This design comes from an exercise in tuning for small area on the open sky130 flow, not from production work. Function was checked by simulation only, so behaviour that the tests miss may differ from the original. Some runs may be left out. An edit can pass the tests and still lose a function that they never use. Power figures rest on the tool's default switching activity, not on a simulated workload.

Run 1, wires at chosen ports, followed through buffers:
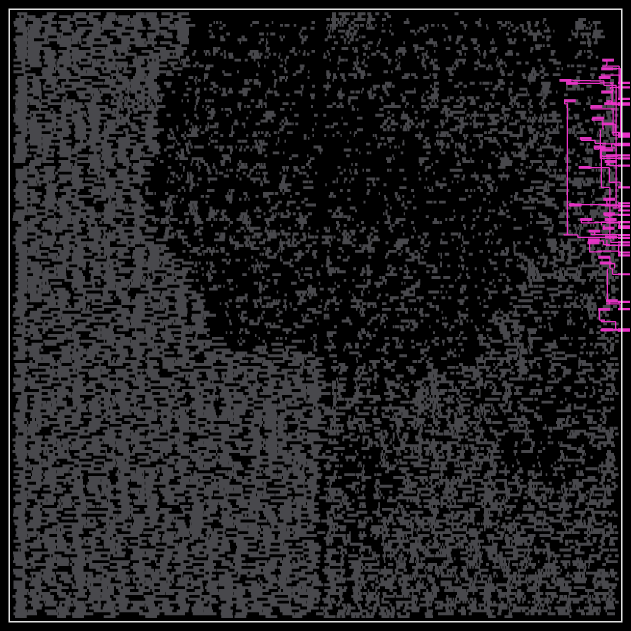
Run 1, logic cells by family:
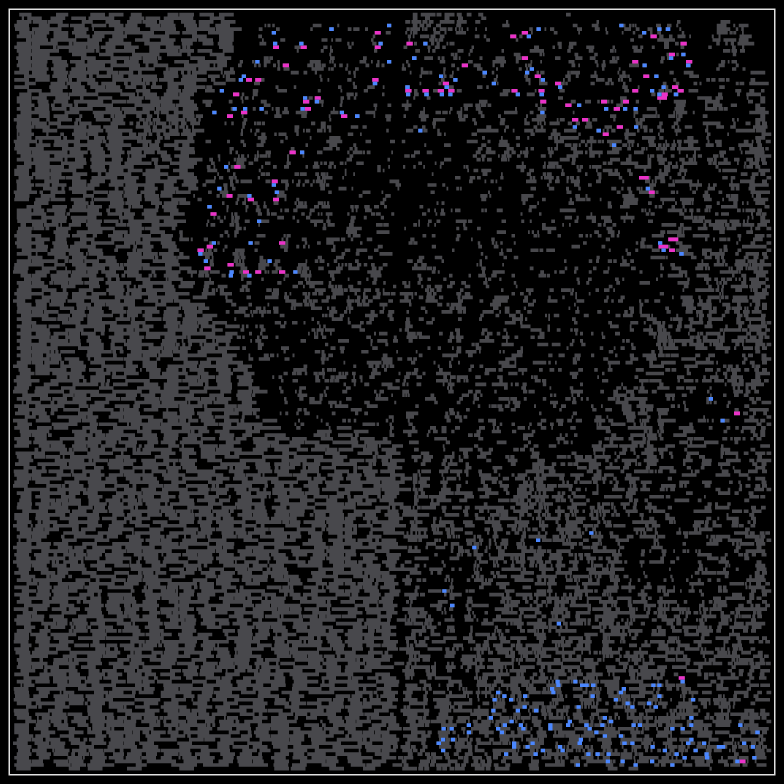
Run 1, metal layers overlaid:
Scale bar: 200 um. Two of the layers only.
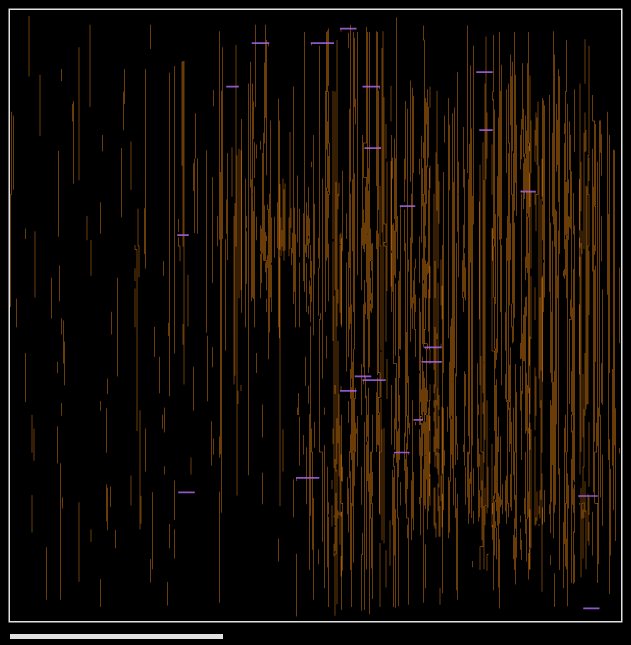
--- design/flow/design.v ---
`timescale 1ns / 1ps
module PolarisCPU(
	output			fence_o,
	output			trap_o,
	output	[3:0]		cause_o,
	output	[63:0]		mepc_o,
	output			mpie_o,
	output			mie_o,
	input			irq_i,
	input			iack_i,
	input	[31:0]		idat_i,
	output	[63:0]		iadr_o,
	output			istb_o,
	input			dack_i,
	input	[63:0]		ddat_i,
	output	[63:0]		ddat_o,
	output	[63:0]		dadr_o,
	output			dwe_o,
	output			dcyc_o,
	output			dstb_o,
	output	[1:0]		dsiz_o,
	output			dsigned_o,
	output	[11:0]		cadr_o,
	output			coe_o,
	output			cwe_o,
	input			cvalid_i,
	output	[63:0]		cdat_o,
	input	[63:0]		cdat_i,
	input			clk_i,
	input			reset_i
);
	wire		pc_mbvec, pc_pcPlus4;
	wire		ft0_o;
	wire		iadr_pc;
	wire		ir_idat;
	reg		ft0;
	reg		rst;
	reg	[63:0]	pc, ia;
	wire	[63:0]	pc_mux, ia_mux;
	reg	[31:0]	ir;
	wire	[31:0]	ir_mux;
	reg		xt0, xt1, xt2, xt3, xt4;
	wire		xt0_o, xt1_o, xt2_o, xt3_o, xt4_o;
	wire	[4:0]	ra_mux;
	wire		ra_ir1, ra_ir2, ra_ird;
	wire		rdat_alu, rdat_pc;
	wire	[63:0]	rdat_i, rdat_o;
	wire		rwe_o;
	reg	[63:0]	alua, alub;
	wire	[63:0]	alua_mux, alub_mux;
	wire		alua_rdat, alua_0, alua_ia;
	wire		alub_rdat, alub_imm12i, alub_imm12s, alub_imm20u, alub_imm20uj;
	wire	[63:0]	imm12i, imm12s, imm12sb;
	wire		pc_alu;
	wire		cflag_i;
	wire		sum_en;
	wire		and_en;
	wire		xor_en;
	wire		invB_en;
	wire		lsh_en;
	wire		rsh_en;
	wire		ltu_en, lts_en;
	wire	[63:0]	aluResult, aluXResult;
	wire		cflag_o;
	wire		vflag_o;
	wire		zflag_o;
	wire	[3:0]	rmask_i;
	wire		sx32_en;
	wire		alua_alua;
	wire		alub_alub;
	wire	[63:0]	imm20u, imm20uj;
	wire		ia_pc;
	wire		dadr_alu;
	wire		dcyc_1;
	wire		dstb_1;
	wire		dsiz_fn3;
	wire		rdat_ddat;
	wire		ddat_rdat;
	wire	[7:0]	ccr_mux;
	reg	[7:0]	ccr;
	wire		ccr_alu;
	wire		alub_imm12sb;
	reg		trap;
	wire		mcause_2, mcause_3, mcause_11;
	wire		pc_mtvec;
	reg	[63:0]	mepc;
	wire	[63:0]	mepc_mux;
	wire		mepc_ia;
	wire		pc_mepc;
	wire		mie, mpie;
	wire		mie_0, mie_mpie;
	wire		mpie_mie, mpie_1;
	wire		rdat_cdat, cdat_rdat;
	wire		coe_1, cwe_1;
	wire		cdat_imm5;
	wire		cdat_alu;
	wire		alub_imm5;
	wire		alua_cdat;
	wire		icvalid_i;
	wire	[63:0]	icdat_i;
	wire	[63:0]	mtvec_i;
	wire		take_irq;
	wire		mepc_pc;
	wire		mcause_irq_o;
	wire		cvalid = icvalid_i | cvalid_i;
	wire	[63:0]	ucdat_i = icdat_i | cdat_i;
	wire rdNotZero = |ir[11:7];
	wire r1NotZero = |ir[19:15];
	wire [63:0] imm5 = {59'b0, ir[19:15]};
	assign coe_o = coe_1 & rdNotZero;
	assign cwe_o = cwe_1 & r1NotZero;
	assign cadr_o = ir[31:20];
	assign cdat_o = (cdat_rdat ? rdat_o : 0) |
			(cdat_alu ? aluXResult : 0) |
			(cdat_imm5 ? imm5 : 0);
	wire ltFlag = aluXResult[63] ^ vflag_o;
	assign ccr_mux = ccr_alu ? {cflag_o, ~cflag_o, ~ltFlag, ltFlag, 2'b00, ~zflag_o, zflag_o} : ccr;
	assign dsigned_o = dsiz_fn3 & ~ir[14];
	assign dsiz_o = dsiz_fn3 ? ir[13:12] : 2'b00;
	assign dcyc_o = dcyc_1;
	assign dstb_o = dstb_1;
	assign dadr_o = (dadr_alu ? aluXResult : 64'd0);
	assign ddat_o = (ddat_rdat ? rdat_o : 0);
	assign aluXResult = (sx32_en ? {{32{aluResult[31]}}, aluResult[31:0]} : aluResult);
	assign imm12i = {{52{ir[31]}}, ir[31:20]};
	assign imm12s = {{52{ir[31]}}, ir[31:25], ir[11:7]};
	assign imm12sb = {{51{ir[31]}}, ir[31], ir[7], ir[30:25], ir[11:8], 1'b0};
	assign imm20u = {{32{ir[31]}}, ir[31:12], 12'd0};
	assign imm20uj = {{43{ir[31]}}, ir[31], ir[19:12], ir[20], ir[30:21], 1'b0};
	assign alua_alua = ~|{alua_rdat, alua_0, alua_ia, alua_cdat};
	assign alub_alub = ~|{alub_rdat, alub_imm12i, alub_imm12s, alub_imm12sb, alub_imm20u, alub_imm20uj, alub_imm5};
	assign alua_mux =	 
			(alua_ia ? ia : 0) |
			(alua_rdat ? rdat_o : 0) |
			(alua_cdat ? ucdat_i : 0) |
			(alua_alua ? alua : 0);
	assign alub_mux =
			(alub_rdat ? rdat_o : 0) |
			(alub_imm12i ? imm12i : 0) |
			(alub_imm12s ? imm12s : 0) |
			(alub_imm12sb ? imm12sb : 0) |
			(alub_imm20u ? imm20u : 0) |
			(alub_imm20uj ? imm20uj : 0) |
			(alub_imm5 ? imm5 : 0) |
			(alub_alub ? alub : 0);
	assign rdat_i = (rdat_alu ? aluXResult : 0) |
			(rdat_ddat ? ddat_i : 0) |
			(rdat_cdat ? ucdat_i : 0) |
			(rdat_pc ? pc : 0);
	assign ra_mux = (ra_ir1 ? ir[19:15] : 0) |
			(ra_ir2 ? ir[24:20] : 0) |
			(ra_ird ? ir[11:7] : 0);	 
	wire pc_pc    = ~|{pc_mbvec,pc_pcPlus4,pc_alu,pc_mtvec,pc_mepc};
	assign pc_mux = (pc_mbvec ? 64'hFFFF_FFFF_FFFF_FF00 : 64'h0) |
			(pc_pcPlus4 ? pc + 4 : 64'h0) |
			(pc_alu ? aluXResult : 64'h0) |
			(pc_mtvec ? mtvec_i : 64'h0) |
			(pc_mepc ? mepc_o : 64'h0) |
			(pc_pc ? pc : 64'h0);	 
	wire ia_ia    = ~ia_pc;
        assign ia_mux = (ia_pc ? pc : 0) |
			(ia_ia ? ia : 0);
	assign iadr_o = iadr_pc ? pc : 0;
	wire ir_ir    = ~ir_idat;
	assign ir_mux = (ir_idat ? idat_i : 0) |
			(ir_ir ? ir : 0);	 
	always @(posedge clk_i) begin
		rst <= reset_i;
		pc <= pc_mux;
		ia <= ia_mux;
		ft0 <= ft0_o;
		xt0 <= xt0_o;
		xt1 <= xt1_o;
		xt2 <= xt2_o;
		xt3 <= xt3_o;
		xt4 <= xt4_o;
		ir <= ir_mux;
		alua <= alua_mux;
		alub <= alub_mux;
		ccr <= ccr_mux;
		trap <= trap_o;
	end
	Sequencer s(
		.xt0_o(xt0_o),
		.xt1_o(xt1_o),
		.xt2_o(xt2_o),
		.xt3_o(xt3_o),
		.xt0(xt0),
		.xt1(xt1),
		.xt2(xt2),
		.xt3(xt3),
		.ft0(ft0),
		.istb_o(istb_o),
		.iadr_pc(iadr_pc),
		.iack_i(iack_i),
		.pc_mbvec(pc_mbvec),
		.pc_pcPlus4(pc_pcPlus4),
		.ir_idat(ir_idat),
		.ir(ir),
		.ft0_o(ft0_o),
		.rdat_pc(rdat_pc),
		.sum_en(sum_en),
		.pc_alu(pc_alu),
		.ra_ir1(ra_ir1),
		.ra_ir2(ra_ir2),
		.ra_ird(ra_ird),
		.alua_rdat(alua_rdat),
		.alub_rdat(alub_rdat),
		.alub_imm12i(alub_imm12i),
		.rwe_o(rwe_o),
		.rdat_alu(rdat_alu),
		.and_en(and_en),
		.xor_en(xor_en),
		.invB_en(invB_en),
		.lsh_en(lsh_en),
		.rsh_en(rsh_en),
		.cflag_i(cflag_i),
		.sx32_en(sx32_en),
		.alua_0(alua_0),
		.alub_imm20u(alub_imm20u),
		.ia_pc(ia_pc),
		.alua_ia(alua_ia),
		.dadr_alu(dadr_alu),
		.dcyc_1(dcyc_1),
		.dstb_1(dstb_1),
		.dsiz_fn3(dsiz_fn3),
		.rdat_ddat(rdat_ddat),
		.dack_i(dack_i),
		.ddat_rdat(ddat_rdat),
		.alub_imm12s(alub_imm12s),
		.dwe_o(dwe_o),
		.alub_imm20uj(alub_imm20uj),
		.ccr_alu(ccr_alu),
		.alub_imm12sb(alub_imm12sb),
		.xt4_o(xt4_o),
		.xt4(xt4),
		.ccr(ccr),
		.fence_o(fence_o),
		.trap_o(trap_o),
		.trap(trap),
		.mcause_2(mcause_2),
		.mcause_3(mcause_3),
		.mcause_11(mcause_11),
		.pc_mtvec(pc_mtvec),
		.mepc_ia(mepc_ia),
		.pc_mepc(pc_mepc),
		.mpie_mie(mpie_mie),
		.mpie_1(mpie_1),
		.mie_mpie(mie_mpie),
		.mie_0(mie_0),
		.csrok_i(cvalid),
		.rdat_cdat(rdat_cdat),
		.coe_o(coe_1),
		.cdat_rdat(cdat_rdat),
		.cwe_o(cwe_1),
		.cdat_imm5(cdat_imm5),
		.cdat_alu(cdat_alu),
		.alub_imm5(alub_imm5),
		.alua_cdat(alua_cdat),
		.take_irq(take_irq),
		.mepc_pc(mepc_pc),
		.mcause_irq_o(mcause_irq_o),
		.ltu_en(ltu_en),
		.lts_en(lts_en),
		.rst(rst)
	);
	xrs xrs(
		.clk_i(clk_i),
		.ra_i(ra_mux),
		.rdat_i(rdat_i),
		.rdat_o(rdat_o),
		.rmask_i({4{rwe_o}})
	);
	alu alu(
		.inA_i(alua),
		.inB_i(alub),
		.cflag_i(cflag_i),
		.sum_en_i(sum_en),
		.and_en_i(and_en),
		.xor_en_i(xor_en),
		.invB_en_i(invB_en),
		.lsh_en_i(lsh_en),
		.rsh_en_i(rsh_en),
		.ltu_en_i(ltu_en),
		.lts_en_i(lts_en),
		.out_o(aluResult),
		.cflag_o(cflag_o),
		.vflag_o(vflag_o),
		.zflag_o(zflag_o)
	);
	CSRs csrs(
		.cadr_i(cadr_o),
		.cvalid_o(icvalid_i),
		.cdat_o(icdat_i),
		.cdat_i(cdat_o),
		.coe_i(coe_o),
		.cwe_i(cwe_o),
		.mie_0(mie_0),
		.mie_mpie(mie_mpie),
		.mpie_mie(mpie_mie),
		.mpie_1(mpie_1),
		.mtvec_o(mtvec_i),
		.mepc_o(mepc_o),
		.mie_o(mie_o),
		.mpie_o(mpie_o),
		.ft0_i(ft0),
		.tick_i(1'b0),	 
		.mcause_2(mcause_2),
		.mcause_3(mcause_3),
		.mcause_11(mcause_11),
		.mepc_ia(mepc_ia),
		.mepc_pc(mepc_pc),
		.ia_i(ia),
		.pc_i(pc),
		.cause_o(cause_o),
		.irq_i(irq_i),
		.take_irq_o(take_irq),
		.mcause_irq_i(mcause_irq_o),
		.reset_i(reset_i),
		.clk_i(clk_i)
	);
endmodule
module CSRs(
	input	[11:0]	cadr_i,
	output		cvalid_o,
	output	[63:0]	cdat_o,
	input	[63:0]	cdat_i,
	input		coe_i,
	input		cwe_i,
	input		mie_0,
	input		mie_mpie,
	input		mpie_mie,
	input		mpie_1,
	output	[63:0]	mtvec_o,
	output	[63:0]	mepc_o,
	output	[3:0]	cause_o,
	input	[63:0]	ia_i,
	input	[63:0]	pc_i,
	output		mie_o,
	output		mpie_o,
	input		ft0_i,
	input		tick_i,
	input		mcause_2,
	input		mcause_3,
	input		mcause_11,
	input		mcause_irq_i,
	input		mepc_ia,
	input		mepc_pc,
	input		irq_i,
	output		take_irq_o,
	input		reset_i,
	input		clk_i
);
	reg		mpie, mie;
	reg	[63:0]	mtvec;
	reg	[63:0]	mscratch;
	reg	[63:0]	mepc;
	reg	[4:0]	mcause;		 
	reg	[63:0]	mbadaddr;
	reg	[63:0]	mcycle;
	reg	[63:0]	mtime;
	reg	[63:0]	minstret;
	reg		irqEn;
	wire		mpie_mux, mie_mux;
	wire	[63:0]	mtvec_mux;
	wire	[63:0]	mscratch_mux;
	wire	[63:0]	mepc_mux;
	wire	[4:0]	mcause_mux;
	wire	[63:0]	mbadaddr_mux;
	wire	[63:0]	mcycle_mux;
	wire	[63:0]	mtime_mux;
	wire	[63:0]	minstret_mux;
	assign mtvec_o = mtvec;
	assign mepc_o = mepc;
	wire		csrv_misa = (cadr_i == 12'hF10);
	wire		csrv_mvendorid = (cadr_i == 12'hF11);
	wire		csrv_marchid = (cadr_i == 12'hF12);
	wire		csrv_mimpid = (cadr_i == 12'hF13);
	wire		csrv_mhartid = (cadr_i == 12'hF14);
	wire		csrv_mstatus = (cadr_i == 12'h300);
	wire		csrv_medeleg = (cadr_i == 12'h302);
	wire		csrv_mideleg = (cadr_i == 12'h303);
	wire		csrv_mie = (cadr_i == 12'h304);
	wire		csrv_mtvec = (cadr_i == 12'h305);
	wire		csrv_mscratch = (cadr_i == 12'h340);
	wire		csrv_mepc = (cadr_i == 12'h341);
	wire		csrv_mcause = (cadr_i == 12'h342);
	wire		csrv_mbadaddr = (cadr_i == 12'h343);
	wire		csrv_mip = (cadr_i == 12'h344);
	wire		csrv_mcycle = (cadr_i == 12'hF00);
	wire		csrv_mtime = (cadr_i == 12'hF01);
	wire		csrv_minstret = (cadr_i == 12'hF02);
	assign cvalid_o = |{
		csrv_misa, csrv_mvendorid, csrv_marchid,
		csrv_mimpid, csrv_mhartid, csrv_mstatus,
		csrv_medeleg, csrv_mideleg, csrv_mie,
		csrv_mtvec, csrv_mscratch, csrv_mepc,
		csrv_mcause, csrv_mbadaddr, csrv_mip,
		csrv_mcycle, csrv_mtime, csrv_minstret
	};
	wire	[63:0]	csrd_misa = {2'b10, 36'd0, 26'b00000001000000000100000000};
	wire	[63:0]	csrd_mvendorid = 64'd0;
	wire	[63:0]	csrd_marchid = 64'd0;
	wire	[63:0]	csrd_mimpid = 64'h1161008010000000;
	wire	[63:0]	csrd_mhartid = 64'd0;
	wire	[63:0]	csrd_mstatus = {
		1'b0,		 
		34'd0,		 
		5'b00000,	 
		4'b0000,	 
		3'b000,		 
		2'b00,		 
		2'b00,		 
		2'b11,		 
		2'b10,		 
		1'b1,		 
		mpie, 3'b000,
		mie, 3'b000
	};
	wire	[63:0]	csrd_medeleg = 64'd0;
	wire	[63:0]	csrd_mideleg = 64'd0;
	wire	[63:0]	csrd_mie = {
		52'd0,
		irqEn,
		11'd0
	};
	wire	[63:0]	csrd_mtvec = mtvec;
	wire	[63:0]	csrd_mscratch = mscratch;
	wire	[63:0]	csrd_mepc = mepc;
	wire	[63:0]	csrd_mcause = {
		mcause[4],
		59'd0,		 
		mcause[3:0]
	};
	wire	[63:0]	csrd_mbadaddr = mbadaddr;
	wire	[63:0]	csrd_mip = {
		52'd0,
		irq_i,
		11'd0
	};
	wire	[63:0]	csrd_mcycle = mcycle;
	wire	[63:0]	csrd_mtime = mtime;
	wire	[63:0]	csrd_minstret = minstret;
	assign take_irq_o = mie & irqEn & irq_i;
	assign cdat_o =
		(csrv_misa ? csrd_misa : 0) |
		(csrv_mvendorid ? csrd_mvendorid : 0) |
		(csrv_marchid ? csrd_marchid : 0) |
		(csrv_mimpid ? csrd_mimpid : 0) |
		(csrv_mhartid ? csrd_mhartid : 0) |
		(csrv_mstatus ? csrd_mstatus : 0) |
		(csrv_medeleg ? csrd_medeleg : 0) |
		(csrv_mideleg ? csrd_mideleg : 0) |
		(csrv_mie ? csrd_mie : 0) |
		(csrv_mtvec ? csrd_mtvec : 0) |
		(csrv_mscratch ? csrd_mscratch : 0) |
		(csrv_mepc ? csrd_mepc : 0) |
		(csrv_mcause ? csrd_mcause : 0) |
		(csrv_mbadaddr ? csrd_mbadaddr : 0) |
		(csrv_mip ? csrd_mip : 0) |
		(csrv_mcycle ? csrd_mcycle : 0) |
		(csrv_mtime ? csrd_mtime : 0) |
		(csrv_minstret ? csrd_minstret : 0);
	wire irqEn_cdat = csrv_mie & cwe_i;
	wire irqEn_irqEn = ~|{irqEn_cdat, reset_i};
	wire irqEn_mux =
			(irqEn_cdat ? cdat_i[11] : 0) |
			(irqEn_irqEn ? irqEn : 0);
	wire mstatus_we = csrv_mstatus & cwe_i;
	wire mie_mie = ~|{mie_0, mie_mpie, mstatus_we};
	assign mie_mux =
			(mie_0 ? 0 : 0) |
			(mie_mpie ? mpie : 0) |
			(mstatus_we ? cdat_i[3] : 0) |
			(mie_mie ? mie : 0);
	wire mpie_mpie = ~|{mpie_mie, mpie_1, mstatus_we};
	assign mpie_mux =
			(mpie_mie ? mie : 0) |
			(mpie_1 ? 1 : 0) |
			(mstatus_we ? cdat_i[7] : 0) |
			(mpie_mpie ? mpie : 0);
	assign mie_o = mie;
	assign mpie_o = mpie;
	wire mtvec_we = csrv_mtvec & cwe_i;
	wire mtvec_mtvec = ~|{mtvec_we, reset_i};
	assign mtvec_mux =
			(mtvec_we ? cdat_i : 0) |
			(reset_i ? 64'hFFFF_FFFF_FFFF_FE00 : 0) |
			(mtvec_mtvec ? mtvec : 0);
	wire mscratch_we = csrv_mscratch & cwe_i;
	assign mscratch_mux = (mscratch_we ? cdat_i : mscratch);
	wire mepc_we = csrv_mepc & cwe_i;
	wire mepc_mepc = ~|{mepc_we, mepc_ia, mepc_pc};
	assign mepc_mux =
			(mepc_we ? cdat_i : 0) |
			(mepc_ia ? ia_i : 0) |
			(mepc_pc ? pc_i : 0) |
			(mepc_mepc ? mepc : 0);
	wire mcause_we = csrv_mcause & cwe_i;
	wire mcause_mcause = ~|{mcause_2, mcause_3, mcause_11, mcause_we};
	assign cause_o = mcause_mux[3:0];
	assign mcause_mux =
			(mcause_we ? {cdat_i[63], cdat_i[3:0]} : 0) |
			(mcause_2 ? {mcause_irq_i, 4'd2} : 0) |
			(mcause_3 ? {mcause_irq_i, 4'd3} : 0) |
			(mcause_11 ? {mcause_irq_i, 4'd11} : 0) |
			(mcause_mcause ? mcause : 0);
	wire mbadaddr_we = csrv_mbadaddr & cwe_i;
	assign mbadaddr_mux = (mbadaddr_we ? cdat_i : mbadaddr);
	assign mcycle_mux = (~reset_i ? mcycle + 1 : 0);
	assign minstret_mux =
			(~reset_i & ft0_i ? minstret + 1 : 0) |
			(~reset_i & ~ft0_i ? minstret : 0);
	assign mtime_mux =
			(~reset_i & tick_i ? mtime + 1 : 0) |
			(~reset_i & ~tick_i ? mtime : 0);
	always @(posedge clk_i) begin
		mie <= mie_mux;
		mpie <= mpie_mux;
		mtvec <= mtvec_mux;
		mscratch <= mscratch_mux;
		mepc <= mepc_mux;
		mcause <= mcause_mux;
		mbadaddr <= mbadaddr_mux;
		mcycle <= mcycle_mux;
		minstret <= minstret_mux;
		mtime <= mtime_mux;
		irqEn <= irqEn_mux;
	end
endmodule
module Sequencer(
	input 	take_irq,
	input 	csrok_i,
	input 	trap,
	input [7:0]	ccr,
	input 	xt4,
	input 	xt3,
	input 	xt2,
	input 	xt1,
	input 	xt0,
	input [31:0]	ir,
	input 	dack_i,
	input 	iack_i,
	input 	ft0,
	input 	rst,
	output 	mcause_irq_o,
	output 	mepc_pc,
	output 	alub_imm5,
	output 	alua_cdat,
	output 	cdat_alu,
	output 	cdat_imm5,
	output 	cwe_o,
	output 	cdat_rdat,
	output 	coe_o,
	output 	rdat_cdat,
	output 	mpie_1,
	output 	mie_mpie,
	output 	pc_mepc,
	output 	mcause_2,
	output 	mcause_3,
	output 	mcause_11,
	output 	mie_0,
	output 	mpie_mie,
	output 	pc_mtvec,
	output 	mepc_ia,
	output 	trap_o,
	output 	fence_o,
	output 	xt4_o,
	output 	alub_imm12sb,
	output 	ccr_alu,
	output 	dwe_o,
	output 	ddat_rdat,
	output 	rdat_ddat,
	output 	dsiz_fn3,
	output 	dstb_1,
	output 	dcyc_1,
	output 	dadr_alu,
	output 	ia_pc,
	output 	sx32_en,
	output 	pc_alu,
	output 	xt3_o,
	output 	and_en,
	output 	rsh_en,
	output 	xor_en,
	output 	ltu_en,
	output 	lts_en,
	output 	invB_en,
	output 	cflag_i,
	output 	lsh_en,
	output 	sum_en,
	output 	alub_imm20uj,
	output 	alub_imm20u,
	output 	alub_imm12s,
	output 	alub_imm12i,
	output 	alub_rdat,
	output 	alua_ia,
	output 	alua_0,
	output 	alua_rdat,
	output 	rwe_o,
	output 	rdat_pc,
	output 	rdat_alu,
	output 	ra_ird,
	output 	ra_ir2,
	output 	ra_ir1,
	output 	xt2_o,
	output 	xt1_o,
	output 	xt0_o,
	output 	ir_idat,
	output 	pc_pcPlus4,
	output 	istb_o,
	output 	iadr_pc,
	output 	pc_mbvec,
	output 	ft0_o
);
wire  isCsrRcI;
wire  isCsrRc;
wire  isCsrRsI;
wire  isCsrRs;
wire  isCsrRwI;
wire  isCsrRw;
wire  isMRet;
wire  isEBreak;
wire  isECall;
wire  isFence;
wire  isBr;
wire  isJal;
wire  isStore;
wire  isLoad;
wire  isLuiAuipc;
wire  useAlu2;
wire  useAlu;
wire  fn3_is_111;
wire  fn3_is_110;
wire  fn3_is_101;
wire  fn3_is_100;
wire  fn3_is_011;
wire  fn3_is_010;
wire  fn3_is_001;
wire  fn3_is_000;
wire  isJalr;
wire  isOpR;
wire  isOpI;
wire R1391 = (|rst) ; 
wire R1392 = ~(|rst) & (|ft0) & ~(|take_irq) & ~(|trap_o) ; 
wire R1393 = ~(|rst) & (|ft0) & ~(|take_irq) & ~(|trap_o) & ~(|iack_i) ; 
wire R1394 = ~(|rst) & (|ft0) & ~(|take_irq) & ~(|trap_o) & (|iack_i) ; 
wire R1395 = ~(|rst) & ~(|take_irq) & (|trap) ; 
wire R1396 = ~(|rst) & (|ft0) & (|take_irq) ; 
wire R1397 = ~(|rst) & ~(|trap) & ~(|ft0) & ~(|xt0) & ~(|xt1) & ~(|xt2) & ~(|xt3) & ~(|xt4) ; 
wire R1398 = ( ir[14:12] == 3'b000 ) ; 
wire R1399 = ( ir[14:12] == 3'b001 ) ; 
wire R1400 = ( ir[14:12] == 3'b010 ) ; 
wire R1401 = ( ir[14:12] == 3'b011 ) ; 
wire R1402 = ( ir[14:12] == 3'b100 ) ; 
wire R1403 = ( ir[14:12] == 3'b101 ) ; 
wire R1404 = ( ir[14:12] == 3'b110 ) ; 
wire R1405 = ( ir[14:12] == 3'b111 ) ; 
wire R1406 = ( ir[6:4] == 3'b001 ) & ( ir[2:0] == 3'b011 ) ; 
wire R1407 = ( ir[6:4] == 3'b011 ) & ( ir[2:0] == 3'b011 ) ; 
wire R1408 = ~(|rst) & (|xt0) & (|isOpI) ; 
wire R1409 = ~(|rst) & (|xt1) & (|isOpI) ; 
wire R1410 = ~(|rst) & (|xt2) & (|isOpI) ; 
wire R1411 = (|useAlu) & (|fn3_is_000) ; 
wire R1412 = (|useAlu) & (|fn3_is_001) ; 
wire R1413 = (|useAlu) & (|fn3_is_010) ; 
wire R1414 = (|useAlu) & (|fn3_is_011) ; 
wire R1415 = (|useAlu) & (|fn3_is_100) ; 
wire R1416 = (|useAlu) & (|fn3_is_101) & ~(|ir[30]) ; 
wire R1417 = (|useAlu) & (|fn3_is_101) & (|ir[30]) ; 
wire R1418 = (|useAlu) & (|fn3_is_110) ; 
wire R1419 = (|useAlu) & (|fn3_is_111) ; 
wire R1420 = (|useAlu) & (|ir[3]) ; 
wire R1421 = ~(|rst) & (|xt0) & (|isOpR) ; 
wire R1422 = ~(|rst) & (|xt1) & (|isOpR) ; 
wire R1423 = ~(|rst) & (|xt2) & (|isOpR) ; 
wire R1424 = ~(|rst) & (|xt3) & (|isOpR) ; 
wire R1425 = (|useAlu2) & (|fn3_is_000) & ~(|ir[30]) ; 
wire R1426 = (|useAlu2) & (|fn3_is_000) & (|ir[30]) ; 
wire R1427 = (|useAlu2) & (|fn3_is_001) ; 
wire R1428 = (|useAlu2) & (|fn3_is_010) ; 
wire R1429 = (|useAlu2) & (|fn3_is_011) ; 
wire R1430 = (|useAlu2) & (|fn3_is_100) ; 
wire R1431 = (|useAlu2) & (|fn3_is_101) & ~(|ir[30]) ; 
wire R1432 = (|useAlu2) & (|fn3_is_101) & (|ir[30]) ; 
wire R1433 = (|useAlu2) & (|fn3_is_110) ; 
wire R1434 = (|useAlu2) & (|fn3_is_111) ; 
wire R1435 = (|useAlu2) & (|ir[3]) ; 
wire R1436 = ( ir[6:0] == 7'b1100111 ) ; 
wire R1437 = ( ir[6:0] == 7'b1101111 ) ; 
wire R1438 = ~(|rst) & (|xt0) & (|isJalr) ; 
wire R1439 = ~(|rst) & (|xt1) & (|isJalr) ; 
wire R1440 = ~(|rst) & (|xt2) & (|isJalr) ; 
wire R1441 = ~(|rst) & (|xt3) & (|isJalr) ; 
wire R1442 = ~(|rst) & (|xt0) & (|isJal) ; 
wire R1443 = ~(|rst) & (|xt1) & (|isJal) ; 
wire R1444 = ~(|rst) & (|xt2) & (|isJal) ; 
wire R1445 = ~(|ir[6]) & ( ir[4:0] == 5'b10111 ) ; 
wire R1446 = ~(|rst) & (|xt0) & (|isLuiAuipc) ; 
wire R1447 = ~(|rst) & (|xt0) & (|isLuiAuipc) & (|ir[5]) ; 
wire R1448 = ~(|rst) & (|xt0) & (|isLuiAuipc) & ~(|ir[5]) ; 
wire R1449 = ~(|rst) & (|xt1) & (|isLuiAuipc) ; 
wire R1450 = ( ir[6:0] == 7'b0000011 ) ; 
wire R1451 = ( ir[6:0] == 7'b0100011 ) ; 
wire R1452 = ~(|rst) & (|xt0) & (|isLoad) ; 
wire R1453 = ~(|rst) & (|xt1) & (|isLoad) ; 
wire R1454 = ~(|rst) & (|xt2) & (|isLoad) & ~(|dack_i) ; 
wire R1455 = ~(|rst) & (|xt2) & (|isLoad) & (|dack_i) ; 
wire R1456 = ~(|rst) & (|xt0) & (|isStore) ; 
wire R1457 = ~(|rst) & (|xt1) & (|isStore) ; 
wire R1458 = ~(|rst) & (|xt2) & (|isStore) & ~(|dack_i) ; 
wire R1459 = ~(|rst) & (|xt2) & (|isStore) & (|dack_i) ; 
wire R1460 = ( ir[6:0] == 7'b1100011 ) ; 
wire R1461 = ~(|rst) & (|xt0) & (|isBr) ; 
wire R1462 = ~(|rst) & (|xt1) & (|isBr) ; 
wire R1463 = ~(|rst) & (|xt2) & (|isBr) ; 
wire R1464 = ~(|rst) & (|xt3) & (|isBr) ; 
wire R1465 = ~(|rst) & (|xt4) & (|isBr) ; 
wire R1466 = (|isBr) & (|xt4) & (|fn3_is_000) & (|ccr[0]) ; 
wire R1467 = (|isBr) & (|xt4) & (|fn3_is_001) & (|ccr[1]) ; 
wire R1468 = (|isBr) & (|xt4) & (|fn3_is_100) & (|ccr[4]) ; 
wire R1469 = (|isBr) & (|xt4) & (|fn3_is_101) & (|ccr[5]) ; 
wire R1470 = (|isBr) & (|xt4) & (|fn3_is_110) & (|ccr[6]) ; 
wire R1471 = (|isBr) & (|xt4) & (|fn3_is_111) & (|ccr[7]) ; 
wire R1472 = ( ir[31:28] == 4'b0000 ) & ( ir[19:0] == 20'h0000F ) ; 
wire R1473 = ( ir[31:0] == 32'h0000100F ) ; 
wire R1474 = ~(|rst) & (|isFence) & (|xt0) ; 
wire R1475 = ~(|rst) & (|isFence) & (|xt1) ; 
wire R1476 = ~(|rst) & (|isFence) & (|xt2) ; 
wire R1477 = ~(|rst) & (|isFence) & (|xt3) ; 
wire R1478 = ( ir[31:0] == 32'b0000_0000_0000_00000_000_00000_1110011 ) ; 
wire R1479 = ( ir[31:0] == 32'b0000_0000_0001_00000_000_00000_1110011 ) ; 
wire R1480 = ~(|rst) & (|isECall) & (|xt0) ; 
wire R1481 = ~(|rst) & (|isEBreak) & (|xt0) ; 
wire R1482 = ( ir[31:0] == 32'b0011_0000_0010_00000_000_00000_1110011 ) ; 
wire R1483 = ~(|rst) & (|isMRet) & (|xt0) ; 
wire R1484 = ( ir[6:0] == 7'b1110011 ) & (|fn3_is_001) ; 
wire R1485 = ( ir[6:0] == 7'b1110011 ) & (|fn3_is_010) ; 
wire R1486 = ( ir[6:0] == 7'b1110011 ) & (|fn3_is_011) ; 
wire R1487 = ( ir[6:0] == 7'b1110011 ) & (|fn3_is_101) ; 
wire R1488 = ( ir[6:0] == 7'b1110011 ) & (|fn3_is_110) ; 
wire R1489 = ( ir[6:0] == 7'b1110011 ) & (|fn3_is_111) ; 
wire R1490 = ~(|rst) & (|isCsrRw) & (|xt0) & (|csrok_i) ; 
wire R1491 = ~(|rst) & (|isCsrRw) & (|xt1) ; 
wire R1492 = ~(|rst) & (|isCsrRwI) & (|xt0) & (|csrok_i) ; 
wire R1493 = ~(|rst) & (|isCsrRwI) & (|xt1) ; 
wire R1494 = ~(|rst) & (|isCsrRs) & (|xt0) & (|csrok_i) ; 
wire R1495 = ~(|rst) & (|isCsrRs) & (|xt1) ; 
wire R1496 = ~(|rst) & (|isCsrRs) & (|xt2) ; 
wire R1497 = ~(|rst) & (|isCsrRsI) & (|xt0) & (|csrok_i) ; 
wire R1498 = ~(|rst) & (|isCsrRsI) & (|xt1) ; 
wire R1499 = ~(|rst) & (|isCsrRsI) & (|xt2) ; 
wire R1500 = ~(|rst) & (|isCsrRc) & (|xt0) & (|csrok_i) ; 
wire R1501 = ~(|rst) & (|isCsrRc) & (|xt1) ; 
wire R1502 = ~(|rst) & (|isCsrRc) & (|xt2) ; 
wire R1503 = ~(|rst) & (|isCsrRcI) & (|xt0) & (|csrok_i) ; 
wire R1504 = ~(|rst) & (|isCsrRcI) & (|xt1) ; 
wire R1505 = ~(|rst) & (|isCsrRcI) & (|xt2) ; 
wire  out1506 = R1391 ? 1 : 0 ; 
wire  out1507 = R1391 ? 1 : 0 ; 
wire  out1508 = R1391 ? 1 : 0 ; 
wire  out1509 = R1391 ? 1 : 0 ; 
wire  out1510 = R1392 ? 1 : 0 ; 
wire  out1511 = R1392 ? 1 : 0 ; 
wire  out1512 = R1393 ? 1 : 0 ; 
wire  out1513 = R1394 ? 1 : 0 ; 
wire  out1514 = R1394 ? 1 : 0 ; 
wire  out1515 = R1394 ? 1 : 0 ; 
wire  out1516 = R1394 ? 1 : 0 ; 
wire  out1517 = R1395 ? 1 : 0 ; 
wire  out1518 = R1395 ? 1 : 0 ; 
wire  out1519 = R1395 ? 1 : 0 ; 
wire  out1520 = R1395 ? 1 : 0 ; 
wire  out1521 = R1395 ? 1 : 0 ; 
wire  out1522 = R1396 ? 1 : 0 ; 
wire  out1523 = R1396 ? 1 : 0 ; 
wire  out1524 = R1396 ? 1 : 0 ; 
wire  out1525 = R1396 ? 1 : 0 ; 
wire  out1526 = R1396 ? 1 : 0 ; 
wire  out1527 = R1396 ? 1 : 0 ; 
wire  out1528 = R1396 ? 1 : 0 ; 
wire  out1529 = R1397 ? 1 : 0 ; 
wire  out1530 = R1397 ? 1 : 0 ; 
wire  out1531 = R1398 ? 1 : 0 ; 
wire  out1532 = R1399 ? 1 : 0 ; 
wire  out1533 = R1400 ? 1 : 0 ; 
wire  out1534 = R1401 ? 1 : 0 ; 
wire  out1535 = R1402 ? 1 : 0 ; 
wire  out1536 = R1403 ? 1 : 0 ; 
wire  out1537 = R1404 ? 1 : 0 ; 
wire  out1538 = R1405 ? 1 : 0 ; 
wire  out1539 = R1406 ? 1 : 0 ; 
wire  out1540 = R1407 ? 1 : 0 ; 
wire  out1541 = R1408 ? 1 : 0 ; 
wire  out1542 = R1408 ? 1 : 0 ; 
wire  out1543 = R1409 ? 1 : 0 ; 
wire  out1544 = R1409 ? 1 : 0 ; 
wire  out1545 = R1409 ? 1 : 0 ; 
wire  out1546 = R1410 ? 1 : 0 ; 
wire  out1547 = R1410 ? 1 : 0 ; 
wire  out1548 = R1410 ? 1 : 0 ; 
wire  out1549 = R1410 ? 1 : 0 ; 
wire  out1550 = R1410 ? 1 : 0 ; 
wire  out1551 = R1411 ? 1 : 0 ; 
wire  out1552 = R1412 ? 1 : 0 ; 
wire  out1553 = R1413 ? 1 : 0 ; 
wire  out1554 = R1413 ? 1 : 0 ; 
wire  out1555 = R1413 ? 1 : 0 ; 
wire  out1556 = R1414 ? 1 : 0 ; 
wire  out1557 = R1414 ? 1 : 0 ; 
wire  out1558 = R1414 ? 1 : 0 ; 
wire  out1559 = R1415 ? 1 : 0 ; 
wire  out1560 = R1416 ? 1 : 0 ; 
wire  out1561 = R1417 ? 1 : 0 ; 
wire  out1562 = R1417 ? 1 : 0 ; 
wire  out1563 = R1418 ? 1 : 0 ; 
wire  out1564 = R1418 ? 1 : 0 ; 
wire  out1565 = R1419 ? 1 : 0 ; 
wire  out1566 = R1420 ? 1 : 0 ; 
wire  out1567 = R1421 ? 1 : 0 ; 
wire  out1568 = R1421 ? 1 : 0 ; 
wire  out1569 = R1422 ? 1 : 0 ; 
wire  out1570 = R1422 ? 1 : 0 ; 
wire  out1571 = R1422 ? 1 : 0 ; 
wire  out1572 = R1423 ? 1 : 0 ; 
wire  out1573 = R1423 ? 1 : 0 ; 
wire  out1574 = R1424 ? 1 : 0 ; 
wire  out1575 = R1424 ? 1 : 0 ; 
wire  out1576 = R1424 ? 1 : 0 ; 
wire  out1577 = R1424 ? 1 : 0 ; 
wire  out1578 = R1424 ? 1 : 0 ; 
wire  out1579 = R1425 ? 1 : 0 ; 
wire  out1580 = R1426 ? 1 : 0 ; 
wire  out1581 = R1426 ? 1 : 0 ; 
wire  out1582 = R1426 ? 1 : 0 ; 
wire  out1583 = R1427 ? 1 : 0 ; 
wire  out1584 = R1428 ? 1 : 0 ; 
wire  out1585 = R1428 ? 1 : 0 ; 
wire  out1586 = R1428 ? 1 : 0 ; 
wire  out1587 = R1429 ? 1 : 0 ; 
wire  out1588 = R1429 ? 1 : 0 ; 
wire  out1589 = R1429 ? 1 : 0 ; 
wire  out1590 = R1430 ? 1 : 0 ; 
wire  out1591 = R1431 ? 1 : 0 ; 
wire  out1592 = R1432 ? 1 : 0 ; 
wire  out1593 = R1432 ? 1 : 0 ; 
wire  out1594 = R1433 ? 1 : 0 ; 
wire  out1595 = R1433 ? 1 : 0 ; 
wire  out1596 = R1434 ? 1 : 0 ; 
wire  out1597 = R1435 ? 1 : 0 ; 
wire  out1598 = R1436 ? 1 : 0 ; 
wire  out1599 = R1437 ? 1 : 0 ; 
wire  out1600 = R1438 ? 1 : 0 ; 
wire  out1601 = R1438 ? 1 : 0 ; 
wire  out1602 = R1438 ? 1 : 0 ; 
wire  out1603 = R1438 ? 1 : 0 ; 
wire  out1604 = R1439 ? 1 : 0 ; 
wire  out1605 = R1439 ? 1 : 0 ; 
wire  out1606 = R1440 ? 1 : 0 ; 
wire  out1607 = R1440 ? 1 : 0 ; 
wire  out1608 = R1440 ? 1 : 0 ; 
wire  out1609 = R1441 ? 1 : 0 ; 
wire  out1610 = R1441 ? 1 : 0 ; 
wire  out1611 = R1441 ? 1 : 0 ; 
wire  out1612 = R1442 ? 1 : 0 ; 
wire  out1613 = R1442 ? 1 : 0 ; 
wire  out1614 = R1442 ? 1 : 0 ; 
wire  out1615 = R1442 ? 1 : 0 ; 
wire  out1616 = R1443 ? 1 : 0 ; 
wire  out1617 = R1443 ? 1 : 0 ; 
wire  out1618 = R1443 ? 1 : 0 ; 
wire  out1619 = R1444 ? 1 : 0 ; 
wire  out1620 = R1444 ? 1 : 0 ; 
wire  out1621 = R1444 ? 1 : 0 ; 
wire  out1622 = R1445 ? 1 : 0 ; 
wire  out1623 = R1446 ? 1 : 0 ; 
wire  out1624 = R1446 ? 1 : 0 ; 
wire  out1625 = R1447 ? 1 : 0 ; 
wire  out1626 = R1448 ? 1 : 0 ; 
wire  out1627 = R1449 ? 1 : 0 ; 
wire  out1628 = R1449 ? 1 : 0 ; 
wire  out1629 = R1449 ? 1 : 0 ; 
wire  out1630 = R1449 ? 1 : 0 ; 
wire  out1631 = R1449 ? 1 : 0 ; 
wire  out1632 = R1450 ? 1 : 0 ; 
wire  out1633 = R1451 ? 1 : 0 ; 
wire  out1634 = R1452 ? 1 : 0 ; 
wire  out1635 = R1452 ? 1 : 0 ; 
wire  out1636 = R1453 ? 1 : 0 ; 
wire  out1637 = R1453 ? 1 : 0 ; 
wire  out1638 = R1453 ? 1 : 0 ; 
wire  out1639 = R1454 ? 1 : 0 ; 
wire  out1640 = R1454 ? 1 : 0 ; 
wire  out1641 = R1454 ? 1 : 0 ; 
wire  out1642 = R1454 ? 1 : 0 ; 
wire  out1643 = R1454 ? 1 : 0 ; 
wire  out1644 = R1454 ? 1 : 0 ; 
wire  out1645 = R1455 ? 1 : 0 ; 
wire  out1646 = R1455 ? 1 : 0 ; 
wire  out1647 = R1455 ? 1 : 0 ; 
wire  out1648 = R1455 ? 1 : 0 ; 
wire  out1649 = R1455 ? 1 : 0 ; 
wire  out1650 = R1455 ? 1 : 0 ; 
wire  out1651 = R1455 ? 1 : 0 ; 
wire  out1652 = R1455 ? 1 : 0 ; 
wire  out1653 = R1455 ? 1 : 0 ; 
wire  out1654 = R1456 ? 1 : 0 ; 
wire  out1655 = R1456 ? 1 : 0 ; 
wire  out1656 = R1457 ? 1 : 0 ; 
wire  out1657 = R1457 ? 1 : 0 ; 
wire  out1658 = R1457 ? 1 : 0 ; 
wire  out1659 = R1457 ? 1 : 0 ; 
wire  out1660 = R1458 ? 1 : 0 ; 
wire  out1661 = R1458 ? 1 : 0 ; 
wire  out1662 = R1458 ? 1 : 0 ; 
wire  out1663 = R1458 ? 1 : 0 ; 
wire  out1664 = R1458 ? 1 : 0 ; 
wire  out1665 = R1458 ? 1 : 0 ; 
wire  out1666 = R1458 ? 1 : 0 ; 
wire  out1667 = R1458 ? 1 : 0 ; 
wire  out1668 = R1458 ? 1 : 0 ; 
wire  out1669 = R1459 ? 1 : 0 ; 
wire  out1670 = R1459 ? 1 : 0 ; 
wire  out1671 = R1459 ? 1 : 0 ; 
wire  out1672 = R1459 ? 1 : 0 ; 
wire  out1673 = R1459 ? 1 : 0 ; 
wire  out1674 = R1459 ? 1 : 0 ; 
wire  out1675 = R1459 ? 1 : 0 ; 
wire  out1676 = R1459 ? 1 : 0 ; 
wire  out1677 = R1460 ? 1 : 0 ; 
wire  out1678 = R1461 ? 1 : 0 ; 
wire  out1679 = R1461 ? 1 : 0 ; 
wire  out1680 = R1462 ? 1 : 0 ; 
wire  out1681 = R1462 ? 1 : 0 ; 
wire  out1682 = R1462 ? 1 : 0 ; 
wire  out1683 = R1463 ? 1 : 0 ; 
wire  out1684 = R1463 ? 1 : 0 ; 
wire  out1685 = R1464 ? 1 : 0 ; 
wire  out1686 = R1464 ? 1 : 0 ; 
wire  out1687 = R1464 ? 1 : 0 ; 
wire  out1688 = R1464 ? 1 : 0 ; 
wire  out1689 = R1464 ? 1 : 0 ; 
wire  out1690 = R1464 ? 1 : 0 ; 
wire  out1691 = R1464 ? 1 : 0 ; 
wire  out1692 = R1465 ? 1 : 0 ; 
wire  out1693 = R1465 ? 1 : 0 ; 
wire  out1694 = R1466 ? 1 : 0 ; 
wire  out1695 = R1467 ? 1 : 0 ; 
wire  out1696 = R1468 ? 1 : 0 ; 
wire  out1697 = R1469 ? 1 : 0 ; 
wire  out1698 = R1470 ? 1 : 0 ; 
wire  out1699 = R1471 ? 1 : 0 ; 
wire  out1700 = R1472 ? 1 : 0 ; 
wire  out1701 = R1473 ? 1 : 0 ; 
wire  out1702 = R1474 ? 1 : 0 ; 
wire  out1703 = R1474 ? 1 : 0 ; 
wire  out1704 = R1475 ? 1 : 0 ; 
wire  out1705 = R1475 ? 1 : 0 ; 
wire  out1706 = R1476 ? 1 : 0 ; 
wire  out1707 = R1476 ? 1 : 0 ; 
wire  out1708 = R1477 ? 1 : 0 ; 
wire  out1709 = R1477 ? 1 : 0 ; 
wire  out1710 = R1478 ? 1 : 0 ; 
wire  out1711 = R1479 ? 1 : 0 ; 
wire  out1712 = R1480 ? 1 : 0 ; 
wire  out1713 = R1480 ? 1 : 0 ; 
wire  out1714 = R1481 ? 1 : 0 ; 
wire  out1715 = R1481 ? 1 : 0 ; 
wire  out1716 = R1482 ? 1 : 0 ; 
wire  out1717 = R1483 ? 1 : 0 ; 
wire  out1718 = R1483 ? 1 : 0 ; 
wire  out1719 = R1483 ? 1 : 0 ; 
wire  out1720 = R1483 ? 1 : 0 ; 
wire  out1721 = R1484 ? 1 : 0 ; 
wire  out1722 = R1485 ? 1 : 0 ; 
wire  out1723 = R1486 ? 1 : 0 ; 
wire  out1724 = R1487 ? 1 : 0 ; 
wire  out1725 = R1488 ? 1 : 0 ; 
wire  out1726 = R1489 ? 1 : 0 ; 
wire  out1727 = R1490 ? 1 : 0 ; 
wire  out1728 = R1490 ? 1 : 0 ; 
wire  out1729 = R1491 ? 1 : 0 ; 
wire  out1730 = R1491 ? 1 : 0 ; 
wire  out1731 = R1491 ? 1 : 0 ; 
wire  out1732 = R1491 ? 1 : 0 ; 
wire  out1733 = R1491 ? 1 : 0 ; 
wire  out1734 = R1491 ? 1 : 0 ; 
wire  out1735 = R1491 ? 1 : 0 ; 
wire  out1736 = R1492 ? 1 : 0 ; 
wire  out1737 = R1493 ? 1 : 0 ; 
wire  out1738 = R1493 ? 1 : 0 ; 
wire  out1739 = R1493 ? 1 : 0 ; 
wire  out1740 = R1493 ? 1 : 0 ; 
wire  out1741 = R1493 ? 1 : 0 ; 
wire  out1742 = R1493 ? 1 : 0 ; 
wire  out1743 = R1493 ? 1 : 0 ; 
wire  out1744 = R1494 ? 1 : 0 ; 
wire  out1745 = R1494 ? 1 : 0 ; 
wire  out1746 = R1495 ? 1 : 0 ; 
wire  out1747 = R1495 ? 1 : 0 ; 
wire  out1748 = R1495 ? 1 : 0 ; 
wire  out1749 = R1495 ? 1 : 0 ; 
wire  out1750 = R1495 ? 1 : 0 ; 
wire  out1751 = R1495 ? 1 : 0 ; 
wire  out1752 = R1495 ? 1 : 0 ; 
wire  out1753 = R1496 ? 1 : 0 ; 
wire  out1754 = R1496 ? 1 : 0 ; 
wire  out1755 = R1496 ? 1 : 0 ; 
wire  out1756 = R1496 ? 1 : 0 ; 
wire  out1757 = R1496 ? 1 : 0 ; 
wire  out1758 = R1497 ? 1 : 0 ; 
wire  out1759 = R1498 ? 1 : 0 ; 
wire  out1760 = R1498 ? 1 : 0 ; 
wire  out1761 = R1498 ? 1 : 0 ; 
wire  out1762 = R1498 ? 1 : 0 ; 
wire  out1763 = R1498 ? 1 : 0 ; 
wire  out1764 = R1498 ? 1 : 0 ; 
wire  out1765 = R1498 ? 1 : 0 ; 
wire  out1766 = R1499 ? 1 : 0 ; 
wire  out1767 = R1499 ? 1 : 0 ; 
wire  out1768 = R1499 ? 1 : 0 ; 
wire  out1769 = R1499 ? 1 : 0 ; 
wire  out1770 = R1499 ? 1 : 0 ; 
wire  out1771 = R1500 ? 1 : 0 ; 
wire  out1772 = R1500 ? 1 : 0 ; 
wire  out1773 = R1501 ? 1 : 0 ; 
wire  out1774 = R1501 ? 1 : 0 ; 
wire  out1775 = R1501 ? 1 : 0 ; 
wire  out1776 = R1501 ? 1 : 0 ; 
wire  out1777 = R1501 ? 1 : 0 ; 
wire  out1778 = R1501 ? 1 : 0 ; 
wire  out1779 = R1501 ? 1 : 0 ; 
wire  out1780 = R1502 ? 1 : 0 ; 
wire  out1781 = R1502 ? 1 : 0 ; 
wire  out1782 = R1502 ? 1 : 0 ; 
wire  out1783 = R1502 ? 1 : 0 ; 
wire  out1784 = R1502 ? 1 : 0 ; 
wire  out1785 = R1503 ? 1 : 0 ; 
wire  out1786 = R1504 ? 1 : 0 ; 
wire  out1787 = R1504 ? 1 : 0 ; 
wire  out1788 = R1504 ? 1 : 0 ; 
wire  out1789 = R1504 ? 1 : 0 ; 
wire  out1790 = R1504 ? 1 : 0 ; 
wire  out1791 = R1504 ? 1 : 0 ; 
wire  out1792 = R1504 ? 1 : 0 ; 
wire  out1793 = R1505 ? 1 : 0 ; 
wire  out1794 = R1505 ? 1 : 0 ; 
wire  out1795 = R1505 ? 1 : 0 ; 
wire  out1796 = R1505 ? 1 : 0 ; 
wire  out1797 = R1505 ? 1 : 0 ; 
assign dsiz_fn3 = out1673|out1665|out1649|out1644;
assign isBr = out1677;
assign isFence = out1701|out1700;
assign isLoad = out1632;
assign invB_en = out1794|out1781|out1687|out1588|out1585|out1582|out1557|out1554;
assign ia_pc = out1514;
assign cflag_i = out1688|out1593|out1587|out1584|out1581|out1562|out1556|out1553;
assign and_en = out1793|out1780|out1766|out1753|out1596|out1594|out1565|out1563;
assign isJalr = out1598;
assign isCsrRs = out1722;
assign alua_ia = out1690|out1626|out1617;
assign isLuiAuipc = out1622;
assign fn3_is_000 = out1531;
assign isCsrRw = out1721;
assign coe_o = out1789|out1776|out1762|out1749|out1739|out1731;
assign mepc_ia = out1517;
assign fn3_is_001 = out1532;
assign fn3_is_010 = out1533;
assign fn3_is_100 = out1535;
assign fn3_is_011 = out1534;
assign fn3_is_101 = out1536;
assign fn3_is_110 = out1537;
assign fence_o = out1709|out1707|out1705|out1703;
assign fn3_is_111 = out1538;
assign iadr_pc = out1510;
assign useAlu = out1549;
assign ra_ird = out1787|out1774|out1760|out1747|out1737|out1729|out1650|out1627|out1613|out1601|out1574|out1546;
assign cwe_o = out1796|out1783|out1769|out1756|out1742|out1734;
assign dwe_o = out1675|out1668;
assign alua_cdat = out1791|out1778|out1764|out1751;
assign mepc_pc = out1522;
assign pc_mepc = out1718;
assign pc_alu = out1699|out1698|out1697|out1696|out1695|out1694|out1620|out1610;
assign dadr_alu = out1670|out1662|out1646|out1641;
assign ccr_alu = out1689;
assign cdat_alu = out1795|out1782|out1768|out1755;
assign pc_mbvec = out1507;
assign mcause_11 = out1713|out1526;
assign ir_idat = out1515;
assign lsh_en = out1583|out1552;
assign rdat_pc = out1614|out1602;
assign rdat_cdat = out1788|out1775|out1761|out1748|out1738|out1730;
assign cdat_rdat = out1733;
assign rdat_ddat = out1652;
assign ddat_rdat = out1674|out1666;
assign mpie_mie = out1524|out1519;
assign mie_mpie = out1719;
assign rsh_en = out1592|out1591|out1561|out1560;
assign istb_o = out1511;
assign rwe_o = out1790|out1777|out1763|out1750|out1740|out1732|out1651|out1629|out1615|out1603|out1576|out1548;
assign alua_rdat = out1682|out1657|out1637|out1607|out1570|out1544;
assign alub_imm12i = out1638|out1608|out1545;
assign sx32_en = out1597|out1566;
assign alub_rdat = out1779|out1752|out1684|out1573;
assign rdat_alu = out1628|out1575|out1547;
assign trap_o = out1714|out1712|out1529;
assign lts_en = out1586|out1555;
assign isStore = out1633;
assign sum_en = out1693|out1686|out1669|out1661|out1645|out1640|out1630|out1621|out1611|out1580|out1579|out1551;
assign ltu_en = out1589|out1558;
assign pc_mtvec = out1523|out1518;
assign alub_imm12sb = out1691;
assign xor_en = out1767|out1754|out1595|out1590|out1564|out1559;
assign alub_imm12s = out1658;
assign alub_imm20u = out1624;
assign mie_0 = out1525|out1520|out1508;
assign alub_imm20uj = out1618;
assign alua_0 = out1625;
assign dcyc_1 = out1671|out1663|out1647|out1642;
assign isECall = out1710;
assign isCsrRcI = out1726;
assign mpie_1 = out1720|out1509;
assign mcause_irq_o = out1527;
assign ft0_o = out1797|out1784|out1770|out1757|out1743|out1735|out1717|out1708|out1692|out1676|out1653|out1631|out1619|out1609|out1578|out1550|out1528|out1521|out1512|out1506;
assign useAlu2 = out1577;
assign dstb_1 = out1672|out1664|out1648|out1643;
assign ra_ir1 = out1772|out1745|out1728|out1679|out1655|out1635|out1605|out1568|out1542;
assign isEBreak = out1711;
assign ra_ir2 = out1681|out1667|out1659|out1571;
assign mcause_2 = out1530;
assign cdat_imm5 = out1741;
assign isOpI = out1539;
assign mcause_3 = out1715;
assign isCsrRsI = out1725;
assign pc_pcPlus4 = out1513;
assign xt0_o = out1516;
assign isCsrRwI = out1724;
assign xt1_o = out1785|out1771|out1758|out1744|out1736|out1727|out1702|out1678|out1654|out1634|out1623|out1612|out1600|out1567|out1541;
assign alub_imm5 = out1792|out1765;
assign xt2_o = out1786|out1773|out1759|out1746|out1704|out1680|out1660|out1656|out1639|out1636|out1616|out1604|out1569|out1543;
assign isOpR = out1540;
assign xt3_o = out1706|out1683|out1606|out1572;
assign xt4_o = out1685;
assign isMRet = out1716;
assign isCsrRc = out1723;
assign isJal = out1599;
endmodule
`timescale 1ns / 1ps
module alu(
	input	[63:0]	inA_i,
	input	[63:0]	inB_i,
	input		cflag_i,
	input		sum_en_i,
	input		and_en_i,
	input		xor_en_i,
	input		invB_en_i,
	input		lsh_en_i,
	input		rsh_en_i,
	input		ltu_en_i,	 
	input		lts_en_i,	 
	output	[63:0]	out_o,
	output		cflag_o,
	output		vflag_o,
	output		zflag_o
);
	wire [63:0] b = inB_i ^ ({64{invB_en_i}});
	wire [63:0] sumL = inA_i[62:0] + b[62:0] + {62'b0, cflag_i};
	wire c62 = sumL[63];
	wire [64:63] sumH = inA_i[63] + b[63] + c62;
	wire [63:0] rawSums = {sumH[63], sumL[62:0]};
	wire [63:0] sums = sum_en_i ? rawSums : 64'd0;
	assign zflag_o = ~(|out_o);
	assign vflag_o = sumH[64] ^ sumL[63];
	assign cflag_o = sumH[64];
	wire [63:0] ands = and_en_i ? (inA_i & b) : 64'd0;
	wire [63:0] xors = xor_en_i ? (inA_i ^ b) : 64'd0;
	wire [63:0] lsh32 = inB_i[5] ? {inA_i[31:0], 32'd0} : inA_i;
	wire [63:0] lsh16 = inB_i[4] ? {lsh32[47:0], 16'd0} : lsh32;
	wire [63:0] lsh8  = inB_i[3] ? {lsh16[55:0], 8'd0} : lsh16;
	wire [63:0] lsh4  = inB_i[2] ? {lsh8[59:0], 4'd0} : lsh8;
	wire [63:0] lsh2  = inB_i[1] ? {lsh4[61:0], 2'd0} : lsh4;
	wire [63:0] lsh1  = inB_i[0] ? {lsh2[62:0], 1'd0} : lsh2;
	wire [63:0] lshs = lsh_en_i ? lsh1 : 0;
	wire [63:32] sx5 = cflag_i ? {32{inA_i[63]}} : 0;
	wire [63:0] rsh32 = inB_i[5] ? {sx5, inA_i[63:32]} : inA_i;
	wire [63:48] sx4 = cflag_i ? {16{rsh32[63]}} : 0;
	wire [63:0] rsh16 = inB_i[4] ? {sx4, rsh32[63:16]} : rsh32;
	wire [63:56] sx3 = cflag_i ? {8{rsh16[63]}} : 0;
	wire [63:0] rsh8  = inB_i[3] ? {sx3, rsh16[63:8]} : rsh16;
	wire [63:60] sx2 = cflag_i ? {4{rsh8[63]}} : 0;
	wire [63:0] rsh4  = inB_i[2] ? {sx2, rsh8[63:4]} : rsh8;
	wire [63:62] sx1 = cflag_i ? {2{rsh4[63]}} : 0;
	wire [63:0] rsh2  = inB_i[1] ? {sx1, rsh4[63:2]} : rsh4;
	wire sx0 = cflag_i & rsh2[63];
	wire [63:0] rsh1  = inB_i[0] ? {sx0, rsh2[63:1]} : rsh2;
	wire [63:0] rshs = rsh_en_i ? rsh1 : 0;
	wire isLTS = lts_en_i ? {63'd0, rawSums[63] ^ vflag_o} : 0;
	wire isLTU = ltu_en_i ? {63'd0, ~cflag_o} : 0;
	assign out_o = sums | ands | xors | lshs | rshs | isLTS | isLTU;
endmodule
`timescale 1ns / 1ps
module xrs(
	input		clk_i,
	input	[4:0]	ra_i,
	input	[63:0]	rdat_i,
	output	[63:0]	rdat_o,
	input	[3:0]	rmask_i
);
	wire [63:0] q;
	reg [4:0] addr;
	always @(posedge clk_i) addr <= ra_i;
	assign rdat_o = (|addr) ? q : 0;
	ram column3(
		.din(rdat_i[63:48]),
		.addr(ra_i),
		.write_en(rmask_i[3]),
		.clk(clk_i),
		.dout(q[63:48])
	);
	ram column2(
		.din(rdat_i[47:32]),
		.addr(ra_i),
		.write_en(rmask_i[2]),
		.clk(clk_i),
		.dout(q[47:32])
	);
	ram column1(
		.din(rdat_i[31:16]),
		.addr(ra_i),
		.write_en(rmask_i[1]),
		.clk(clk_i),
		.dout(q[31:16])
	);
	ram column0(
		.din(rdat_i[15:0]),
		.addr(ra_i),
		.write_en(rmask_i[0]),
		.clk(clk_i),
		.dout(q[15:0])
	);
endmodule
module ram (din, addr, write_en, clk, dout);
	parameter addr_width = 5;
	parameter data_width = 16;
	input [addr_width-1:0] addr;
	input [data_width-1:0] din;
	input write_en, clk;
	output [data_width-1:0] dout;
	reg [data_width-1:0] dout;  
	reg [data_width-1:0] mem [(1<<addr_width)-1:0];
	always @(posedge clk)
	begin
		if (write_en) mem[(addr)] <= din;
		dout = mem[addr];  
	end
endmodule
--- design/flow/constraint.sdc ---
create_clock -name core_clock -period 15.0 [get_ports {clk_i}]
set_input_delay 3.0000 -clock core_clock [delete_from_list [all_inputs] [get_ports {clk_i}]]
set_output_delay 3.0000 -clock core_clock [all_outputs]
set_load 0.01 [all_outputs]
--- design/flow/config.mk ---
export PLATFORM = sky130hd
export DESIGN_NAME = PolarisCPU
export DESIGN_NICKNAME = PolarisCPU
export VERILOG_FILES = /design/flow/design.v
export SDC_FILE = /design/flow/constraint.sdc
export NUM_CORES = 4
export LEC_CHECK = 0
export CAP_MARGIN = 20
export CORE_MARGIN = 2
export CORE_UTILIZATION = 40
export SLEW_MARGIN = 20
--- design/flow/run.sh ---
#!/bin/bash
# synth_recipe.tcl (not shown) runs the flow's synth.tcl, then flattens the netlist and writes it again
# the make line also repeats each setting of config.mk as NAME=value (left out here)
make -C /OpenROAD-flow-scripts/flow DESIGN_CONFIG=/design/flow/config.mk WORK_HOME=/design/flow/orfs CLKGATE_MAP_FILE= SYNTH_SCRIPT=/design/flow/synth_recipe.tcl finish
==> reports/summary.txt, run 1 <==
sequential area share after synthesis = 61.0%
pin count of the biggest net entering global routing = 127
WL met1 = 274 mm
clk buf depth = 4
mapped cell area = 130000 sq um
LEAKAGE = 44.4 nW
Clk Latency, worst-skew pair = 980 ps
Design Power = 0.0171 W
nets = 10400
# port buffers = 514
CP top delay family = compound AO/OA/AOI/OAI gates
sequential cell area share = 52.0%
part of the power in the clock network = 44.5%
minimum clock period = 13720 ps
Synth warnings = 4
highest routed layer = met5
CP peak stage delay = 790 ps
P_comb = 0.000856 W
actual slew at the worst max-slew pin = 1390 ps
H-tree Lvls = 5
comb_multi_in = 5869
FF-to-FF setup slack = 4150 ps
DRT Wirelength = 729 mm
Pint = 0.0130 W
FP Rows = 209
CTS tree = done
number of vias per cell = 7.03
mux cell area share after synthesis = 11.9%
Clock Sinks = 2811
top-count cell post-synth = edfxtp_1
Starting Density = 40.1%
DR pass1 iterations = 9
# IOs = 515
setup TNS = 0 ps
Flop pwr share = 50.5%
Routed Antenna Nets = 0
number of max-cap violations = 0
GPL Wtd Cong = 1.10
Biggest consumer = sequential cells
Simple-Gate Fraction of Synth Area = 9.01%
mean post-synth cell area = 13.5 sq um
Synth Flop Type = edfxtp_1
Multi-input gate area = 47700 sq um
final worst path period share = 91.4%
Post-CTS Hold Buffers = 0
most frequent CP cell = buf_4
total CTS buffers = 305
Psw = 0.00408 W
async set or reset register ratio after synthesis = 0%
worst hold path stage count = 2
post-cts resize count = 0
Hold Path Origin = alub[45]
Worst R2R Path Depth = 31
Area Growth Syn to Fin = 17.3%
Chip Height = 573 um
Clock-cell share = 6.54%
CLK BUF = 410
Post-Synth Adder-Cell Area = 0.718%
Setup Buffers After CTS = 0
Yosys top cell area share = 52.8%
Final Cell Area = 152000 sq um
Final Hold Viols = 0
status = timing/DRC/antenna clean
Peak VDD IR = 0.000119 V
unrepaired setup endpoints after global routing = false
commonest cells in the netlist = 2278 x edfxtp_1, 771 x nand2_1, 648 x nor2_1
GR Util met1 = 55.8%
Signal buffers = 1026
HPWL after detailed placement = 515 mm
FF/Latch Area = 79100 sq um
GRT Residual Overflow = 0
met2 wire len = 313 mm
syn_nets = 9824
initial antenna violation count = 119
hold_ws = 493 ps
Setup-failing EPs final = 0
Back to the opening pictures, 'wires at chosen ports, followed through buffers':
idat_i: marked magenta, direction input, end cells 32, buffers 32, wire 1630 um.

Back to the opening pictures, 'logic cells by family':
xor and xnor cells: marked blue, cells 197, most used xnor2_1. fa/ha/maj cells: marked magenta, cells 72, most used ha_1.
Cell Count, Final, Fillers Out: 14800
most common cell after layout, fill and taps aside: edfxtp_1

Back to the opening pictures, 'metal layers overlaid':
M5: marked purple, wire length 312 um. M4: marked orange, wire length 64.9 mm.
WL/cell: 49.3 um
Vias: 104000

Run 1, worst path highlighted:
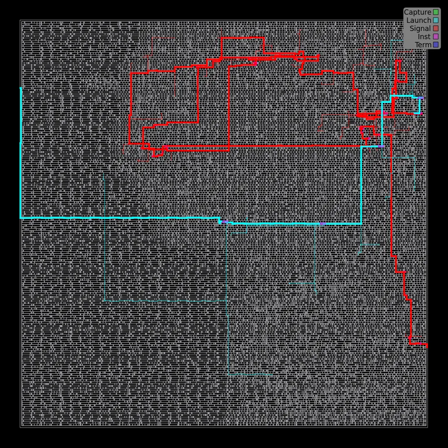

--- run 2: outline of the changes from run 1 ---
design/flow/design.v: 1255 -> 1021 lines; modules unchanged: 0
  PolarisCPU: edited, 321 -> 1002 lines
  mux2i: new, 6 lines
  aoi222: new, 6 lines
  ao22: new, 6 lines
  removed: CSRs, Sequencer, alu, xrs, ram
==> module ao22 as of run 2 <==
module ao22(
	input	a1, a2, b1, b2,
	output	x
);
	assign x = (a1 & a2) | (b1 & b2);
endmodule
==> module aoi222 as of run 2 <==
module aoi222(
	input	a, sa, b, sb, c, sc,
	output	y
);
	assign y = ~((a & sa) | (b & sb) | (c & sc));
endmodule
==> module mux2i as of run 2 <==
module mux2i(
	input	a0, a1, s,
	output	y
);
	assign y = ~(s ? a1 : a0);
endmodule
==> design/flow/flow/run.sh (new file) <==
#!/bin/bash
# Layout flow: the standard ORFS flow (standard.sh) with two changes:
#  - the port buffers are buf_1 cells instead of the flow's default choice;
#  - clock tree synthesis clusters up to 30 sinks under each clkbuf_16 and
#    adds no dummy loads.
# Synthesis is the standard one, run on its own first.
# Each step's full output goes to a log file here; ORFS's own per-stage logs
# are under orfs/logs/.
set -euo pipefail
bash standard.sh synth > flow_synth.log 2>&1
bash standard.sh \
	BUFFER_PORTS_ARGS="-buffer_cell sky130_fd_sc_hd__buf_1" \
	CTS_ARGS="-sink_clustering_enable -repair_clock_nets -dont_use_dummy_load -buf_list sky130_fd_sc_hd__clkbuf_16 -sink_clustering_size 30 -sink_clustering_max_diameter 60" \
	finish > flow_finish.log 2>&1
==> design/flow/standard.sh (new file) <==
#!/bin/bash
# synth_recipe.tcl (not shown) runs the flow's synth.tcl, then flattens the netlist and writes it again
# the make line also repeats each setting of config.mk as NAME=value (left out here)
make -C /OpenROAD-flow-scripts/flow DESIGN_CONFIG=/design/flow/config.mk WORK_HOME=/design/flow/orfs CLKGATE_MAP_FILE= SYNTH_SCRIPT=/design/flow/synth_recipe.tcl "${@:-finish}"
--- a/design/flow/config.mk
+++ b/design/flow/config.mk
@@ -8,4 +8,5 @@
 export CAP_MARGIN = 20
 export CORE_MARGIN = 2
-export CORE_UTILIZATION = 40
+export CORE_UTILIZATION = 50
 export SLEW_MARGIN = 20
+export SYNTH_HIERARCHICAL = 1
removed: design/flow/run.sh
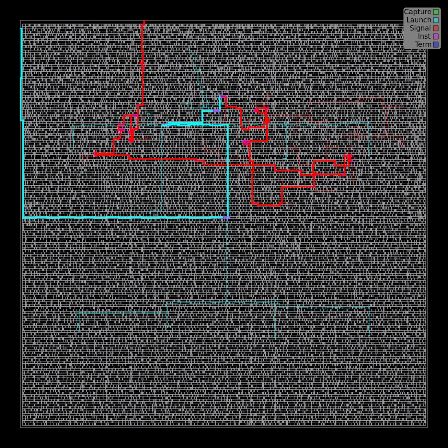
Run 2: worst path highlighted
Cell Count, Final, Fillers Out: 13200
setup TNS: 0 ps
minimum clock period: 13160 ps
fin worst setup slack: 1840 ps

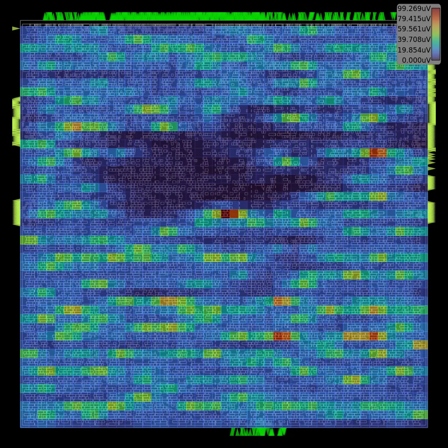
Run 2: static IR drop
Pint: 0.00927 W
Psw: 0.00305 W

==> reports/summary.txt, run 2 <==
sequential cell area share = 43.7%
CP top delay family = compound AO/OA/AOI/OAI gates
Vias = 104000
CTS tree = done
DR pass1 iterations = 14
Design Power = 0.0123 W
Synth Flop Type = dfxtp_1
nets = 10900
Area Growth Syn to Fin = 12.1%
highest routed layer = met5
post-cts resize count = 0
CLK BUF = 171
Hold Path Origin = csrs_mcycle[0]
clk buf depth = 3
unrepaired setup endpoints after global routing = false
Routed Antenna Nets = 0
Simple-Gate Fraction of Synth Area = 6.35%
Flop pwr share = 58.7%
syn_nets = 10200
mean post-synth cell area = 11.1 sq um
Signal buffers = 880
cells after synthesis = 9634
CP Buf/Inv Count = 4
FP Rows = 169
top-count cell post-synth = dfxtp_1
most common cell after layout, fill and taps aside = dfxtp_1
Multi-input gate area = 54300 sq um
CP peak stage delay = 980 ps
comb_multi_in = 6511
Starting Density = 50.4%
WL met1 = 205 mm
number of vias per cell = 7.87
pin count of the biggest net entering global routing = 76
part of the power in the clock network = 35.9%
commonest cells in the netlist = 2613 x dfxtp_1, 2163 x a22o_1, 732 x a222oi_1
Worst R2R Path Depth = 64
GRT Residual Overflow = 0
initial antenna violation count = 34
HPWL after detailed placement = 340 mm
FF/Latch Area = 52400 sq um
Setup-failing EPs final = 0
Clock Sinks = 2616
Chip Height = 467 um
# port buffers = 514
sequential area share after synthesis = 49.0%
status = timing/DRC/antenna clean
Biggest consumer = sequential cells
Final Hold Viols = 0
DRT Wirelength = 534 mm
Clock transition at path regs = 70 ps
hold_ws = 458 ps
met2 wire len = 218 mm
final worst path period share = 87.8%
Setup Buffers After CTS = 0
Iter 0 DRT Violations = 20500
number of max-cap violations = 0
P_comb = 0.000666 W
WL/cell = 40.6 um
GR Util met1 = 61.4%
total CTS buffers = 171
R2R Path Start = pc[2]
LEAKAGE = 45.9 nW
Clock-cell share = 3.57%
Yosys top cell area share = 48.9%
worst hold path stage count = 1
H-tree Lvls = 4
Post-Synth Adder-Cell Area = 4.51%
Run 2, metal layers overlaid:
Scale bar: 100 um. Two of the layers only.
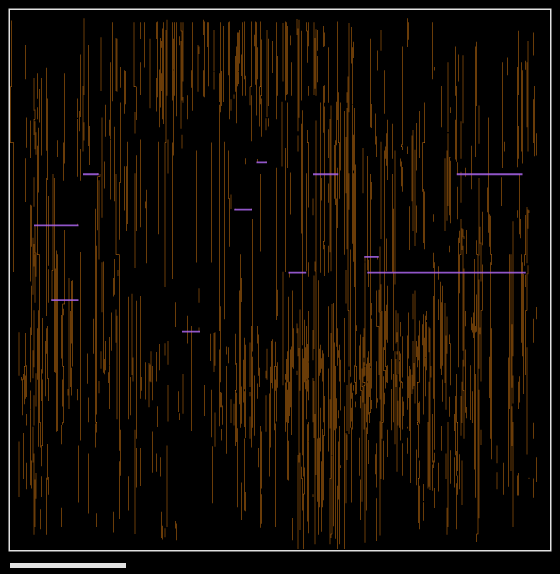

==> run 3: changes to the inputs <==
--- a/design/flow/config.mk
+++ b/design/flow/config.mk
@@ -8,5 +8,5 @@
 export CAP_MARGIN = 20
 export CORE_MARGIN = 2
-export CORE_UTILIZATION = 50
+export CORE_UTILIZATION = 40
 export SLEW_MARGIN = 20
 export SYNTH_HIERARCHICAL = 1
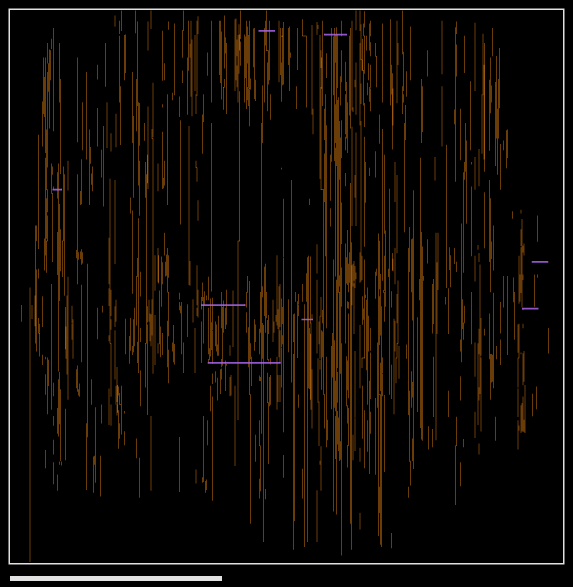
Run 3: metal layers overlaid
Scale bar: 200 um. Two of the layers only.
M5: marked purple, wire length 186 um. M4: marked orange, wire length 35.3 mm.

==> reports/summary.txt, run 3 <==
status = timing/DRC/antenna clean
cells after synthesis = 9634
Setup-failing EPs final = 0
grt peak-use layer = met2
Post-CTS Hold Buffers = 0
GRT Residual Overflow = 0
met2 wire len = 226 mm
Crit Path Category = flop to output port
CP Buf/Inv Count = 3
post-cts resize count = 0
CP top delay family = compound AO/OA/AOI/OAI gates
Max-area cell class = multi-input combinational cells
Post-Synth Adder-Cell Area = 4.51%
sequential cell area share = 43.3%
nets = 10900
Largest Register = xrs_g.xrs_r
async set or reset register ratio after synthesis = 0%
Peak VDD IR = 0.000128 V
mean post-synth cell area = 11.1 sq um
DRT Wirelength = 556 mm
most common cell after layout, fill and taps aside = dfxtp_1
Signal buffers = 911
Cell Count, Final, Fillers Out = 13900
multi-input combinational area share = 44.8%
Starting Density = 40.3%
Worst R2R Path Depth = 64
fin worst setup slack = 1650 ps
Hold Path Origin = csrs_mcycle[0]
Simple-Gate Fraction of Synth Area = 6.35%
Clock transition at path regs = 80 ps
gr usage total = 38.6%
syn_nets = 10200
Setup Buffers After CTS = 0
Area contributors post-synth = dfxtp_1 49%, a22o_1 18%, a222oi_1 6.8%
FF-to-FF setup slack = 2080 ps
most frequent CP cell = o21ai_0
Clk Latency, worst-skew pair = 900 ps
clk buf depth = 3
Biggest consumer = sequential cells
Iter 0 DRT Violations = 22000
GPL Wtd Cong = 1.04
Ant. Diodes = 27
DR WL met3 = 78.6 mm
Area Growth Syn to Fin = 13.3%
WL/cell = 39.9 um
top-count cell post-synth = dfxtp_1
GR Util met1 = 51.5%
final worst path period share = 89.0%
unrepaired setup endpoints after global routing = false
Worst slew margin = 12.6%
largest family of logic cells by synthesized area = compound AO/OA/AOI/OAI gates
Synth warnings = 7
total CTS buffers = 180
Vias = 104000
HPWL after detailed placement = 363 mm
Routed Antenna Nets = 0
Synth Flop Type = dfxtp_1
commonest cells in the netlist = 2613 x dfxtp_1, 2163 x a22o_1, 732 x a222oi_1
Clock Sinks = 2616
FF/Latch Area = 52400 sq um
number of vias per cell = 7.49
Psw = 0.00315 W
actual slew at the worst max-slew pin = 1310 ps
mux cell area share after synthesis = 4.26%
hold_ws = 451 ps
DR pass1 iterations = 13
# port buffers = 514
P_comb = 0.000751 W
Pint = 0.00938 W
FP Rows = 189
xor/xnor cell area share of the yosys netlist = 0.606%
WL met1 = 216 mm
biggest area consumer among synthesized cells = dfxtp_1
Clock-cell share = 3.72%
H-tree Lvls = 4
Design Power = 0.0125 W
# IOs = 515
#FFs+latches synth = 2616
Final Cell Area = 121000 sq um
Yosys top cell area share = 48.9%
Fillers = 24400
CP Cell Sequence = mux2i_1 > nor3_4 > a221oi_4 > buf_4 > xnor2_1 > ha_1 > a21oi_1 > o21ai_0 > a221oi_1 > nand2_1 > a21oi_1 > nor2_1 > nor2_1 > o21ai_0 > fa_1 > fa_1 > fa_1 > o211a_1 > o21ai_0 > o21ai_0 > o22a_1 > inv_1 > buf_1
Chip Height = 521 um
LEAKAGE = 46.2 nW
number of max-cap violations = 0
R2R Path Start = pc[2]
comb_multi_in = 6511
highest routed layer = met5
Multi-input gate area = 54300 sq um
pin count of the biggest net entering global routing = 77
sequential area share after synthesis = 49.0%
CP peak stage delay = 990 ps
CTS tree = done
Final Hold Viols = 0
CLK BUF = 180
worst hold path stage count = 1
mapped cell area = 107000 sq um
Flop pwr share = 57.6%
minimum clock period = 13350 ps
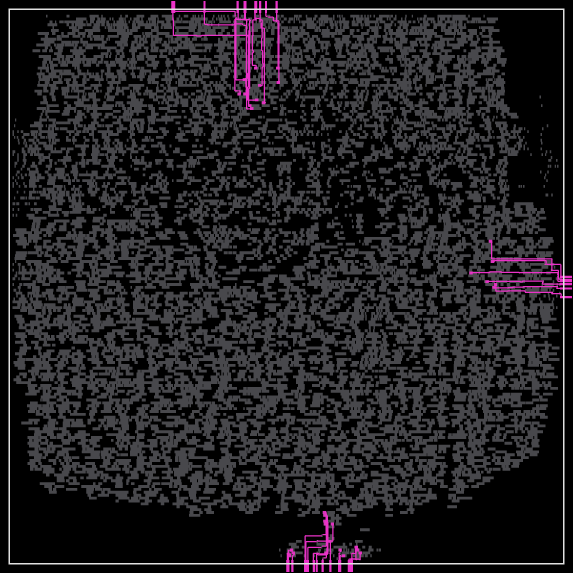
Run 3: wires at chosen ports, followed through buffers
idat_i: marked magenta, direction input, end cells 32, buffers 32, wire 2050 um.

Run 3, static IR drop:
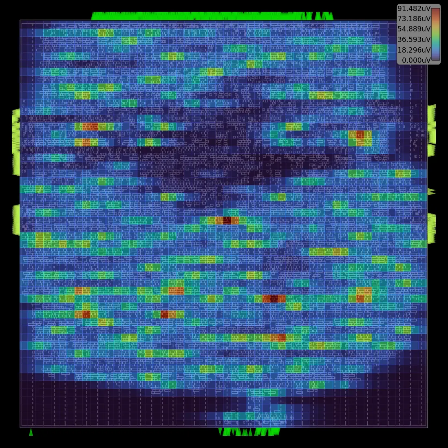

==> run 4: changes to the inputs <==
--- a/design/flow/design.v
+++ b/design/flow/design.v
@@ -36,7 +36,8 @@
 	reg		ft0;
 	reg		rst;
-	reg	[63:0]	pc;
-	wire	[63:0]	ia;
-	wire	[63:0]	pc_mux;
+	reg	[63:0]	ia;
+	reg		pcf;
+	wire	[63:0]	pc;
+	wire	[63:0]	ia_mux;
 	reg	[31:0]	ir;
 	wire	[31:0]	ir_mux;
@@ -151,28 +152,29 @@
 			(ra_ir2 ? ir[24:20] : 0) |
 			(ra_ird ? ir[11:7] : 0);	
-	wire [64:2] pc_c;
-	assign pc_c[2] = 1'b1;
+	wire [63:2] pc_c;
+	wire [8:0] pc_bc;
+	assign pc_bc[0] = pcf;
 	genvar k;
 	generate
+		for (k = 0; k < 8; k = k + 1) begin : pcblk
+			localparam LO = 2 + 8 * k;
+			localparam HI = (k == 7) ? 63 : LO + 7;
+			assign pc_c[LO] = pc_bc[k];
+			assign pc_bc[k+1] = pc_bc[k] & (&ia[HI:LO]);
+		end
 		for (k = 2; k < 64; k = k + 1) begin : pcinc
-			assign pc_c[k+1] = pc_c[k] & pc[k];
+			if (((k - 2) % 8) != 7 && k != 63)
+				assign pc_c[k+1] = pc_c[k] & ia[k];
 		end
 	endgenerate
-	wire [63:0] pc_plus4 = {pc[63:2] ^ pc_c[63:2], pc[1:0]};
-	wire pc_pc    = ~|{pc_mbvec,pc_pcPlus4,pc_alu,pc_mtvec,pc_mepc};
-	assign pc_mux = (pc_mbvec ? 64'hFFFF_FFFF_FFFF_FF00 : 64'h0) |
-			(pc_pcPlus4 ? pc_plus4 : 64'h0) |
+	assign pc = {ia[63:2] ^ pc_c[63:2], ia[1:0]};
+	wire ia_ia    = ~|{pc_mbvec,pc_pcPlus4,pc_alu,pc_mtvec,pc_mepc};
+	assign ia_mux = (pc_mbvec ? 64'hFFFF_FFFF_FFFF_FF00 : 64'h0) |
+			(pc_pcPlus4 ? pc : 64'h0) |
 			(pc_alu ? aluXResult : 64'h0) |
 			(pc_mtvec ? mtvec_i : 64'h0) |
 			(pc_mepc ? mepc_o : 64'h0) |
-			(pc_pc ? pc : 64'h0);	
-	wire [64:2] pc_b;
-	assign pc_b[2] = 1'b1;
-	generate
-		for (k = 2; k < 64; k = k + 1) begin : iadec
-			assign pc_b[k+1] = pc_b[k] & ~pc[k];
-		end
-	endgenerate
-	assign ia = {pc[63:2] ^ pc_b[63:2], pc[1:0]};
+			(ia_ia ? ia : 64'h0);	
+	wire pcf_mux = pc_pcPlus4 | (ia_ia & pcf);
 	assign iadr_o = iadr_pc ? pc : 0;
 	wire ir_ir    = ~ir_idat;
@@ -184,5 +186,6 @@
 	always @(posedge clk_i) begin
 		rst <= reset_i;
-		pc <= pc_mux;
+		ia <= ia_mux;
+		pcf <= pcf_mux;
 		ft0 <= ft0_o;
 		xt0 <= xt0_o;
--- a/design/flow/config.mk
+++ b/design/flow/config.mk
@@ -8,5 +8,5 @@
 export CAP_MARGIN = 20
 export CORE_MARGIN = 2
-export CORE_UTILIZATION = 40
+export CORE_UTILIZATION = 50
 export SLEW_MARGIN = 20
 export SYNTH_HIERARCHICAL = 1
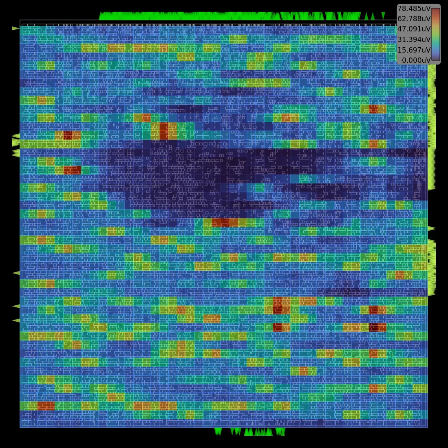
Run 4: static IR drop
Pint: 0.00941 W
Psw: 0.00333 W
Design Power: 0.0127 W

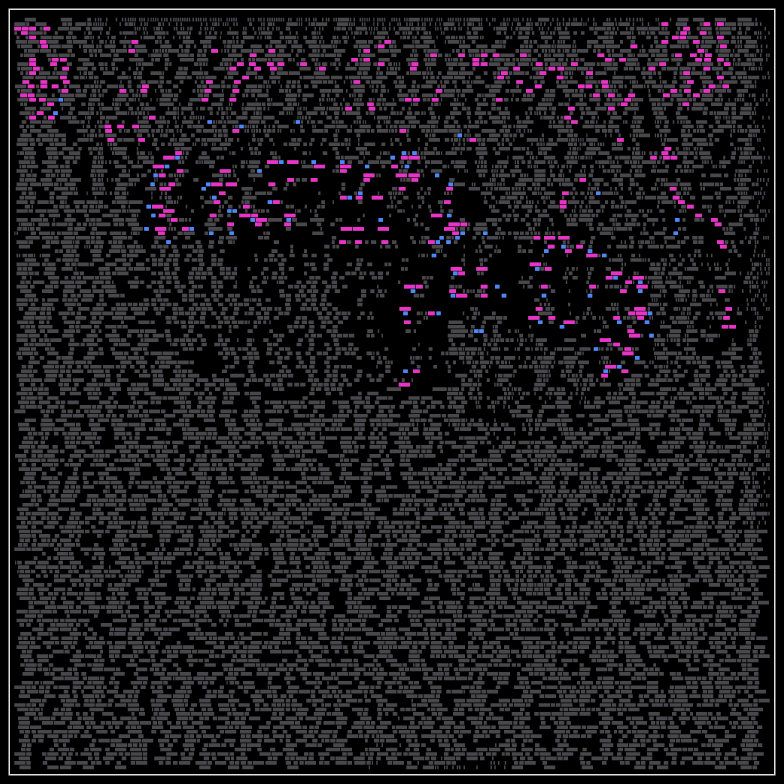
Run 4: logic cells by family
xor and xnor cells: marked blue, cells 80, most used xor2_1. fa/ha/maj cells: marked magenta, cells 291, most used ha_1.
multi-input combinational area share: 45.2%
most common cell after layout, fill and taps aside: dfxtp_1

==> reports/summary.txt, run 4 <==
Area Growth Syn to Fin = 12.0%
GR Util met1 = 65.8%
post-cts resize count = 0
Flop pwr share = 56.9%
WL met1 = 215 mm
hold_ws = 448 ps
grt peak-use layer = met2
Setup-failing EPs final = 0
DR pass1 iterations = 15
most frequent CP cell = fa_1
Simple-Gate Fraction of Synth Area = 7.70%
Clock transition at path regs = 80 ps
number of max-cap violations = 0
part of the power in the clock network = 34.7%
worst hold path stage count = 1
Final Hold Viols = 0
Max-area cell class = multi-input combinational cells
Post-CTS Hold Buffers = 0
H-tree Lvls = 4
Routed Antenna Nets = 0
DRT Wirelength = 593 mm
#FFs+latches synth = 2617
Core Box Area = 213000 sq um
R2R Path Start = ft0
fin worst setup slack = 1830 ps
highest routed layer = met5
CP top delay family = compound AO/OA/AOI/OAI gates
Multi-input gate area = 54300 sq um
Iter 0 DRT Violations = 26300
Signal buffers = 923
xor/xnor cell area share of the yosys netlist = 0.654%
minimum clock period = 13170 ps
Post-Synth Adder-Cell Area = 3.73%
Biggest consumer = sequential cells
Vias = 109000
nets = 10800
WL/cell = 44.8 um
# IOs = 515
commonest cells in the netlist = 2614 x dfxtp_1, 2177 x a22o_1, 792 x a222oi_1
Starting Density = 50.4%
CP peak stage delay = 950 ps
FF-to-FF setup slack = 2170 ps
FF/Latch Area = 52400 sq um
Synth Flop Type = dfxtp_1
syn_nets = 10100
# port buffers = 514
Ant. Diodes = 47
Cell Count, Final, Fillers Out = 13300
top-count cell post-synth = dfxtp_1
sequential area share after synthesis = 48.9%
GRT Residual Overflow = 0
Critical Path Start Type = flop
vias in the first global route = 100000
clk buf depth = 3
Yosys top cell area share = 48.8%
CTS tree = done
Worst R2R Path Depth = 64
Hold Path Origin = csrs_mcycle[0]
met2 wire len = 231 mm
DR WL met3 = 96.9 mm
P_comb = 0.00107 W
biggest area consumer among synthesized cells = dfxtp_1
mux cell area share after synthesis = 4.23%
setup TNS = 0 ps
Area contributors post-synth = dfxtp_1 49%, a22o_1 18%, a222oi_1 7.4%
Crit Path Category = flop to output port
mean post-synth cell area = 11.1 sq um
sequential cell area share = 43.7%
async set or reset register ratio after synthesis = 0%
Peak VDD IR = 0.000136 V
initial antenna violation count = 63
Synth warnings = 7
Clock Sinks = 2617
actual slew at the worst max-slew pin = 1380 ps
final worst path period share = 87.8%
LEAKAGE = 45.9 nW
Setup Buffers After CTS = 0
total CTS buffers = 170
number of vias per cell = 8.22
Fillers = 18300
cells after synthesis = 9665
Clock-cell share = 3.54%
gr usage total = 51.6%
mapped cell area = 107000 sq um
GPL Wtd Cong = 1.09
CP Buf/Inv Count = 3
Clk Latency, worst-skew pair = 910 ps
status = timing/DRC/antenna clean
HPWL after detailed placement = 376 mm
largest family of logic cells by synthesized area = compound AO/OA/AOI/OAI gates
Largest Register = xrs_g.xrs_r
pin count of the biggest net entering global routing = 78
Worst slew margin = 7.94%
Final Cell Area = 120000 sq um

[port drivers added, routing unchanged]
No port has a modelled driver above. Below, the same layouts with a new extraction and two added sets of constraints. Step 1, drivers: a clkbuf_16 drives clk_i and a buf_2 each remaining input, both assumed. Step 2 also shifts input and output timing later by t, the mid clock arrival at the registers, as if the neighbouring blocks saw the same clock. a / b / c = no drivers / after step 1 / after step 2; a / b = the first two.
run	t (ns)	slack for setup (ns)	worst setup path at the end	latest minus earliest clock arrival (ns)
run 1	1.042	1.284 / 1.184 / 2.226	register to output	0.070 / 0.070
run 2	0.930	1.835 / 1.736 / 2.089	register to register	0.131 / 0.132
run 3	0.947	1.653 / 1.539 / 2.084	register to register	0.135 / 0.135
run 4	0.947	1.829 / 1.733 / 2.174	register to register	0.123 / 0.123
After both steps setup and hold are still met in every run listed.
